Context: an optimization exercise on an open-source flow, tuned for small area. The choices shown serve that exercise and are no tape-out recipe. Function was checked by simulation only, so behaviour that the tests miss may differ from the original. Some runs may be left out. An edit can pass the tests and still lose a function that they never use. In runs 8 to 10 the design's own scripts or RTL, not TritonCTS, make the clock network. The clock input has no modelled driver; a real chip could not lean on it and would need a root buffer or a full tree.

--- flow/design.v ---
`timescale 1ns / 1ps
module signalReceive(clk, rst, SCK, MOSI, byteReceived, dataByte, SSEL);
input clk;
input rst;
input SCK, SSEL, MOSI;
output byteReceived;
output [7:0] dataByte;
reg [2:0] bitcnt;
reg byte_received;   
reg [7:0] byte_data_received;
assign byteReceived = byte_received;
assign dataByte = byte_data_received;
reg [2:0] SCKr;  
reg [2:0] SSELr;  
reg [1:0] MOSIr; 
always @(posedge clk) 
begin
  if (rst)
    SCKr <= 3'b000;
  else
    SCKr <= {SCKr[1:0], SCK};
end
wire SCK_risingedge = (SCKr[2:1]==2'b01);   
wire SCK_fallingedge = (SCKr[2:1]==2'b10);   
always @(posedge clk) 
begin
  if (rst)
    SSELr <= 3'b111;
  else
    SSELr <= {SSELr[1:0], SSEL};
end
wire SSEL_active = ~SSELr[1];   
wire SSEL_startmessage = (SSELr[2:1]==2'b10);   
wire SSEL_endmessage = (SSELr[2:1]==2'b01);   
always @(posedge clk) 
begin
  MOSIr <= {MOSIr[0], MOSI};
end
wire MOSI_data = MOSIr[1];
always @(posedge clk)
begin
  if(rst)
  begin
    bitcnt <= 3'b000;
  end
  else if(~SSEL_active)
  begin
    bitcnt <= 3'b000;
  end
  else
  begin
    if(SCK_risingedge)
    begin
      bitcnt <= bitcnt + 3'b001;
      byte_data_received <= {byte_data_received[6:0], MOSI_data};
    end
  end
end
always @(posedge clk)
begin    
  if (rst)
    byte_received <= 1'b0;
  else
    byte_received <= SSEL_active && SCK_risingedge && (bitcnt==3'b111);
end 
endmodule
module sending(clk, rst, SCK, MISO, SSEL, data, signalReceived, byteSent);
input clk;
input rst;
input SCK;
output MISO;
input SSEL;
input [7:0] data;
input signalReceived;
output byteSent;
reg byte_sent;
assign byteSent = byte_sent;
reg [7:0] byte_data_sent;
reg byte_sent_2clk;
reg [2:0] cnt;
reg [2:0] SCKr;  
always @(posedge clk) 
begin
 if (rst)
   SCKr <= 3'b000;
 else
   SCKr <= {SCKr[1:0], SCK};
end
wire SCK_risingedge = (SCKr[2:1]==2'b01);   
wire SCK_fallingedge = (SCKr[2:1]==2'b10);   
reg [2:0] SSELr;  
always @(posedge clk) 
begin
  if (rst)
    SSELr <= 3'b111;
  else
    SSELr <= {SSELr[1:0], SSEL};
end
wire SSEL_active = ~SSELr[1];   
wire SSEL_startmessage = (SSELr[2:1]==2'b10);   
wire SSEL_endmessage = (SSELr[2:1]==2'b01);   
always @(posedge clk) 
begin
  if(rst)
  begin
    cnt <= 3'b000;
    byte_data_sent <= 8'h00;
  end
  else if(signalReceived)
  begin
    if(~SSEL_active) 
    begin
      cnt<=3'b000;   
    end
    else
    begin
      if(byte_sent_2clk)
      begin
        byte_data_sent <= data;
      end
      if(SCK_risingedge)
      begin
        cnt <= cnt + 3'b001;
        byte_data_sent <= {byte_data_sent[6:0], 1'b0};
      end
    end
  end
end
always @(posedge clk)
begin
  if(rst)
  begin
    byte_sent_2clk <= 1'b0;
    byte_sent <= 1'b0;
  end
  else if(signalReceived)
  begin
    if (byte_sent_2clk)
    begin
      byte_sent_2clk <= 1'b0;
    end
    if (byte_sent)
    begin
      byte_sent_2clk <= 1'b1;
      byte_sent <= SSEL_active && SCK_risingedge && (cnt==3'b111);
    end
    else
    begin
      byte_sent <= SSEL_active && SCK_risingedge && (cnt==3'b111);
    end
  end
end
assign MISO = byte_data_sent[7];   
endmodule
`timescale 1ns / 1ps
module signalProcess(clk, rst, SCK, MOSI, MISO, SSEL);
input clk;
input rst;
input SCK, SSEL, MOSI;
output MISO;
wire [7:0] dataByte;
wire [7:0] sendByte;
reg [7:0] compressedX [63:0];
reg [6:0] inputCounter;
wire byte_received;
reg signalReceived;
wire byteSent;
integer i;
integer j;
assign sendByte = compressedX[j[5:0]];
signalReceive srA(.clk(clk), .rst(rst), .SCK(SCK), .MOSI(MOSI), .byteReceived(byte_received), .dataByte(dataByte), .SSEL(SSEL));
always @(posedge clk)
begin 
  if(rst)
  begin
    i <= 0;
    inputCounter <= 7'b0000000;
  end
  else if(~signalReceived)
  begin
    if(byte_received)
    begin
      i <= i+1;
      inputCounter <= inputCounter + 7'b0000001; 
    end
  end
end
always @(posedge clk)
begin 
  if(~rst && ~signalReceived && byte_received && i >= 0 && i < 64)
    compressedX[i[5:0]] <= dataByte;
end
always @(posedge clk)
begin
  if(rst)
    signalReceived <= 1'b0;
  else
    signalReceived <= (inputCounter == 7'b1000000);
end
sending sB(.clk(clk), .rst(rst), .SCK(SCK), .MISO(MISO), .SSEL(SSEL), .data(sendByte), .signalReceived(signalReceived), .byteSent(byteSent));
always @(posedge clk)
begin
  if(rst)
    j <= -1;
  else if(signalReceived)
  begin
    if(byteSent)
    begin
      j <= j+1;
    end 
  end
end
endmodule
--- flow/run.sh ---
#!/bin/bash
# synth_recipe.tcl (not shown) runs the flow's synth.tcl, then flattens the netlist and writes it again
# the make line also repeats each setting of config.mk as NAME=value (left out here)
make -C /OpenROAD-flow-scripts/flow DESIGN_CONFIG=/design/flow/config.mk WORK_HOME=/design/flow/orfs CLKGATE_MAP_FILE= SYNTH_SCRIPT=/design/flow/synth_recipe.tcl finish
--- flow/config.mk ---
export PLATFORM = sky130hd
export DESIGN_NAME = signalProcess
export DESIGN_NICKNAME = signalProcess
export VERILOG_FILES = /design/flow/design.v
export SDC_FILE = /design/flow/constraint.sdc
export NUM_CORES = 4
export LEC_CHECK = 0
export CAP_MARGIN = 20
export CORE_MARGIN = 2
export CORE_UTILIZATION = 40
export SLEW_MARGIN = 20
--- flow/constraint.sdc ---
create_clock -name core_clock -period 10.0 [get_ports {clk}]
set_input_delay 2.0000 -clock core_clock [delete_from_list [all_inputs] [get_ports {clk}]]
set_output_delay 2.0000 -clock core_clock [all_outputs]
set_load 0.01 [all_outputs]
### Metal 3, run 1

(2 px per um)
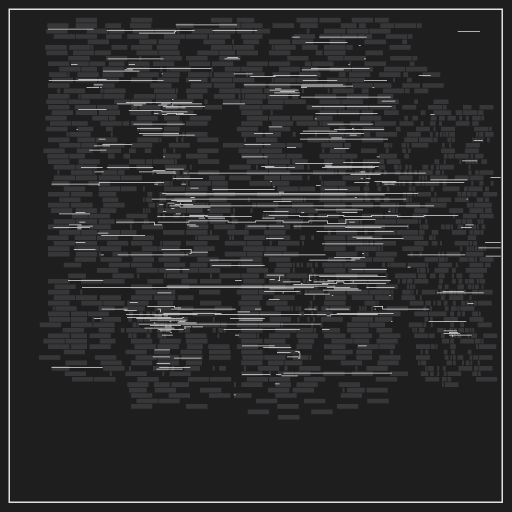
The layer carries 4,770 um of wire. The layer holds 8.4% of the routed length. 152 nets have wire on it.

### Nets reached from selected ports, run 1

(1.5 px per um)
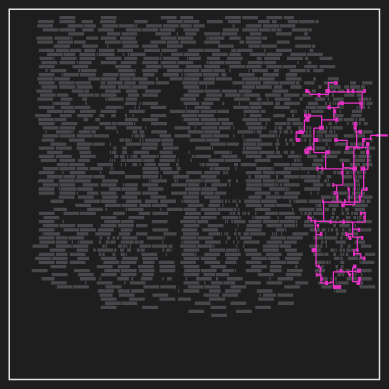
Key: rst = magenta [direction input, edge east, end cells 76, buffers 2, wire 704 um]

### Final layout, run 1

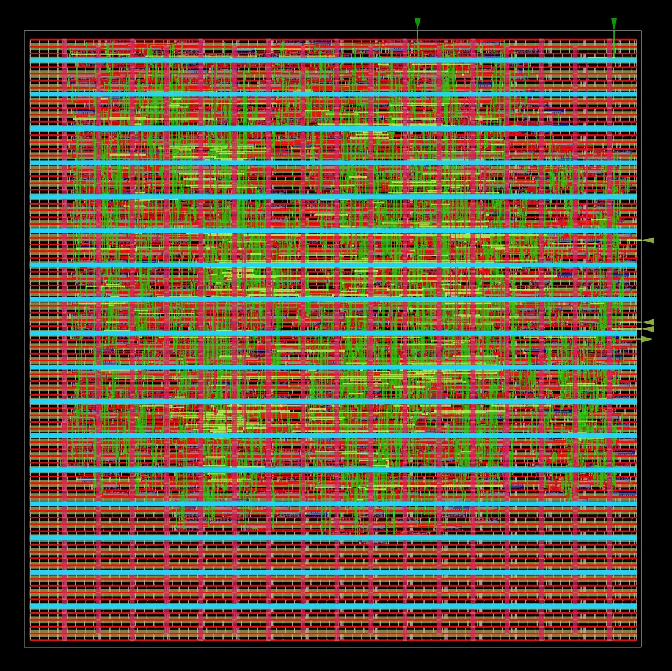
final core utilization: 0.452
Finished Layout Cells: 2,140
# IOs: 6
Die Height: 246 um

==> results.ini, run 1 <==
[clocking]
cts.sinks = 596
clockBufferDepth = 3
clk_latency_ns = 0.64
cts_resized = 0

[yosys]
synth_mux_area_frac = 0.134
synthTopCellsByCount = edfxtp_1, nor2_1, mux4_2, nand2_1, dfxtp_1
synth-compound-area-share = 0.0269
synthXorXnorAreaFrac = 0.0127
ys_ff_latch = 596
synth_top_area_cell = edfxtp_1
synthAdderAreaFrac = 0.00481
async_reset_ff_frac = 0
yosysTopAreaCellShare = 0.668
syn_area_sq_mm = 0.0234
synth-edff-count = 520
yosysMostFrequentCell = edfxtp_1
synth_top_family_by_area = multiplexers
ys_warn_count = 3
netlist_top_cells_area = edfxtp_1, mux4_2, dfxtp_1
synth_seq_area_share = 0.733

[drt]
drcViolationCount = 0
dr_wl_met3_mm = 4.77
final_antenna_net_count = 0
wl_per_cell_um = 26.6
firstDrtPassIters = 5

[worst_setup_path]
cp_common_cell = nor2_1
cp.depth = 6
startpoint = rst
worstPathArrival_ns = 4.73
path_max_fanout = 8
cpPeakStageDelay_ns = 0.89
start_kind = input port
crit_type = in -> reg
endpoint = compressedX[53][4]
reg2reg_setup_slack_ns = 6.40
path_cells = buf_2 > nor4_1 > nand4_1 > nor2_1 > nand3_1 > nor2_1
regToRegEndpoint = compressedX[53][4]

[place]
place_area_sq_mm = 0.0242
routabilityCongestion = 0.844
dpl.hpwl_mm = 33.1
port_buffers = 5

[sta]
whs_ns = 0.330
setup_violations = 0
fin_skew_ns = 0.0282
rsz0062_at_grt = false
hold_viol = 0
clock.fmax_mhz = 223
worstMarginPinSlew_ns = 1.00

[grt]
use_met2 = 0.300
grt_overflow = 0
grt_pass1_vias = 12300
grt_pass1_wl_mm = 83.9
grt_util_met3 = 0.0405
use_met1 = 0.268

[cells_and_area]
layout_commonest_cell = edfxtp_1
syn_to_final_growth_pct = 11.7
finalInstanceArea_sq_mm = 0.0261
drive_above_1_share = 0.177

[worst_hold_path]
worstHoldPathCells = 0
min_path_type = reg -> reg
min_from = srA.MOSIr[0]

[outcome]
status = finished clean

[floorplan]
rows = 88

-- run 1: metrics by stage --
step	setup WS, ns	std cells	util
CTS	5.61	2140	0.452
finish	5.52	2140	0.452
global placement	5.02	2036	0.418
floorplan	6.31	1317	-
detailed placement	4.96	2036	0.418
global route	5.34	2140	0.452
-- run 1: area by class of cell --
class / instances / area (sq um)
fill: 4903 / 31700
sequential: 596 / 17100
multi-input combinational: 641 / 5840
clock buffer: 71 / 1520
tap: 765 / 957
clock inverter: 33 / 429
timing repair buffer: 23 / 193
inverter: 11 / 41.3
-- run 1: sequential cells by signal, indices dropped and copies added (netlist names), 2 cells and up, named ones only --
| register | cells |
|---|---|
| compressedX | 512 |
| i | 32 |
| sB.byte_data_sent | 8 |
| srA.byte_data_received | 8 |
| inputCounter | 7 |
| j | 6 |
| sB.cnt | 3 |
| srA.SCKr | 3 |
| srA.bitcnt | 3 |
| srA.MOSIr | 2 |
| srA.SSELr | 2 |
### Metal layers overlaid, run 1

(1.5 px per um) Two of the layers only.
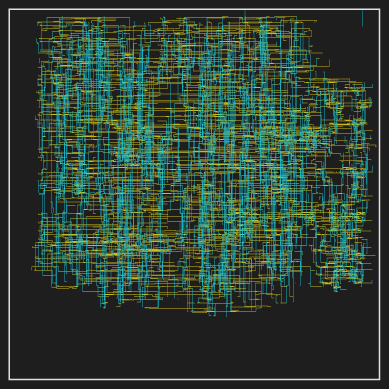

==> run 2, diff against run 1 <==
==> flow/design.v (replaced) <==
module signalProcess(clk, rst, SCK, MOSI, MISO, SSEL);
input clk;
input rst;
input SCK, SSEL, MOSI;
output MISO;
reg [2:0] sck_r;
reg [1:0] ssel_r;
reg [1:0] mosi_r;
always @(posedge clk) begin
  sck_r  <= {sck_r[1:0], SCK};
  ssel_r <= {ssel_r[0], SSEL};
  mosi_r <= {mosi_r[0], MOSI};
end
wire act  = ~ssel_r[1];
wire mosi = mosi_r[1];
wire rise = act & sck_r[1] & ~sck_r[2];
reg [2:0] bitcnt;
always @(posedge clk)
  if (rst | ~act)
    bitcnt <= 3'd0;
  else if (rise)
    bitcnt <= bitcnt + 3'd1;
wire last = rise & (&bitcnt);    
reg rd;           
reg wpend;        
reg rfull;        
reg ld;           
reg [5:0] ptr;    
reg [5:0] d;      
reg [7:0] sr;     
reg [7:0] bf;
reg [511:0] ring;   
wire hit   = (d == 6'd0);    
wire fetch = hit & (wpend | (rd & (~rfull | ld)));
wire ins   = hit & wpend;
wire [5:0] ptr_n = ptr + {5'd0, fetch};
wire recv  = last & ~rd;
wire recv_last = recv & (&ptr_n);    
always @(posedge clk) begin
  ring <= {ring[503:0], ins ? bf : ring[511:504]};
  if (!fetch)
    d <= d - 6'd1;
  if (recv)
    bf <= {sr[6:0], mosi};
  else if (fetch)
    bf <= ring[503:496];
  if (ld)
    sr <= bf;
  else if (recv_last)
    sr <= 8'h00;                        
  else if (rise)
    sr <= {sr[6:0], mosi & ~rd};
end
always @(posedge clk)
  if (rst) begin
    rd    <= 1'b0;
    wpend <= 1'b0;
    rfull <= 1'b0;
    ld    <= 1'b0;
    ptr   <= 6'd0;
  end else begin
    ptr   <= ptr_n;
    if (recv_last)
      rd <= 1'b1;
    wpend <= recv | (wpend & ~hit);
    rfull <= (fetch & rd) | (rfull & ~ld);
    ld    <= last & rd;
  end
assign MISO = sr[7];   
endmodule
==> flow/flow/run.sh (new file) <==
#!/bin/bash
set -euo pipefail
export CTS_ARGS="-sink_clustering_enable -repair_clock_nets -dont_use_dummy_load -buf_list sky130_fd_sc_hd__clkbuf_8 -sink_clustering_size 20 -sink_clustering_max_diameter 80"
bash standard.sh > flow.log 2>&1
==> flow/standard.sh (new file) <==
#!/bin/bash
# synth_recipe.tcl (not shown) runs the flow's synth.tcl, then flattens the netlist and writes it again
# the make line also repeats each setting of config.mk as NAME=value (left out here)
make -C /OpenROAD-flow-scripts/flow DESIGN_CONFIG=/design/flow/config.mk WORK_HOME=/design/flow/orfs CLKGATE_MAP_FILE= SYNTH_SCRIPT=/design/flow/synth_recipe.tcl "${@:-finish}"
--- a/flow/config.mk
+++ b/flow/config.mk
@@ -7,5 +7,5 @@
 export LEC_CHECK = 0
 export CAP_MARGIN = 20
 export CORE_MARGIN = 2
-export CORE_UTILIZATION = 40
+export CORE_UTILIZATION = 60
 export SLEW_MARGIN = 20
removed: flow/run.sh
### Metal layers overlaid, run 2

(2 px per um) Two of the layers only.
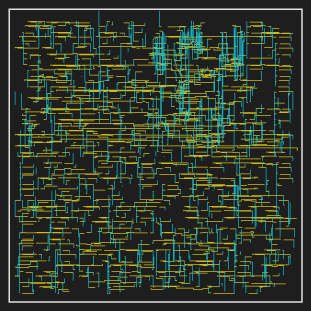
Key: metal 2 = cyan [wire length 4,700 um]; metal 1 = yellow [wire length 6,590 um]

### Nets reached from selected ports, run 2

(2 px per um)
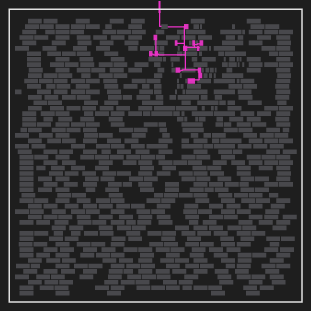
Key: rst = magenta [direction input, edge north, end cells 13, buffers 1, wire 105 um]
number of port buffers: 5

==> run 2 against run 1 <==
Net effect:
- still clean on timing, DRC and antenna
- cell count down 56%
- synthesized cell count is 51% lower
- synthesized area down 49%
- clock skew down 0.00051 ns
- design area is 51% lower
- global-route usage fell by 7.2 points
- routed wire length decreased by 79%
- critical path depth fell by 5
- critical path type is now reg -> out
- critical endpoint is now MISO
==> results.ini, run 2 <==
[grt]
grt_pass1_vias = 4287
antenna_found_initial = 0
grt_util_met3 = 0.0279
use_met1 = 0.181
grt_overflow = 0
grt_pass1_wl_mm = 21.0
use_met2 = 0.170

[worst_setup_path]
reg2reg_setup_slack_ns = 6.67
path_max_fanout = 1
cpPeakStageDelay_ns = 0.54
crit_type = reg -> out
worstPathArrival_ns = 1.48
start_kind = register
path_cells = clkdlybuf4s50_1
r2r_start = d[2]
r2r_cells = 10
regToRegEndpoint = sr[7]
cp_slowest_cell = clkdlybuf4s50_1

[yosys]
async_reset_ff_frac = 0
synth_top_family_by_area = multiplexers
yosysTopAreaCellShare = 0.885
synth_mux_area_frac = 0.0224
synth_seq_area_share = 0.939
synth-compound-area-share = 0.00852
ys_warn_count = 1
synth-edff-count = 22
synthAdderAreaFrac = 0.00520
synthTopCellsByCount = dfxtp_1, edfxtp_1, mux2_2, a21oi_1, mux2i_1
syn_area_sq_mm = 0.0120
yosysMostFrequentCell = dfxtp_1
netlist_top_cells_area = dfxtp_1, edfxtp_1, mux2_2
ys_ff_latch = 554
synthXorXnorAreaFrac = 0.00582
synth_top_area_cell = dfxtp_1

[cells_and_area]
layout_commonest_cell = dfxtp_1
drive_above_1_share = 0.0731
syn_to_final_growth_pct = 6.62
largest_reg_flops = 512
final_cells = 949
finalInstanceArea_sq_mm = 0.0128

[place]
place_area_sq_mm = 0.0124
dp_slack_ns = 6.70
dpl.hpwl_mm = 6.44
dp.cells = 918
routabilityCongestion = 0.689

[drt]
final_antenna_net_count = 0
drt_iter0_drc = 142
wl_per_cell_um = 12.7
drcViolationCount = 0
firstDrtPassIters = 4
post_drt_via_cell_ratio = 4.37
dr_wl_met3_um = 425
vias = 4145

[clocking]
cts_buffers = 31
clockBufferDepth = 3
post_cts.repair.setup_buffers = 0
clk_latency_ns = 0.59
cts_resized = 0
ctsHtreeMaxLevel = 1
cts.sinks = 554
cts_tree = yes

[floorplan]
die_h_um = 146
io_pins = 6
core_sq_mm = 0.0196
rows = 51

[sta]
fin_ws_ns = 6.52
worstMarginPinSlew_ns = 0.588
whs_ns = 0.308
rsz0062_at_grt = false
hold_viol = 0
fin_skew_ns = 0.0276
setup_violations = 0
clock.fmax_mhz = 287
report.final.slew_viol_count = 0

[worst_hold_path]
min_from = ring[250]
worstHoldPathCells = 0
min_path_type = reg -> reg

[outcome]
status = finished clean

### Final layout, run 2

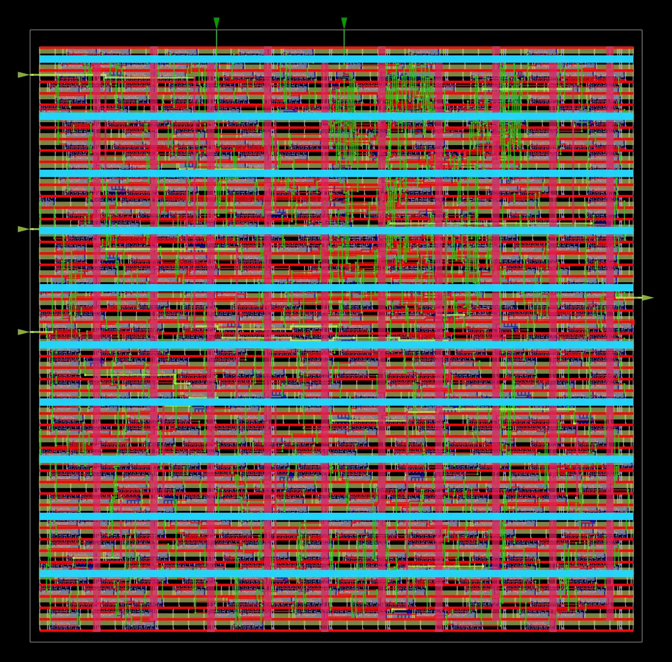
DRT Wirelength: 12.1 mm
die area: 0.0212 sq mm

### Sequential cells grouped by signal name, run 2

(4 px per um) Other sequential cells in the stronger grey, the rest of the logic in the fainter grey.
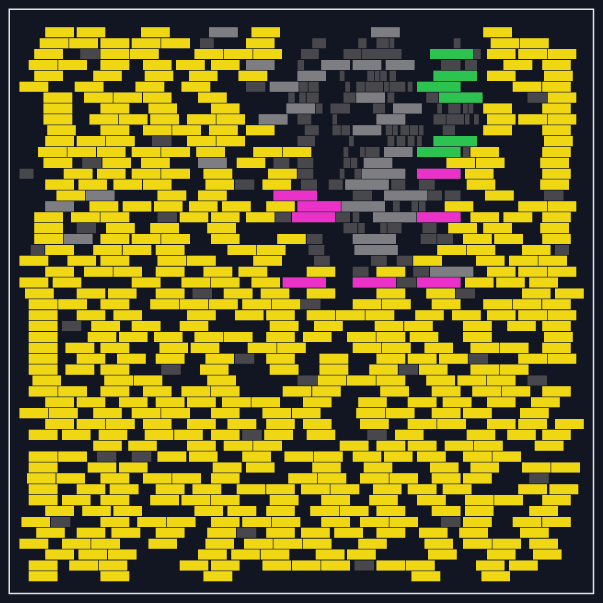
Key: bf = magenta [placed flops 8]; ring = yellow [placed flops 512, where all over the die]; d = green [placed flops 6, where north-east]
final core utilization: 0.655
sequential share of cell area: 0.881
register area: 0.0113 sq mm

-- run 2: cell count changes after synthesis, sizes merged, moves of 26 or more --
cell    delta
edfxtp   -498
dfxtp    +456
mux4     -126
buf       -40
nand2     -75
clkbuf    -26
nor2     -126
-- run 2: how the worst max path moves through the flow --
stage,end,start,cells past startpoint
final,MISO,sr[7],1
after global routing,sr[4],d[2],10
after CTS,MISO,sr[7],1
after detailed placement,sr[7],d[2],10
after global placement,sr[7],ld,10
after floorplan,sr[1],ld,11
-- run 2: final cells by class --
| type | count | area (sq um) |
|---|---|---|
| flip-flops and latches | 554 | 11300 |
| fillers | 1383 | 6750 |
| multi-input cells | 88 | 696 |
| clock buffers | 31 | 427 |
| well taps | 265 | 332 |
| repair buffers | 5 | 50.0 |
| inverters | 6 | 22.5 |
==> run 3, diff against run 2 <==
==> flow/flow/run.sh (replaced) <==
#!/bin/bash
set -euo pipefail
export CTS_ARGS="-sink_clustering_enable -repair_clock_nets -dont_use_dummy_load -buf_list sky130_fd_sc_hd__clkbuf_8 -sink_clustering_size 20 -sink_clustering_max_diameter 80"
export BUFFER_PORTS_ARGS="-buffer_cell sky130_fd_sc_hd__buf_1"
bash standard.sh > flow.log 2>&1
--- a/flow/config.mk
+++ b/flow/config.mk
@@ -7,5 +7,5 @@
 export LEC_CHECK = 0
 export CAP_MARGIN = 20
 export CORE_MARGIN = 2
-export CORE_UTILIZATION = 60
+export CORE_UTILIZATION = 80
 export SLEW_MARGIN = 20
==> run 3 against run 2 <==
Net effect:
- the flow now stops in detailed placement
- synthesized cell count is the same
- synthesized area is the same
==> results.ini, run 3 <==
[yosys]
avgSynthCellArea_sq_um = 18.5
ys_warn_count = 1
synthesis.nets = 661
ys.flop_type = dfxtp_1
async_reset_ff_frac = 0
yosysTopAreaCellShare = 0.885
netlist_top_cells_area = dfxtp_1, edfxtp_1, mux2_2
yosysMostFrequentCell = dfxtp_1
syn_area_sq_mm = 0.0120
synth-edff-count = 22
synth_top_area_cell = dfxtp_1
synth_seq_area_share = 0.939
synthCells = 651
synth.distinct_cells = 25
synthTopCellsByCount = dfxtp_1, edfxtp_1, mux2_2, a21oi_1, mux2i_1
ys_ff_latch = 554

[place]
port_buffers = 5
dpl.hpwl_mm = 10.5
routabilityCongestion = 0.747

[outcome]
stop_stage = detailed placement
first-error = [ERROR DPL-0033] detailed placement checks failed during check placement.
status = did not finish

[floorplan]
die_h_um = 127
io_pins = 6
rows = 44
start_util = 0.822
die_x_um = 127

==> run 3: cell counts after synthesis <==
No cell type changed its count.
==> run 3: logic make-up after synthesis <==
group / count (synthesis) / synth area share
AO/OA/AOI/OAI: 15 / 0.00852
XOR/XNOR: 8 / 0.00582
adder cells (fa/ha/maj): 5 / 0.00520
buffers and inverters: 9 / 0.00281
flip-flops: 554 / 0.939
multiplexers: 25 / 0.0224
AND/OR/NAND/NOR: 35 / 0.0158
==> run 3: worst max path at each step <==
stage / slack, ns / cells after the start / to / from
after floorplan: 7.02 / 11 / sr[1] / ld
after global placement: 6.92 / 11 / sr[7] / d[0]
==> run 3: stage by stage <==
stage | instance area [sq um] | hold WS, ns | setup slack [ns] | instances
after floorplan | 12000 | 0.310 | 7.02 | 651
after global placement | 12300 | 0.312 | 6.92 | 837
==> run 4, diff against run 3 <==
==> flow/run.sh (new file) <==
#!/bin/bash
# synth_recipe.tcl (not shown) runs the flow's synth.tcl, then flattens the netlist and writes it again
# the make line also repeats each setting of config.mk as NAME=value (left out here)
make -C /OpenROAD-flow-scripts/flow DESIGN_CONFIG=/design/flow/config.mk WORK_HOME=/design/flow/orfs CLKGATE_MAP_FILE= SYNTH_SCRIPT=/design/flow/synth_recipe.tcl finish
--- a/flow/config.mk
+++ b/flow/config.mk
@@ -7,5 +7,5 @@
 export LEC_CHECK = 0
 export CAP_MARGIN = 20
 export CORE_MARGIN = 2
-export CORE_UTILIZATION = 80
+export CORE_UTILIZATION = 40
 export SLEW_MARGIN = 20
removed: flow/flow/run.sh
removed: flow/standard.sh
### Nets reached from selected ports, run 4

(2 px per um)
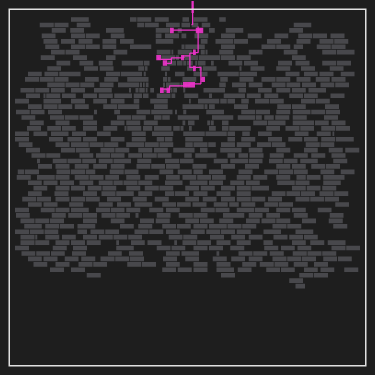
Key: rst = magenta [direction input, edge north, end cells 13, buffers 1, wire 109 um]

### Metal layers overlaid, run 4

(2 px per um) Two of the layers only.
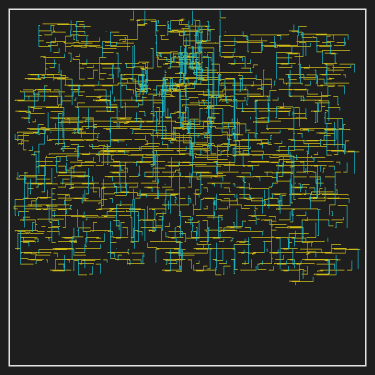
Key: metal 2 = cyan [wire length 4,470 um]; metal 1 = yellow [wire length 7,070 um]

==> run 4 against run 3 <==
Net effect:
- now clean on timing, DRC and antenna
- synthesized area is the same
- synthesized cell count unchanged
==> results.ini, run 4 <==
[outcome]
status = finished clean

[cells_and_area]
syn_to_final_growth_pct = 17.3
finalInstanceArea_sq_mm = 0.0141
final_nets = 710
layout_commonest_cell = dfxtp_1
mostFrequentLayoutCells = dfxtp_1, clkbuf_16, edfxtp_1
largest_reg_flops = 512

[drt]
final_antenna_net_count = 0
wl_per_cell_um = 11.1
post_drt_via_cell_ratio = 3.77
firstDrtPassIters = 3
wl_mm = 12.5
drt_iter0_drc = 167
drcViolationCount = 0
vias = 4238
dr_wl_met3_um = 533

[clocking]
cts_resized = 0
ctsHtreeMaxLevel = 2
clk_latency_ns = 0.53
cts_tree = yes
cts.sinks = 554
post_cts.repair.setup_buffers = 0
cts_buffers = 45
clockBufferDepth = 3

[floorplan]
die_h_um = 177
dieArea_sq_mm = 0.0315
io_pins = 6
core_sq_mm = 0.0296
die_x_um = 177
rows = 63
start_util = 0.406

[worst_setup_path]
start_kind = register
reg2reg_setup_slack_ns = 6.74
required_ns = 8.00
cp_slowest_cell = clkdlybuf4s50_1
end_kind = primary output
worstPathArrival_ns = 1.38
r2r_start = ld
cpPeakStageDelay_ns = 0.53
crit_type = reg -> out
path_max_fanout = 1
r2r_cells = 10
path_cells = clkdlybuf4s50_1
startpoint = sr[7]
regToRegEndpoint = sr[4]

[yosys]
synthesis.nets = 661
netlist_top_cells_area = dfxtp_1, edfxtp_1, mux2_2
ys_ff_latch = 554
syn_area_sq_mm = 0.0120
synthCells = 651
yosysMostFrequentCell = dfxtp_1
synth_seq_area_share = 0.939
yosysTopAreaCellShare = 0.885
async_reset_ff_frac = 0
avgSynthCellArea_sq_um = 18.5
synth_top_area_cell = dfxtp_1
synth-edff-count = 22
synthTopCellsByCount = dfxtp_1, edfxtp_1, mux2_2, a21oi_1, mux2i_1
ys.flop_type = dfxtp_1
ys_warn_count = 1

[place]
place_area_sq_mm = 0.0126
routabilityCongestion = 0.648
port_buffers = 5
dpl.hpwl_mm = 5.83

[sta]
clock.fmax_mhz = 296
setup_violations = 0
hold_viol = 0
worstMarginPinSlew_ns = 0.604
rsz0062_at_grt = false
report.final.slew_viol_count = 0
fin_skew_ns = 0.0137

[grt]
grt_pass1_wl_mm = 21.0
grt_pass1_vias = 4279
grt_overflow = 0
gr-usage-all-layers = 0.0829

[worst_hold_path]
min_path_type = reg -> reg
min_from = ring[469]
worstHoldPathCells = 0

### Sequential cells grouped by signal name, run 4

(4 px per um) Other sequential cells in the stronger grey, the rest of the logic in the fainter grey.
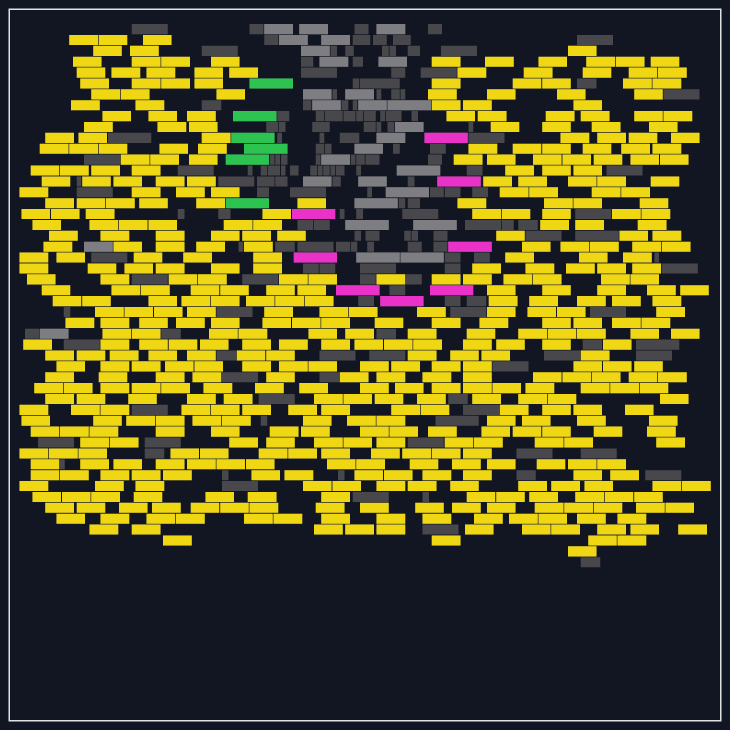
Key: ring = yellow [placed flops 512]; bf = magenta [placed flops 8]; d = green [placed flops 6]

### Final layout, run 4

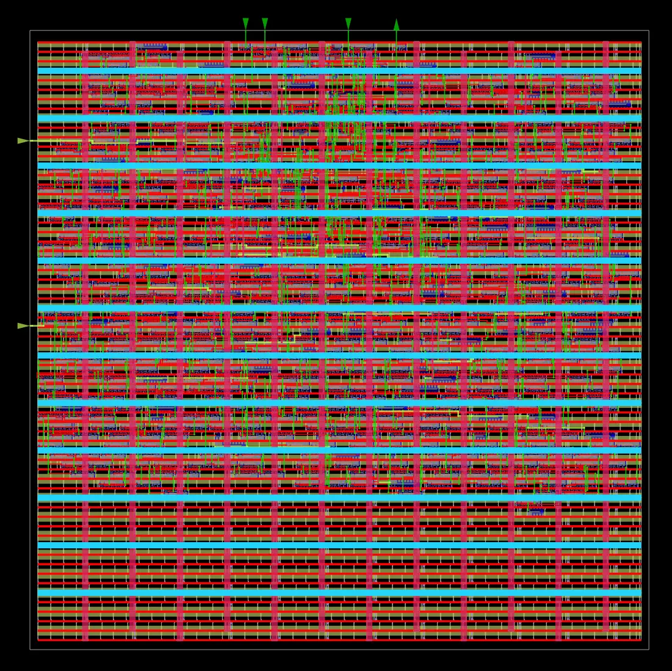
Finished Layout Cells: 1,123
final core utilization: 0.476

==> run 4: how the worst max path moves through the flow <==
stage,end,cells after the start
CTS,MISO,1
finish,MISO,1
detailed placement,sr[0],10
floorplan,sr[1],11
global route,sr[5],10
global placement,sr[7],10
==> run 4: kinds of logic after synthesis <==
kind of cell,after synthesis,share of synthesized area
muxes,25,0.0224
DFF,554,0.939
adders and majority gates,5,0.00520
and+or+nand+nor,35,0.0158
AOI/OAI and AO/OA,15,0.00852
buffers and inverters,9,0.00281
xor gates and xnor gates,8,0.00582
==> run 4: per-stage QoR <==
stage	instances	setup WS, ns	hold WS (ns)
after floorplan	651	7.02	0.310
after global placement	1043	6.80	0.311
after detailed placement	1043	6.73	0.312
after CTS	1123	6.57	0.309
after global routing	1123	6.50	0.315
final	1123	6.62	0.319
==> run 4: routing by layer <==
layer,GRT usage,vias to the layer above
li1,-,2180
met1,0.125,1974
met2,0.105,52
met3,0.0276,32
met4,0.0393,0
met5,0,-
==> run 4: cell type report <==
type	instances	area, sq um
fillers	2520	15500
inverters	6	22.5
flip-flops and latches	554	11300
repair buffers	5	50.0
clock inverters	15	191
multi-input cells	88	696
clock buffers	65	1360
well taps	390	488
### Metal 3, run 4

(3 px per um)
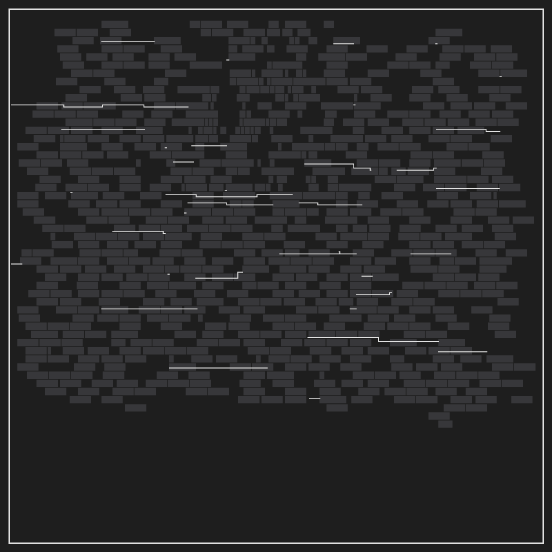

==> run 5, diff against run 4 <==
==> flow/flow/run.sh (new file) <==
#!/bin/bash
set -euo pipefail
export CTS_ARGS="-sink_clustering_enable -repair_clock_nets -dont_use_dummy_load -buf_list sky130_fd_sc_hd__clkbuf_16 -sink_clustering_size 25 -sink_clustering_max_diameter 80"
bash standard.sh > flow.log 2>&1
==> flow/standard.sh (new file) <==
#!/bin/bash
# synth_recipe.tcl (not shown) runs the flow's synth.tcl, then flattens the netlist and writes it again
# the make line also repeats each setting of config.mk as NAME=value (left out here)
make -C /OpenROAD-flow-scripts/flow DESIGN_CONFIG=/design/flow/config.mk WORK_HOME=/design/flow/orfs CLKGATE_MAP_FILE= SYNTH_SCRIPT=/design/flow/synth_recipe.tcl "${@:-finish}"
--- a/flow/config.mk
+++ b/flow/config.mk
@@ -7,5 +7,5 @@
 export LEC_CHECK = 0
 export CAP_MARGIN = 20
 export CORE_MARGIN = 2
-export CORE_UTILIZATION = 40
+export CORE_UTILIZATION = 60
 export SLEW_MARGIN = 20
removed: flow/run.sh
### Metal 3, run 5

(3 px per um)
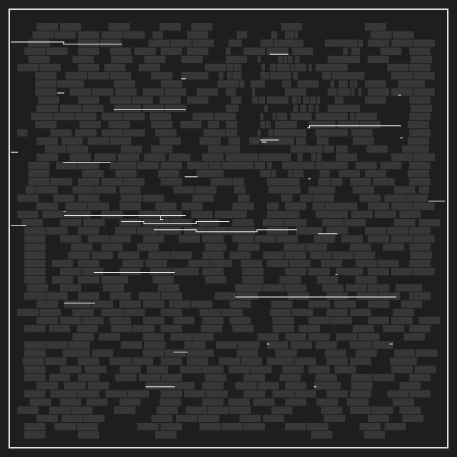
10 nets have wire on it. The layer carries 382 um of wire.
via count: 4,163
DRT Wirelength: 12.0 mm
met3 Usage GRT: 0.0263

### Sequential cells grouped by signal name, run 5

(4 px per um) Other sequential cells in the stronger grey, the rest of the logic in the fainter grey.
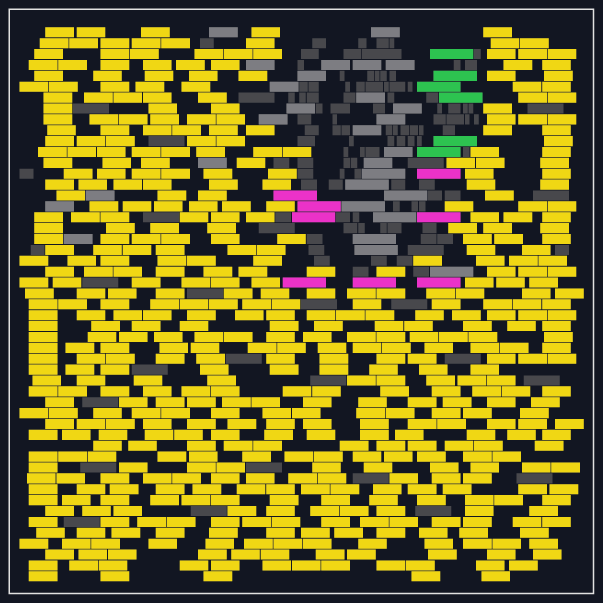
Key: ring = yellow [placed flops 512, where all over the die]; bf = magenta [placed flops 8]; d = green [placed flops 6, where north-east]
Another 28 sequential cells are not coloured.
sequential share of cell area: 0.866
final core utilization: 0.667

### Nets reached from selected ports, run 5

(2 px per um)
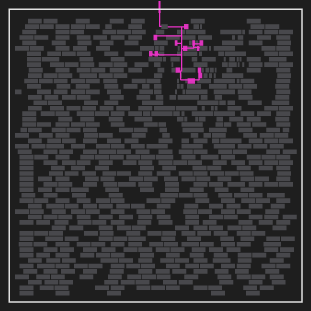
Key: rst = magenta [direction input, edge north, end cells 13, buffers 1, wire 110 um]

### Final layout, run 5

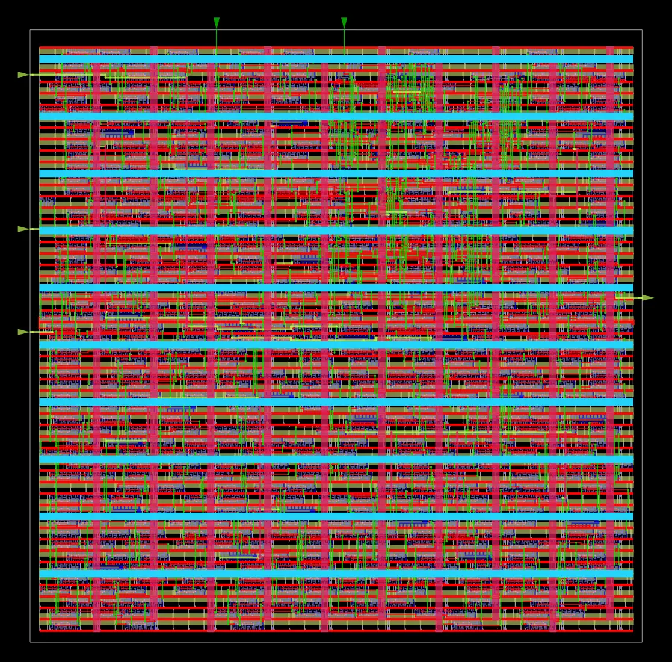
Die Wd: 146 um
Finished Layout Cells: 944
design area: 0.0131 sq mm
placement row count: 51

==> run 5 against run 4 <==
Net effect:
- first-iteration DRC count fell by 14%
- via count is 1.8% lower
- critical path depth unchanged
- highest routed layer unchanged
==> results.ini, run 5 <==
[worst_setup_path]
worstPathArrival_ns = 1.40
cp_slowest_cell = clkdlybuf4s50_1
start_kind = register
path_cells = clkdlybuf4s50_1
required_ns = 8.00
path_max_fanout = 1
cpPeakStageDelay_ns = 0.54

[yosys]
synthCells = 651
synth_seq_area_share = 0.939
synthesis.nets = 661
yosysTopAreaCellShare = 0.885
synth-edff-count = 22
synth_top_area_cell = dfxtp_1

[cells_and_area]
mostFrequentLayoutCells = dfxtp_1, clkbuf_16, edfxtp_1
layout_commonest_cell = dfxtp_1
drive_above_1_share = 0.0663
syn_to_final_growth_pct = 8.48
final_nets = 691

[clocking]
cts.sinks = 554
clockBufferDepth = 3
post_cts.repair.setup_buffers = 0
clk_latency_ns = 0.54
ctsHtreeMaxLevel = 1

[floorplan]
core_sq_mm = 0.0196
dieArea_sq_mm = 0.0212

[sta]
hold_viol = 0
setup_violations = 0
clock.fmax_mhz = 294

[outcome]
status = finished clean

[grt]
use_met2 = 0.172
grt_pass1_wl_mm = 21.1

[drt]
dr_wl_met3_um = 381
firstDrtPassIters = 4
post_drt_via_cell_ratio = 4.41

[place]
dpl.hpwl_mm = 6.44
routabilityCongestion = 0.689
dp_slack_ns = 6.70
place_area_sq_mm = 0.0124

run 5: cell count changes in the layout (fill, tap and decap cells not counted), sizes merged:
cell	delta
clkinv	-8
bufinv	-4
inv	-3
clkbuf	-39
run 5: final timing paths:
kind	slack [ns]	startpoint	depth (start not counted)	to
max	6.60	sr[7]	1	MISO
min	0.27	ring[378]	0	ring[386]
max reg2reg	6.66	d[2]	10	sr[4]
min reg2reg	0.27	ring[378]	0	ring[386]
run 5: cells by family after synthesis:
kind of cell | after synthesis | synth area share
DFF | 554 | 0.939
and+or+nand+nor | 35 | 0.0158
xor gates and xnor gates | 8 | 0.00582
AOI/OAI and AO/OA | 15 | 0.00852
muxes | 25 | 0.0224
buffers and inverters | 9 | 0.00281
adders and majority gates | 5 | 0.00520
run 5: final cells by class:
| class | instances | area [sq um] |
|---|---|---|
| inverter | 6 | 22.5 |
| fill | 1366 | 6530 |
| timing repair buffer | 5 | 50.0 |
| tap | 265 | 332 |
| multi-input combinational | 88 | 696 |
| sequential | 554 | 11300 |
| clock buffer | 26 | 651 |
### Metal layers overlaid, run 5

(2 px per um) Two of the layers only.
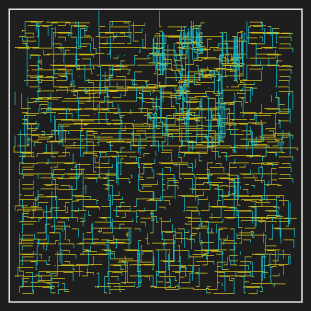

==> run 6, diff against run 5 <==
==> flow/flow/run.sh (replaced) <==
#!/bin/bash
set -euo pipefail
export CTS_ARGS="-sink_clustering_enable -repair_clock_nets -dont_use_dummy_load -buf_list sky130_fd_sc_hd__clkbuf_4 -sink_clustering_size 12 -sink_clustering_max_diameter 60"
export BUFFER_PORTS_ARGS="-buffer_cell sky130_fd_sc_hd__buf_1"
bash standard.sh > flow.log 2>&1
### Metal layers overlaid, run 6

(2 px per um) Two of the layers only.
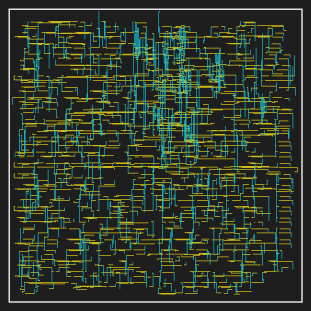
Key: metal 1 = yellow [wire length 6,500 um]; metal 2 = cyan [wire length 4,830 um]
GRT Overall Usage: 0.125
DRT Wirelength: 12.2 mm
via count: 4,219
Routed WL per cell: 12.5 um

### Final layout, run 6

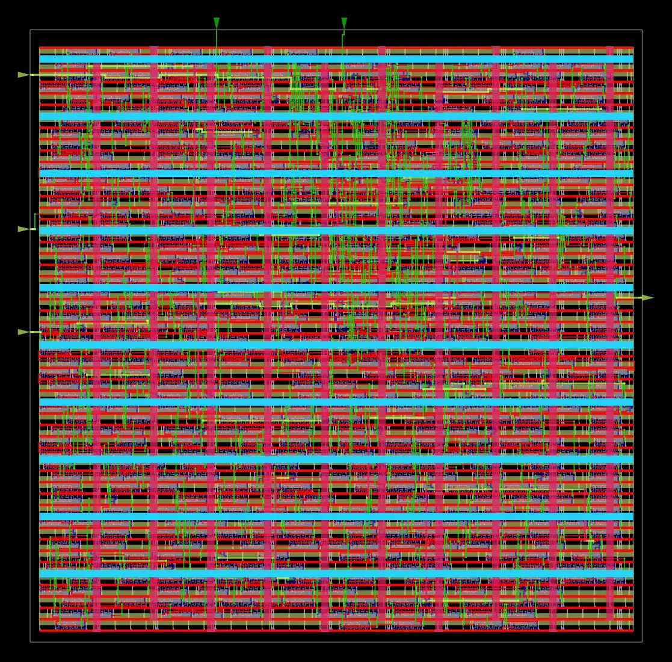
final core utilization: 0.652
Die Height: 146 um

### Sequential cells grouped by signal name, run 6

(4 px per um) Other sequential cells in the stronger grey, the rest of the logic in the fainter grey.
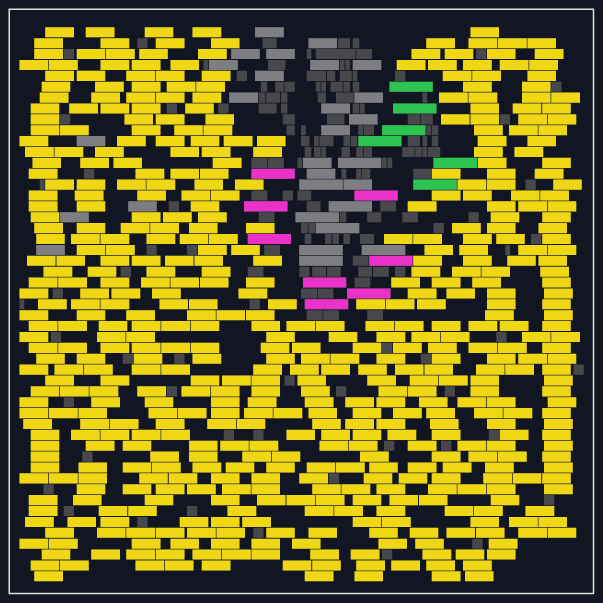
Key: d = green [placed flops 6]; ring = yellow [placed flops 512, where all over the die]; bf = magenta [placed flops 8, where centre]
sequential share of cell area: 0.886

### Metal 3, run 6

(3 px per um)
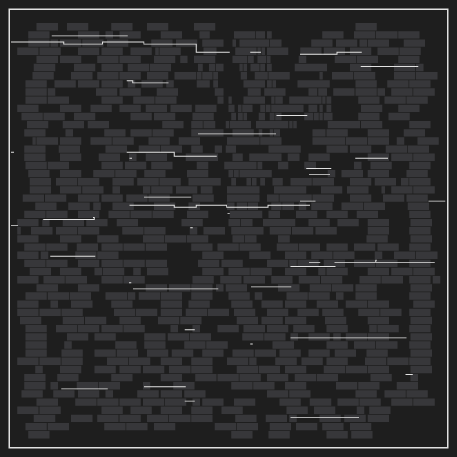
The layer holds 4.7% of the routed length. The layer carries 567 um of wire. The longest straight run is 38.4 um.
met3 Usage GRT: 0.0398

==> run 6 against run 5 <==
Net effect:
- highest routed layer unchanged
- global-route usage up 0.51 points
- still clean
- critical endpoint is now sr[7]
- first-iteration DRC count up 19%
- register-to-register slack better by 0.06 ns
==> results.ini, run 6 <==
[yosys]
yosysMostFrequentCell = dfxtp_1
synth_top_area_cell = dfxtp_1
async_reset_ff_frac = 0
ys_warn_count = 1
synthCells = 651
syn_area_sq_mm = 0.0120
ys_ff_latch = 554
synth_seq_area_share = 0.939
netlist_top_cells_area = dfxtp_1, edfxtp_1, mux2_2
ys.flop_type = dfxtp_1
synth-edff-count = 22
synth.distinct_cells = 25
synthesis.nets = 661
yosysTopAreaCellShare = 0.885
synthTopCellsByCount = dfxtp_1, edfxtp_1, mux2_2, a21oi_1, mux2i_1
avgSynthCellArea_sq_um = 18.5

[grt]
grt_max_degree = 14
grt_pass1_vias = 4457
grt_pass1_wl_mm = 21.6
antenna_found_initial = 1
grt_overflow = 0

[sta]
setup_violations = 0
hold_viol = 0
fin_skew_ns = 0.0598
clock.fmax_mhz = 305
fin_crit_ns = 3.28
fin_tns_setup_ns = 0
rsz0062_at_grt = false
whs_ns = 0.262
min_period_over_period = 0.328
worstMarginPinSlew_ns = 0.567
fin_ws_ns = 6.72
report.final.slew_viol_count = 0
max_slew_margin = 0.622

[cells_and_area]
fillCellCount = 1417
mostFrequentLayoutCells = dfxtp_1, clkbuf_4, edfxtp_1
drive_above_1_share = 0.101
syn_to_final_growth_pct = 6.08
layout_commonest_cell = dfxtp_1
finalInstanceArea_sq_mm = 0.0128
final_cells = 971
largest_reg_flops = 512
final_nets = 717

[worst_setup_path]
cpPeakStageDelay_ns = 0.53
cp_common_cell = ha_1
path_cells = inv_1 > ha_1 > and3b_1 > nand2b_1 > inv_1 > ha_1 > ha_1 > xnor2_1 > or4b_4 > a2111oi_4 > a21oi_1
path_max_fanout = 9
crit_type = reg -> reg
worst-path-buf-inv = 2
reg2reg_setup_slack_ns = 6.72
end_kind = register
start_kind = register
crit_family = simple AND/OR/NAND/NOR gates
required_ns = 10.36
worstPathArrival_ns = 3.64
cp_slowest_cell = or4b_4

[clocking]
ctsHtreeMaxLevel = 2
clockBufferDepth = 3
clockRootBuffer = clkbuf_4
cts_resized = 0
holdBufCountCts = 0
clk_pin_slew_worst_paths_ns = 0.12
cts_buffers = 52
clk_latency_ns = 0.65
cts.sinks = 554
post_cts.repair.setup_buffers = 0
cts_tree = yes

[drt]
firstDrtPassIters = 4
post_drt_via_cell_ratio = 4.35
drt_iter0_drc = 171
drcViolationCount = 0
final_antenna_net_count = 0

[floorplan]
core_sq_mm = 0.0196
rows = 51
start_util = 0.615
io_pins = 6
dieArea_sq_mm = 0.0212
die_x_um = 146

[outcome]
status = finished clean

[place]
dp.cells = 918
dpl.hpwl_mm = 6.23
routabilityCongestion = 0.716
dp_slack_ns = 6.71
place_area_sq_mm = 0.0124
port_buffers = 5

[job]
max_cap_viol_count = 0

[worst_hold_path]
min_path_type = reg -> reg

-- run 6: kinds of logic after synthesis --
family / synth area share
fa+ha+maj: 0.00520
buf+inv: 0.00281
xor+xnor: 0.00582
mux: 0.0224
compound gates: 0.00852
flops: 0.939
simple gates: 0.0158
-- run 6: final cells by class --
class / instances / area (sq um) / share of cell area
Timing Repair Buffer: 5 / 18.8 / 0.00147
Multi-Input combinational cell: 88 / 696 / 0.0545
Antenna cell: 1 / 2.50 / 0.000196
Tap cell: 265 / 332 / 0.0260
Clock buffer: 52 / 390 / 0.0306
Sequential cell: 554 / 11300 / 0.886
Inverter: 6 / 22.5 / 0.00176
-- run 6: path summary, 6_finish.rpt --
| check | start | to | depth (start not counted) |
|---|---|---|---|
| setup / recovery | d[0] | sr[7] | 11 |
| setup reg to reg | d[0] | sr[7] | 11 |
| hold reg to reg | ring[257] | ring[265] | 0 |
| hold / removal | ring[257] | ring[265] | 0 |
-- run 6: routing by layer --
layer / track usage / share of wire / vias up
li1: - / - / 2160
met1: 0.187 / 0.53 / 1976
met2: 0.167 / 0.40 / 57
met3: 0.0398 / 0.046 / 26
met4: 0.0549 / 0.023 / 0
met5: 0 / 0 / -
### Nets reached from selected ports, run 6

(2 px per um)
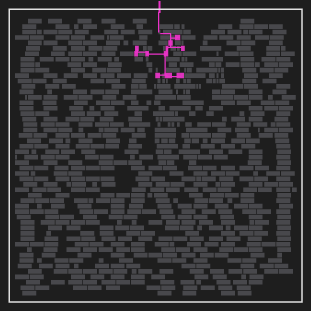

==> run 7, diff against run 6 <==
==> flow/design.v (replaced) <==
module signalProcess(clk, rst, SCK, MOSI, MISO, SSEL);
input clk;
input rst;
input SCK, SSEL, MOSI;
output MISO;
reg [2:0] sck_r;
reg [1:0] ssel_r;
reg [1:0] mosi_r;
always @(posedge clk) begin
  sck_r  <= {sck_r[1:0], SCK};
  ssel_r <= {ssel_r[0], SSEL};
  mosi_r <= {mosi_r[0], MOSI};
end
wire act  = ~ssel_r[1];
wire mosi = mosi_r[1];
wire rise = act & sck_r[1] & ~sck_r[2];
reg [2:0] bitcnt;
always @(posedge clk)
  if (rst | ~act)
    bitcnt <= 3'd1;
  else if (rise)
    bitcnt <= {bitcnt[1:0], bitcnt[2] ^ bitcnt[1] ^ (bitcnt[1:0] == 2'd0)};
wire last = rise & (bitcnt == 3'd0);    
reg rd;           
reg wpend;        
reg ld;           
reg [5:0] ptr;    
reg [5:0] d;      
reg [7:0] sr;     
reg [7:0] bf;
reg [511:0] ring;   
wire d_low = (d[4:0] == 5'd0);
wire hit  = d_low & ~d[5];         
wire ins  = hit & wpend;
wire step = rd ? last : ins;     
wire p_low = (ptr[4:0] == 5'd0);
wire [5:0] ptr_n = step ? {ptr[4:0], ptr[5] ^ ptr[4] ^ p_low} : ptr;   
wire recv = last & ~rd;
wire recv_last = recv & (ptr_n == 6'd0);    
always @(posedge clk) begin
  ring <= {ring[503:0], ins ? bf : ring[511:504]};
  if (!step)
    d <= {d[4:0], d[5] ^ d[4] ^ d_low};    
  if (recv)
    bf <= {sr[6:0], mosi};
  else if (hit)
    bf <= ring[503:496];
  if (ld)
    sr <= bf;
  else if (recv_last)
    sr <= 8'h00;                        
  else if (rise)
    sr <= {sr[6:0], mosi & ~rd};
end
always @(posedge clk)
  if (rst) begin
    rd    <= 1'b0;
    wpend <= 1'b0;
    ld    <= 1'b0;
    ptr   <= 6'd1;
  end else begin
    ptr <= ptr_n;
    if (recv_last)
      rd <= 1'b1;
    wpend <= recv | (wpend & ~hit);
    ld    <= last & rd;
  end
assign MISO = sr[7];   
endmodule
### Nets reached from selected ports, run 7

(2 px per um)
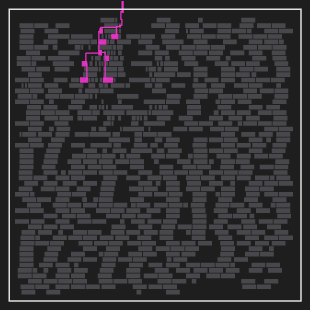
Key: rst = magenta [direction input, edge north, end cells 12, buffers 1, wire 91.3 um]

### Sequential cells grouped by signal name, run 7

(4 px per um) Other sequential cells in the stronger grey, the rest of the logic in the fainter grey.
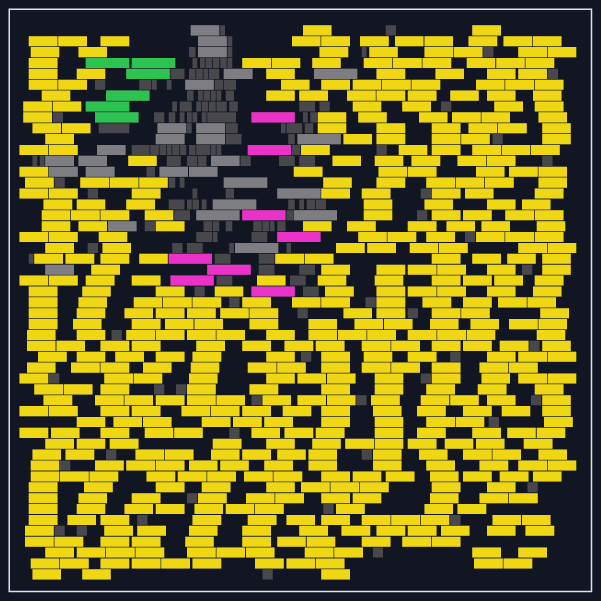
Key: ring = yellow [placed flops 512, where all over the die]; bf = magenta [placed flops 8, where centre]; d = green [placed flops 6, where north-west]

==> run 7 against run 6 <==
Net effect:
- design area fell by 0.66%
- critical endpoint is now MISO
- sequential share of layout area rose by 0.43 points
- synthesized cell count rose by 0.61%
- non-clock buffer count did not move
- clock skew rose by 0.014 ns
- global-route usage rose by 0.19 points
- flip-flop and latch count fell by 1
- still clean on timing, DRC and antenna
- routed wire length rose by 2.8%
- worst hold slack barely moved
- via count rose by 2.7%
==> results.ini, run 7 <==
[outcome]
status = finished clean

[yosys]
netlist_top_cells_area = dfxtp_1, edfxtp_1, mux2_2
synthesis.nets = 660
avgSynthCellArea_sq_um = 18.3
synthCells = 655
synth_seq_area_share = 0.944
async_reset_ff_frac = 0
yosys.area_share.simple = 0.0241
yosysTopAreaCellShare = 0.889
ys_warn_count = 1
synthAdderAreaFrac = 0
synth-compound-area-share = 0.0113
synthTopCellsByCount = dfxtp_1, nand2_1, edfxtp_1, mux2_2, o21ai_0
synth.distinct_cells = 27

[grt]
grt_overflow = 0
grt.busiest_layer = met1
grt_pass1_vias = 4511
use_met2 = 0.169
antenna_found_initial = 1

[worst_setup_path]
cp_slowest_cell = edfxtp_1
path_cells = buf_1
end_kind = primary output
worstPathArrival_ns = 1.18
cpPeakStageDelay_ns = 0.38
crit_family = flip-flops
worst-path-buf-inv = 1

[cells_and_area]
final_util = 0.650
fillCellCount = 1413
layout_commonest_cell = dfxtp_1

[sta]
hold_viol = 0
min_period_over_period = 0.318
clock.fmax_mhz = 314
fin_ws_ns = 6.82
max_slew_margin = 0.573
fin_crit_ns = 3.18
worstMarginPinSlew_ns = 0.639

[floorplan]
die_h_um = 145
io_pins = 6

[drt]
drt_iter0_drc = 186
post_drt_via_cell_ratio = 4.44
wl_per_cell_um = 12.8

[clocking]
clockRootBuffer = clkbuf_4
clk_pin_slew_worst_paths_ns = 0.11
cts.sinks = 553

[place]
dp_slack_ns = 7.26

### Metal layers overlaid, run 7

(2 px per um) Two of the layers only.
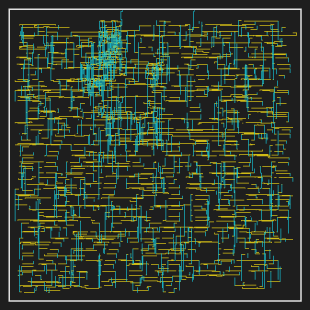
Key: metal 2 = cyan [wire length 4,930 um]; metal 1 = yellow [wire length 6,600 um]

### Metal 3, run 7

(3 px per um)
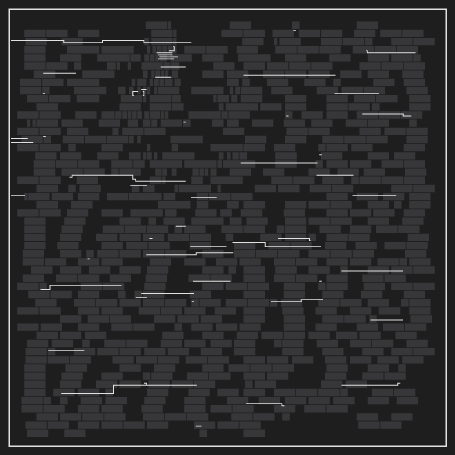
The longest straight run is 30.4 um. The layer holds 4.9% of the routed length.
met3 Usage GRT: 0.0374
DRT Wirelength: 12.5 mm
via count: 4,333

-- run 7: cell count changes in the layout (fill, tap and decap cells not counted), sizes merged, moves of 3 or more --
cell,previous run,this run
nand2,8,25
mux2i,9,1
o21ai,2,10
ha,5,0
inv,5,0
nand2b,4,8
a21oi,11,8
nor2b,3,0
xor2,4,1
-- run 7: worst register-to-register path, stage by stage, from the launching register on --
cell and delay, ns:
edfxtp_1 0.46, nor4_4 0.42, nand3_2 0.34, mux2_2 0.40, a211oi_4 0.35, o21ai_0 0.17
-- run 7: layer usage --
metal | routed length, um | up-vias | part of all wire
li1 | - | 2175 | -
met1 | 6600 | 2042 | 0.53
met2 | 4930 | 82 | 0.39
met3 | 611 | 34 | 0.049
met4 | 378 | 0 | 0.030
met5 | 0 | - | 0
-- run 7: cell type report --
cell class,instances,share of cell area
diodes,1,0.000197
flip-flops and latches,553,0.890
clock buffers,52,0.0308
repair buffers,5,0.00148
well taps,265,0.0261
inverters,1,0.000296
multi-input cells,98,0.0513
-- run 7: path summary, 6_finish.rpt --
path / startpoint / end / depth (start not counted)
max: sr[7] / MISO / 1
min: ring[329] / ring[337] / 0
max reg2reg: d[1] / sr[3] / 5
min reg2reg: ring[329] / ring[337] / 0
### Final layout, run 7

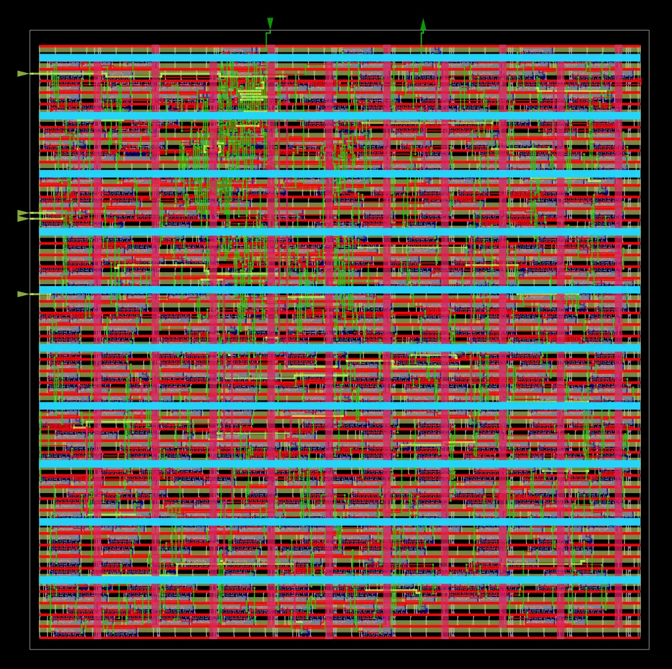

--- run 8 (changed files replaced; the others as in run 7) ---
==> flow/flow/run.sh <==
#!/bin/bash
# The standard layout, except for the clock tree: after placement, flow/tree.tcl
# builds a two-level inverter tree over clusters of flip-flops (flow/cluster.py) in place
# of ORFS's CTS, and the standard flow then routes and finishes the design.
# Each tool's output goes to its own log file here; ORFS's per-step logs stay in orfs/logs.
set -euo pipefail
export BUFFER_PORTS_ARGS="-buffer_cell sky130_fd_sc_hd__buf_1"
R=orfs/results/sky130hd/signalProcess/base
bash standard.sh place > flow_place.log 2>&1
ODB=$R/3_place.odb OUT=flops.txt openroad -no_init -exit flow/dump.tcl > dump.log 2>&1
python3 flow/cluster.py flops.txt 23 sky130_fd_sc_hd__inv_8 sky130_fd_sc_hd__inv_12 2 > plan.txt 2> cluster.log
ODB=$R/3_place.odb SDC=$R/3_place.sdc PLAN=plan.txt OUTODB=$R/4_1_cts.odb OUTSDC=$R/4_cts.sdc \
  openroad -no_init -exit flow/tree.tcl > tree.log 2>&1
bash standard.sh finish > flow_finish.log 2>&1
==> flow/flow/cluster.py <==
import sys, math, random
# usage: cluster.py flops.txt K leafmaster rootmaster nroot > plan.txt
fl=[l.split() for l in open(sys.argv[1]) if not l.startswith('DIE')]
die=[l.split() for l in open(sys.argv[1]) if l.startswith('DIE')][0]
K=int(sys.argv[2]); leafm=sys.argv[3]; rootm=sys.argv[4]; nroot=int(sys.argv[5]) if len(sys.argv)>5 else 1
pts=[(int(f[2]),int(f[3]),f[0]) for f in fl]
N=len(pts); cap=math.ceil(N/K)
random.seed(1)
# k-means++ init
cent=[pts[random.randrange(N)][:2]]
while len(cent)<K:
    d=[min((p[0]-c[0])**2+(p[1]-c[1])**2 for c in cent) for p in pts]
    s=sum(d); r=random.random()*s; a=0
    for i,x in enumerate(d):
        a+=x
        if a>=r: cent.append(pts[i][:2]); break
for it in range(60):
    # capacitated assignment: greedy by distance
    pairs=sorted(((abs(p[0]-c[0])+abs(p[1]-c[1]),i,j) for i,p in enumerate(pts) for j,c in enumerate(cent)))
    asg=[-1]*N; cnt=[0]*K
    for d,i,j in pairs:
        if asg[i]<0 and cnt[j]<cap:
            asg[i]=j; cnt[j]+=1
    new=[]
    for j in range(K):
        m=[pts[i] for i in range(N) if asg[i]==j]
        new.append((sorted(p[0] for p in m)[len(m)//2], sorted(p[1] for p in m)[len(m)//2]) if m else cent[j])
    if new==cent: break
    cent=new
# roots: split leaves into nroot groups by angle around center
# roots: k-means of the leaves into nroot groups
rc=[cent[int(i*K/nroot)] for i in range(nroot)]
for it in range(50):
    ra=[min(range(nroot),key=lambda r:abs(c[0]-rc[r][0])+abs(c[1]-rc[r][1])) for c in cent]
    rc=[(int(sum(c[0] for c,a in zip(cent,ra) if a==r)/max(1,ra.count(r))),int(sum(c[1] for c,a in zip(cent,ra) if a==r)/max(1,ra.count(r)))) for r in range(nroot)]
for r in range(nroot):
    print(f"ROOT root{r} {rc[r][0]} {rc[r][1]} {rootm}")
for j,c in enumerate(cent):
    print(f"LEAF leaf{j} {c[0]} {c[1]} {leafm} root{ra[j]}")
for i,p in enumerate(pts):
    print(f"SINK leaf{asg[i]} {p[2]}")
import collections
rad=collections.defaultdict(int)
for i,p in enumerate(pts):
    c=cent[asg[i]]; rad[asg[i]]=max(rad[asg[i]],abs(p[0]-c[0])+abs(p[1]-c[1]))
print("# max cluster radius um", max(rad.values())/1000, "cap", cap, file=sys.stderr)
==> flow/flow/dump.tcl <==
set P $::env(FLOW_HOME)/platforms/sky130hd
read_lef $P/lef/sky130_fd_sc_hd.tlef
read_lef $P/lef/sky130_fd_sc_hd_merged.lef
read_db $::env(ODB)
set block [ord::get_db_block]
set f [open $::env(OUT) w]
set die [$block getDieArea]
puts $f "DIE [$die xMin] [$die yMin] [$die xMax] [$die yMax]"
foreach it [[$block findNet clk] getITerms] {
  set inst [$it getInst]
  set bb [$inst getBBox]
  puts $f "[$inst getName] [$it getMTerm] [expr {([$bb xMin]+[$bb xMax])/2}] [expr {([$bb yMin]+[$bb yMax])/2}] [[$inst getMaster] getName]"
}
close $f
==> flow/flow/tree.tcl <==
# Clock tree in place of ORFS's CTS step: two root inverters on clk, each driving
# leaf inverters placed at the centres of flip-flop clusters (plan from cluster.py),
# so every flip-flop sees clk through two inversions. Writes 4_1_cts.odb and 4_cts.sdc.
set P $::env(FLOW_HOME)/platforms/sky130hd
read_lef $P/lef/sky130_fd_sc_hd.tlef
read_lef $P/lef/sky130_fd_sc_hd_merged.lef
read_liberty $P/lib/sky130_fd_sc_hd__tt_025C_1v80.lib
read_db $::env(ODB)
read_sdc $::env(SDC)
source $P/setRC.tcl
set db [ord::get_db]
set block [ord::get_db_block]
set clknet [$block findNet clk]
set f [open $::env(PLAN)]
while {[gets $f line] >= 0} {
  if {[string index $line 0] eq "#"} continue
  set w [split $line " "]
  switch [lindex $w 0] {
    ROOT - LEAF {
      lassign $w kind name x y m parent
      set inst [odb::dbInst_create $block [$db findMaster $m] $name]
      $inst setLocation $x $y
      $inst setPlacementStatus PLACED
      if {$kind eq "ROOT"} { [$inst findITerm A] connect $clknet } else { [$inst findITerm A] connect $nets($parent) }
      set n [odb::dbNet_create $block "clknet_${name}"]
      $n setSigType CLOCK
      [$inst findITerm Y] connect $n
      set nets($name) $n
    }
    SINK {
      lassign $w _ leaf iname
      set it [[$block findInst $iname] findITerm CLK]
      $it disconnect
      $it connect $nets($leaf)
    }
  }
}
close $f
detailed_placement
check_placement -verbose
set_propagated_clock [all_clocks]
estimate_parasitics -placement
report_clock_skew
report_check_types -max_slew -max_capacitance -violators
report_worst_slack -min
report_worst_slack -max
write_db $::env(OUTODB)
write_sdc -no_timestamp $::env(OUTSDC)
### Final layout, run 8

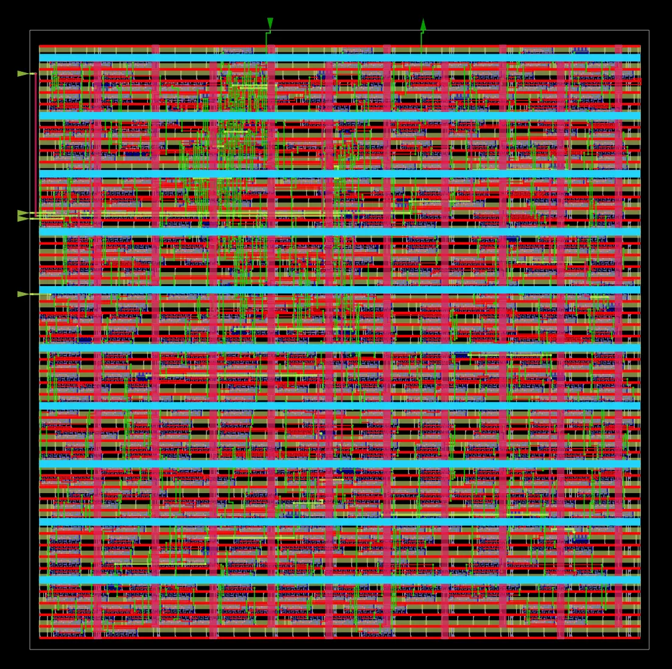
Finished Layout Cells: 947
die area: 0.0211 sq mm
Die Wd: 145 um
Die Height: 145 um
DRT Wirelength: 11.8 mm

### Metal layers overlaid, run 8

(2 px per um) Two of the layers only.
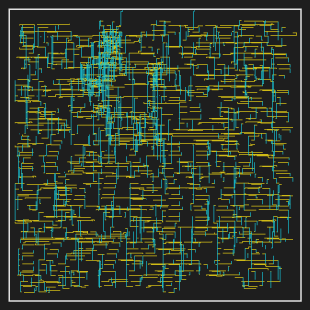
Key: metal 1 = yellow [wire length 6,390 um]; metal 2 = cyan [wire length 4,630 um]
Routed WL per cell: 12.5 um
via count: 4,142
GRT Overall Usage: 0.112

==> run 8 against run 7 <==
Net effect:
- first-iteration DRC count is 8.6% lower
- design area is 0.80% lower
- critical path depth did not move
- worst setup slack gained 0.46 ns
- die area unchanged
- critical path type unchanged
- clock skew decreased by 0.035 ns
- synthesized cell count unchanged
- synthesized area stayed put
- sequential share of layout area grew 0.72 points
- cell count decreased by 2.9%
==> results.ini, run 8 <==
[cells_and_area]
fillCellCount = 1399
largest_reg_flops = 512
layout_commonest_cell = dfxtp_1
final_nets = 689

[grt]
grt_max_degree = 26

[worst_setup_path]
r2r_cells = 5
end_kind = primary output
cp.depth = 1
crit_type = reg -> out
path_max_fanout = 1

[floorplan]
rows = 51
start_util = 0.612
io_pins = 6

[yosys]
yosysTopAreaCellShare = 0.889
ys.flop_type = dfxtp_1
netlist_top_cells_area = dfxtp_1, edfxtp_1, mux2_2
avgSynthCellArea_sq_um = 18.3
yosysMostFrequentCell = dfxtp_1
synth_seq_area_share = 0.944
synthesis.nets = 660
ys_warn_count = 1
synth-edff-count = 22
synth.distinct_cells = 27

[place]
dp.cells = 922
place_area_sq_mm = 0.0123
port_buffers = 5
dp_slack_ns = 7.26

[worst_hold_path]
min_path_type = reg -> reg

[sta]
max_slew_margin = 0.570
fin_ws_ns = 7.27
clock.fmax_mhz = 366
rsz0062_at_grt = false
setup_violations = 0
report.final.slew_viol_count = 0
fin_skew_ns = 0.0391
worstMarginPinSlew_ns = 0.643

[outcome]
status = finished clean

[drt]
firstDrtPassIters = 4

### Metal 3, run 8

(3 px per um)
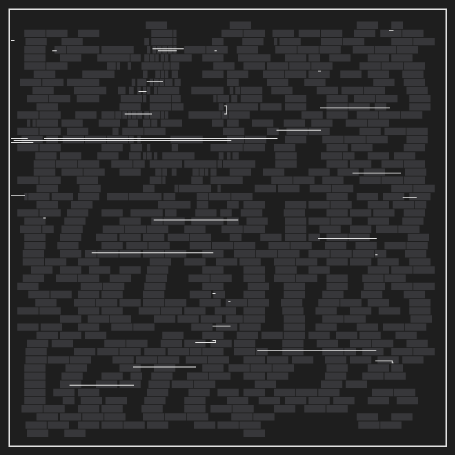
The longest straight run is 77.5 um. The layer holds 3.9% of the routed length. The wires run mostly horizontal.
met3 Usage GRT: 0.0189

### Sequential cells grouped by signal name, run 8

(4 px per um) Other sequential cells in the stronger grey, the rest of the logic in the fainter grey.
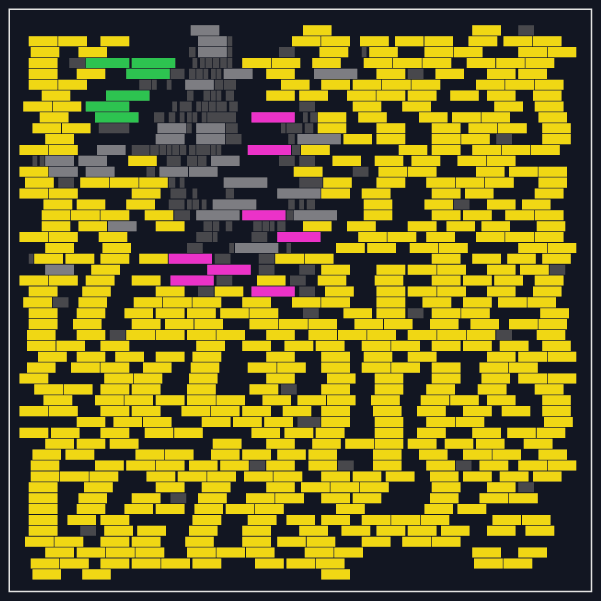
Key: bf = magenta [placed flops 8, where centre]; d = green [placed flops 6, where north-west]; ring = yellow [placed flops 512, where all over the die]
final core utilization: 0.645
sequential share of cell area: 0.897
register area: 0.0113 sq mm

==> run 8: layout make-up <==
class	count	area, sq um	share of cell area
timing repair buffer	5	18.8	0.00149
sequential	553	11300	0.897
inverter	26	295	0.0235
multi-input combinational	98	651	0.0517
tap	265	332	0.0263
==> run 8: logic make-up (layout without fill, tap and decap cells) <==
group | count (synthesis) | count (layout) | share of synthesized area
AO/OA/AOI/OAI | 22 | 22 | 0.0113
XOR/XNOR | 3 | 3 | 0.00220
buffers and inverters | 4 | 31 | 0.00126
flip-flops | 553 | 553 | 0.944
multiplexers | 18 | 18 | 0.0168
AND/OR/NAND/NOR | 55 | 55 | 0.0241
==> run 8: final timing paths <==
kind              startpoint   endpoint  slack (ns)
setup / recovery       sr[7]       MISO        7.27
hold / removal     ring[460]  ring[468]        0.30
setup reg to reg        d[1]      sr[7]        7.60
hold reg to reg    ring[460]  ring[468]        0.30
==> run 8: routing by layer <==
metal | track usage | part of all wire | vias up
met4 | 0.0309 | 0.029 | 0
met3 | 0.0189 | 0.038 | 28
met1 | 0.178 | 0.54 | 1951
li1 | - | - | 2116
met2 | 0.161 | 0.39 | 47
met5 | 0 | 0 | -
### Nets reached from selected ports, run 8

(2 px per um)
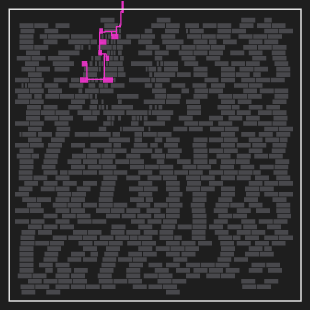

==> run 9, diff against run 8 <==
==> flow/flow/run.sh (replaced) <==
#!/bin/bash
# The standard layout with two changes:
#  - synthesis maps the logic with an area-oriented ABC script (flow/my_synth.tcl,
#    flow/area.abc); the flip-flops are mapped as in the standard synthesis;
#  - after placement, flow/tree.tcl builds a two-level inverter clock tree over
#    clusters of flip-flops (flow/cluster.py) in place of ORFS's CTS.
# Each tool's output goes to its own log file here; ORFS's per-step logs stay in orfs/logs.
set -euo pipefail
export FLOW_WORK=$PWD
export FLOW_ABC_SCRIPT=$PWD/flow/area.abc
export BUFFER_PORTS_ARGS="-buffer_cell sky130_fd_sc_hd__buf_1"
SYN="SYNTH_SCRIPT=$PWD/flow/my_synth.tcl"
R=orfs/results/sky130hd/signalProcess/base
bash standard.sh "$SYN" place > flow_place.log 2>&1
ODB=$R/3_place.odb OUT=flops.txt openroad -no_init -exit flow/dump.tcl > dump.log 2>&1
python3 flow/cluster.py flops.txt 23 sky130_fd_sc_hd__inv_8 sky130_fd_sc_hd__inv_12 2 > plan.txt 2> cluster.log
ODB=$R/3_place.odb SDC=$R/3_place.sdc PLAN=plan.txt OUTODB=$R/4_1_cts.odb OUTSDC=$R/4_cts.sdc \
  openroad -no_init -exit flow/tree.tcl > tree.log 2>&1
bash standard.sh "$SYN" finish > flow_finish.log 2>&1
==> flow/flow/area.abc (new file) <==
strash
dch -f
amap
==> flow/flow/my_synth.tcl (new file) <==
# The standard flow's synthesis script (synth_recipe.tcl, in the work folder), with ABC's
# technology mapping run by flow/area.abc (an area-oriented mapping) in place of
# ORFS's speed script. Flip-flops are mapped before ABC runs, so they are the same.
proc abc {args} {
  set i [lsearch -exact $args -script]
  if {$i >= 0} { lset args [expr {$i + 1}] $::env(FLOW_ABC_SCRIPT) }
  puts "abc with script $::env(FLOW_ABC_SCRIPT)"
  yosys abc {*}$args
}
source $::env(FLOW_WORK)/synth_recipe.tcl
### Nets reached from selected ports, run 9

(2 px per um)
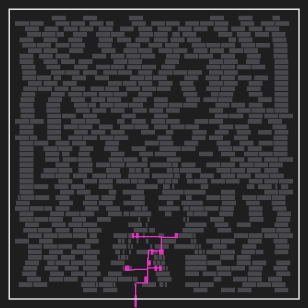
Key: rst = magenta [direction input, edge south, end cells 10, buffers 1, wire 87.9 um]

### Sequential cells grouped by signal name, run 9

(4 px per um) Other sequential cells in the stronger grey, the rest of the logic in the fainter grey.
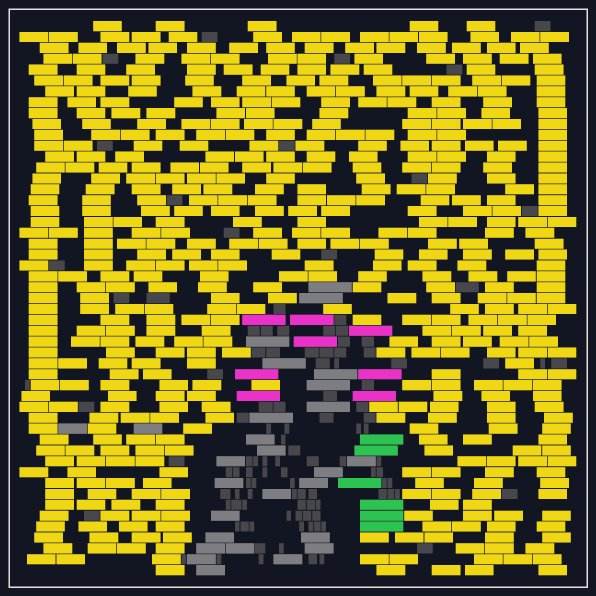
Key: bf = magenta [placed flops 8, where centre]; d = green [placed flops 6]; ring = yellow [placed flops 512, where all over the die]

==> run 9 against run 8 <==
Net effect:
- worst hold slack improved by 0.0096 ns
- via count shrank 1.5%
- global-route usage is 0.056 points lower
- utilization fell by 0.23 points
- design area down 1.3%
- routed wire length shrank 2.8%
- critical path depth rose by 8
- register-to-register slack lost 2.0 ns
- synthesized area is 1.5% lower
- critical path type is now reg -> reg
==> results.ini, run 9 <==
[cells_and_area]
comb.multi_input.count = 73
drive_above_1_share = 0.0377
antenna_cells = 0
multiInputGateArea_sq_um = 460

[drt]
wl_per_cell_um = 12.4
vias = 4078
firstDrtPassIters = 4
drcViolationCount = 0

[outcome]
status = finished clean

[worst_setup_path]
reg2reg_setup_slack_ns = 5.55
cpPeakStageDelay_ns = 0.75
endpoint = sr[4]
path_cells = nor4_1 > nand3_1 > o21ai_0 > clkinv_1 > o22ai_1 > nand3_1 > nor4b_1 > clkinv_1 > a32o_1
path_max_fanout = 12
required_ns = 9.99
crit_type = reg -> reg

[place]
place_area_sq_mm = 0.0121
port_buffers = 5
dp_slack_ns = 5.52

[grt]
gr-usage-all-layers = 0.112
grt_pass1_wl_mm = 19.1
grt_max_degree = 26
antenna_found_initial = 0
grt_overflow = 0

[sta]
max_slew_margin = 0.448
fin_ws_ns = 5.55
rsz0062_at_grt = false
min_period_over_period = 0.445
setup_violations = 0
worstMarginPinSlew_ns = 0.826
clock.fmax_mhz = 225

[yosys]
yosysMostFrequentCell = dfxtp_1
synthAdderAreaFrac = 0
synth.distinct_cells = 17
synthCells = 633
synth_seq_area_share = 0.959
ys_warn_count = 1
syn_area_sq_mm = 0.0118
synthXorXnorAreaFrac = 0
synth-compound-area-share = 0.0263

[worst_hold_path]
min_from = ring[91]
worstHoldPathCells = 0
holdPathEnd = ring[99]

[floorplan]
dieArea_sq_mm = 0.0208
io_pins = 6
n_tap_cell = 265

[clocking]
clk_latency_ns = 0.23

### Final layout, run 9

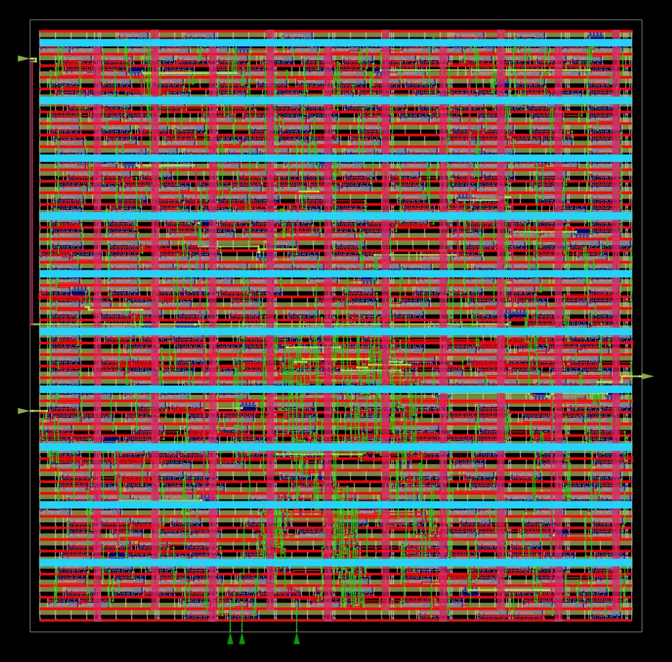
Die Height: 144 um
Finished Layout Cells: 928

### Metal 3, run 9

(3 px per um)
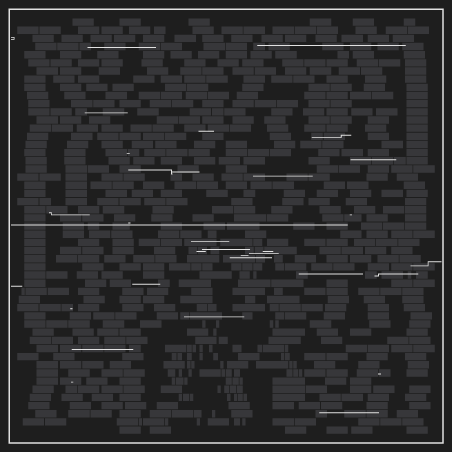
The wires run mostly horizontal. The layer holds 4.1% of the routed length. The longest straight run is 112 um. 10 nets have wire on it.

[run 9: cell count changes in the layout (fill, tap and decap cells not counted), moves of 6 or more]
cell,delta
a21oi_1,-6
a32o_1,+8
clkinv_1,+6
mux2_2,-17
nand2_1,-17
nand2b_1,-8
nor2_1,+11
o22a_1,+17
[run 9: critical path: cells and delay by family, from the launching register on]
| kind | cells | cell delay, ns |
|---|---|---|
| flops | 1 | 0.42 |
| compound gates | 3 | 1.46 |
| simple gates | 4 | 1.44 |
| buf+inv | 2 | 0.89 |
[run 9: per-layer routing]
metal,part of all wire,wire length [um],track usage,vias to the layer above
li1,-,-,-,2086
met4,0.027,311,0.0304,0
met2,0.39,4530,0.161,47
met5,0,0,0,-
met1,0.54,6180,0.177,1920
met3,0.041,473,0.0185,25
[run 9: cell families (layout without fill, tap and decap cells)]
| group | Yosys count | count (layout) |
|---|---|---|
| flip-flops | 553 | 553 |
| AND/OR/NAND/NOR | 34 | 34 |
| buffers and inverters | 7 | 37 |
| AO/OA/AOI/OAI | 39 | 39 |
### Metal layers overlaid, run 9

(2 px per um) Two of the layers only.
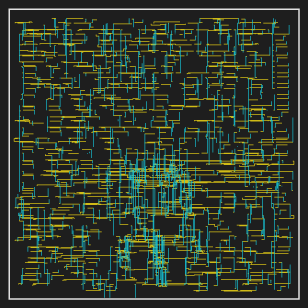

==> run 10, diff against run 9 <==
==> flow/design.v (replaced) <==
module signalProcess(clk, rst, SCK, MOSI, MISO, SSEL);
input clk;
input rst;
input SCK, SSEL, MOSI;
output MISO;
reg [2:0] sck_r;
reg [1:0] ssel_r;
reg [1:0] mosi_r;
always @(posedge clk) begin
  sck_r  <= {sck_r[1:0], SCK};
  ssel_r <= {ssel_r[0], SSEL};
  mosi_r <= {mosi_r[0], MOSI};
end
wire act  = ~ssel_r[1];
wire mosi = mosi_r[1];
wire rise = act & sck_r[1] & ~sck_r[2];
reg rd;           
reg z;            
reg wpend;        
reg [5:0] ptr;    
reg [5:0] d;      
reg [7:0] sr;     
reg [7:0] bf;
reg [495:0] ring;   
reg [2:0] bitcnt;
always @(posedge clk)
  if (rst | (~act & ~rd))
    bitcnt <= 3'd1;
  else if (rise)
    bitcnt <= {bitcnt[1:0], bitcnt[2] ^ bitcnt[1] ^ (bitcnt[1:0] == 2'd0)};
wire last = rise & (bitcnt == 3'd0);    
wire [7:0] sr_sh = {sr[6:0], rd ? sr[7] : mosi};
wire hit   = (d == 6'd0);
wire rswap = hit & wpend;                
wire sswap = last & ~z;                  
wire start = last & ~rd & (ptr == 6'd0);   
always @(posedge clk) begin
  ring <= {ring[487:0], rswap ? bf : ring[495:488]};
  if (sswap)
    bf <= sr_sh;
  else if (rswap)
    bf <= ring[495:488];
  if (sswap)
    sr <= bf;
  else if (rise)
    sr <= sr_sh;
end
always @(posedge clk)
  if (rst) begin
    rd    <= 1'b0;
    z     <= 1'b0;
    wpend <= 1'b0;
    ptr   <= 6'd1;
    d     <= 6'd0;
  end else begin
    if (last & ~rd)
      ptr <= {ptr[4:0], ptr[5] ^ ptr[4] ^ (ptr[4:0] == 5'd0)};
    if (start)
      rd <= 1'b1;
    z     <= start | (z & ~last);
    wpend <= sswap | (wpend & ~hit);
    if (!rswap)
      d <= {d[4:0], ~(d[5] ^ d[1] ^ d[0])};    
  end
assign MISO = sr[7] & ~z;   
endmodule
### Metal layers overlaid, run 10

(3 px per um) Two of the layers only.
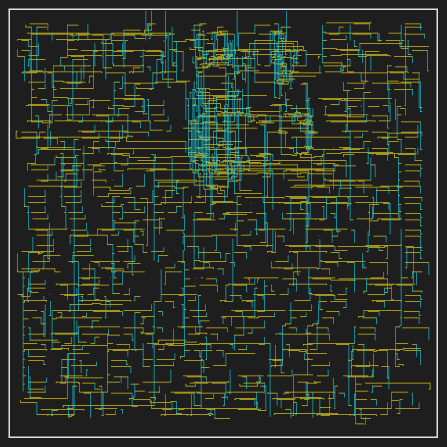
Key: metal 1 = yellow [wire length 6,080 um]; metal 2 = cyan [wire length 4,510 um]

### Metal 3, run 10

(3 px per um)
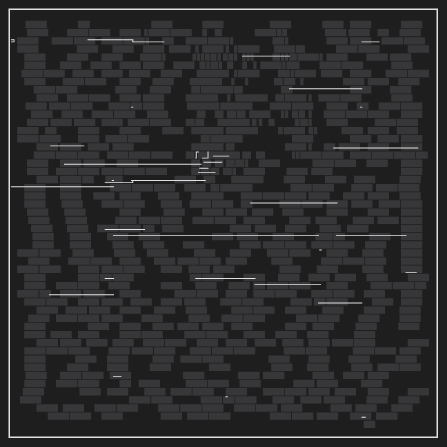
11 nets have wire on it. The longest straight run is 68.3 um. The layer holds 4.2% of the routed length. The wires run mostly horizontal.
via count: 4,050
DRT Wirelength: 11.4 mm
met3 Usage GRT: 0.0195

### Sequential cells grouped by signal name, run 10

(4 px per um) Other sequential cells in the stronger grey, the rest of the logic in the fainter grey.
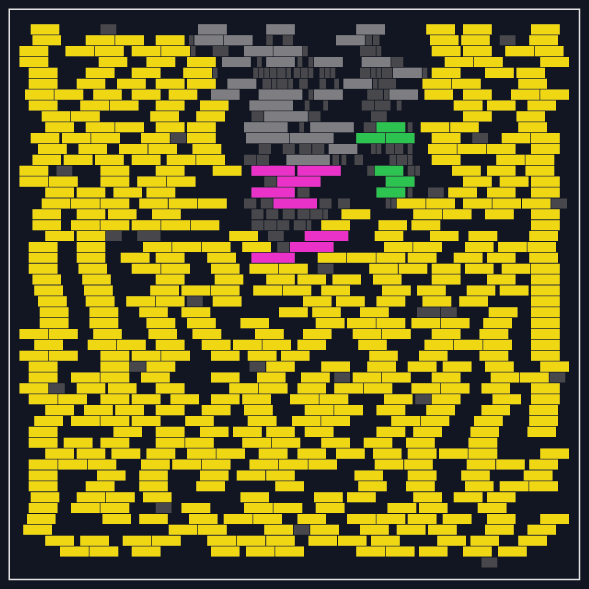
Key: d = green [placed flops 6]; ring = yellow [placed flops 496, where all over the die]; bf = magenta [placed flops 8]
register area: 0.0109 sq mm
final core utilization: 0.645
sequential share of cell area: 0.905

### Final layout, run 10

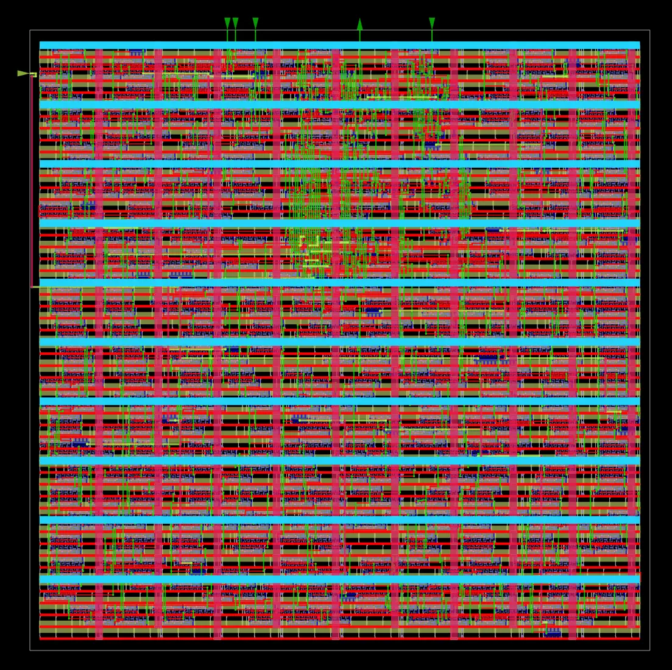
placement row count: 50
Die Height: 142 um
die area: 0.0202 sq mm

==> run 10 against run 9 <==
Net effect:
- design area fell by 2.9%
- worst setup slack improved by 0.080 ns
- highest routed layer unchanged
- register-to-register slack better by 0.08 ns
- worst hold slack worse by 0.021 ns
- critical path type unchanged
- clock skew up 0.025 ns
- via count is 0.69% lower
==> results.ini, run 10 <==
[sta]
fin_tns_setup_ns = 0
fin_skew_ns = 0.0468
clock.fmax_mhz = 229
fin_crit_ns = 4.37
hold_viol = 0
fin_ws_ns = 5.63
worstMarginPinSlew_ns = 1.09

[yosys]
async_reset_ff_frac = 0
yosysMostFrequentCell = dfxtp_1
synth_seq_area_share = 0.952

[worst_setup_path]
cp_common_cell = clkinv_1
start_kind = register
cp.depth = 9
required_ns = 9.88
cpPeakStageDelay_ns = 0.83
reg2reg_setup_slack_ns = 5.63
crit_family = simple AND/OR/NAND/NOR gates
startpoint = ssel_r[1]
end_kind = register
endpoint = bf[3]

[worst_hold_path]
holdPathEnd = ring[181]
worstHoldPathCells = 0
min_path_type = reg -> reg

[drt]
drt_iter0_drc = 204
firstDrtPassIters = 4

[grt]
grt_pass1_vias = 3961
grt_pass1_wl_mm = 19.3

[cells_and_area]
layout_commonest_cell = dfxtp_1
final_cells = 890
final_nets = 664
finalInstanceArea_sq_mm = 0.0121

[floorplan]
start_util = 0.613
die_x_um = 142
io_pins = 6

[clocking]
clk_latency_ns = 0.25

[job]
max_cap_viol_count = 0

[place]
port_buffers = 5
place_area_sq_mm = 0.0118
dp_slack_ns = 5.70

[outcome]
status = finished clean

[run 10: cells by family (layout without fill, tap and decap cells)]
family | Yosys count | in the layout | synth area share
buf+inv | 16 | 46 | 0.00524
fa+ha+maj | 1 | 1 | 0.00109
xor+xnor | 1 | 1 | 0.000764
simple gates | 30 | 30 | 0.0120
flops | 537 | 537 | 0.952
compound gates | 41 | 41 | 0.0287
[run 10: area by class of cell]
cell class / instances / area, sq um / share of cell area
inverters: 41 / 352 / 0.0291
well taps: 234 / 293 / 0.0243
repair buffers: 5 / 18.8 / 0.00156
flip-flops and latches: 537 / 10900 / 0.905
multi-input cells: 73 / 488 / 0.0405
[run 10: per-layer routing]
| metal | part of all wire | GRT usage | routed length (um) | vias up |
|---|---|---|---|---|
| met5 | 0 | 0 | 0 | - |
| met3 | 0.042 | 0.0195 | 474 | 30 |
| met1 | 0.53 | 0.175 | 6080 | 1931 |
| met2 | 0.40 | 0.171 | 4510 | 44 |
| li1 | - | - | - | 2045 |
| met4 | 0.031 | 0.0353 | 349 | 0 |

## afterwards: timing with drivers on the ports
Ports are ideal in the flow. The routed layouts listed here were re-timed in OpenROAD.
Step 1 sets driving cells, clkbuf_16 on the clock port and buf_2 on the other inputs (assumed; they add their load-dependent delay and slew).
Step 2 also shifts input and output timing later by t, the mid clock arrival at the registers, as if the neighbouring blocks saw the same clock.
Slacks: no drivers / after step 1 / after step 2; pairs: no drivers / after step 1.
run	shift t [ns]	slack for setup (ns)	worst data-port slew with drivers (ns)	cell pins on the clock port's net
run 1	0.679	5.518 / 5.554 / 4.875	0.04	1
run 2	0.614	6.519 / 6.481 / 6.668	0.03	1
run 4	0.566	6.617 / 6.576 / 6.736	0.03	1
run 5	0.561	6.600 / 6.557 / 6.664	0.03	1
run 6	0.667	6.717 / 6.717 / 6.717	0.03	1
run 7	0.691	6.815 / 6.776 / 7.243	0.03	1
run 8	0.330	7.271 / 7.166 / 7.270	0.03	2
run 9	0.312	5.551 / 5.551 / 5.551	0.03	2
run 10	0.317	5.631 / 5.631 / 5.631	0.03	2
After both steps every run listed still meets setup and hold. The setup slack of run 1, which loses most, moves by +0.036 ns with the drivers and by -0.643 ns with both steps.
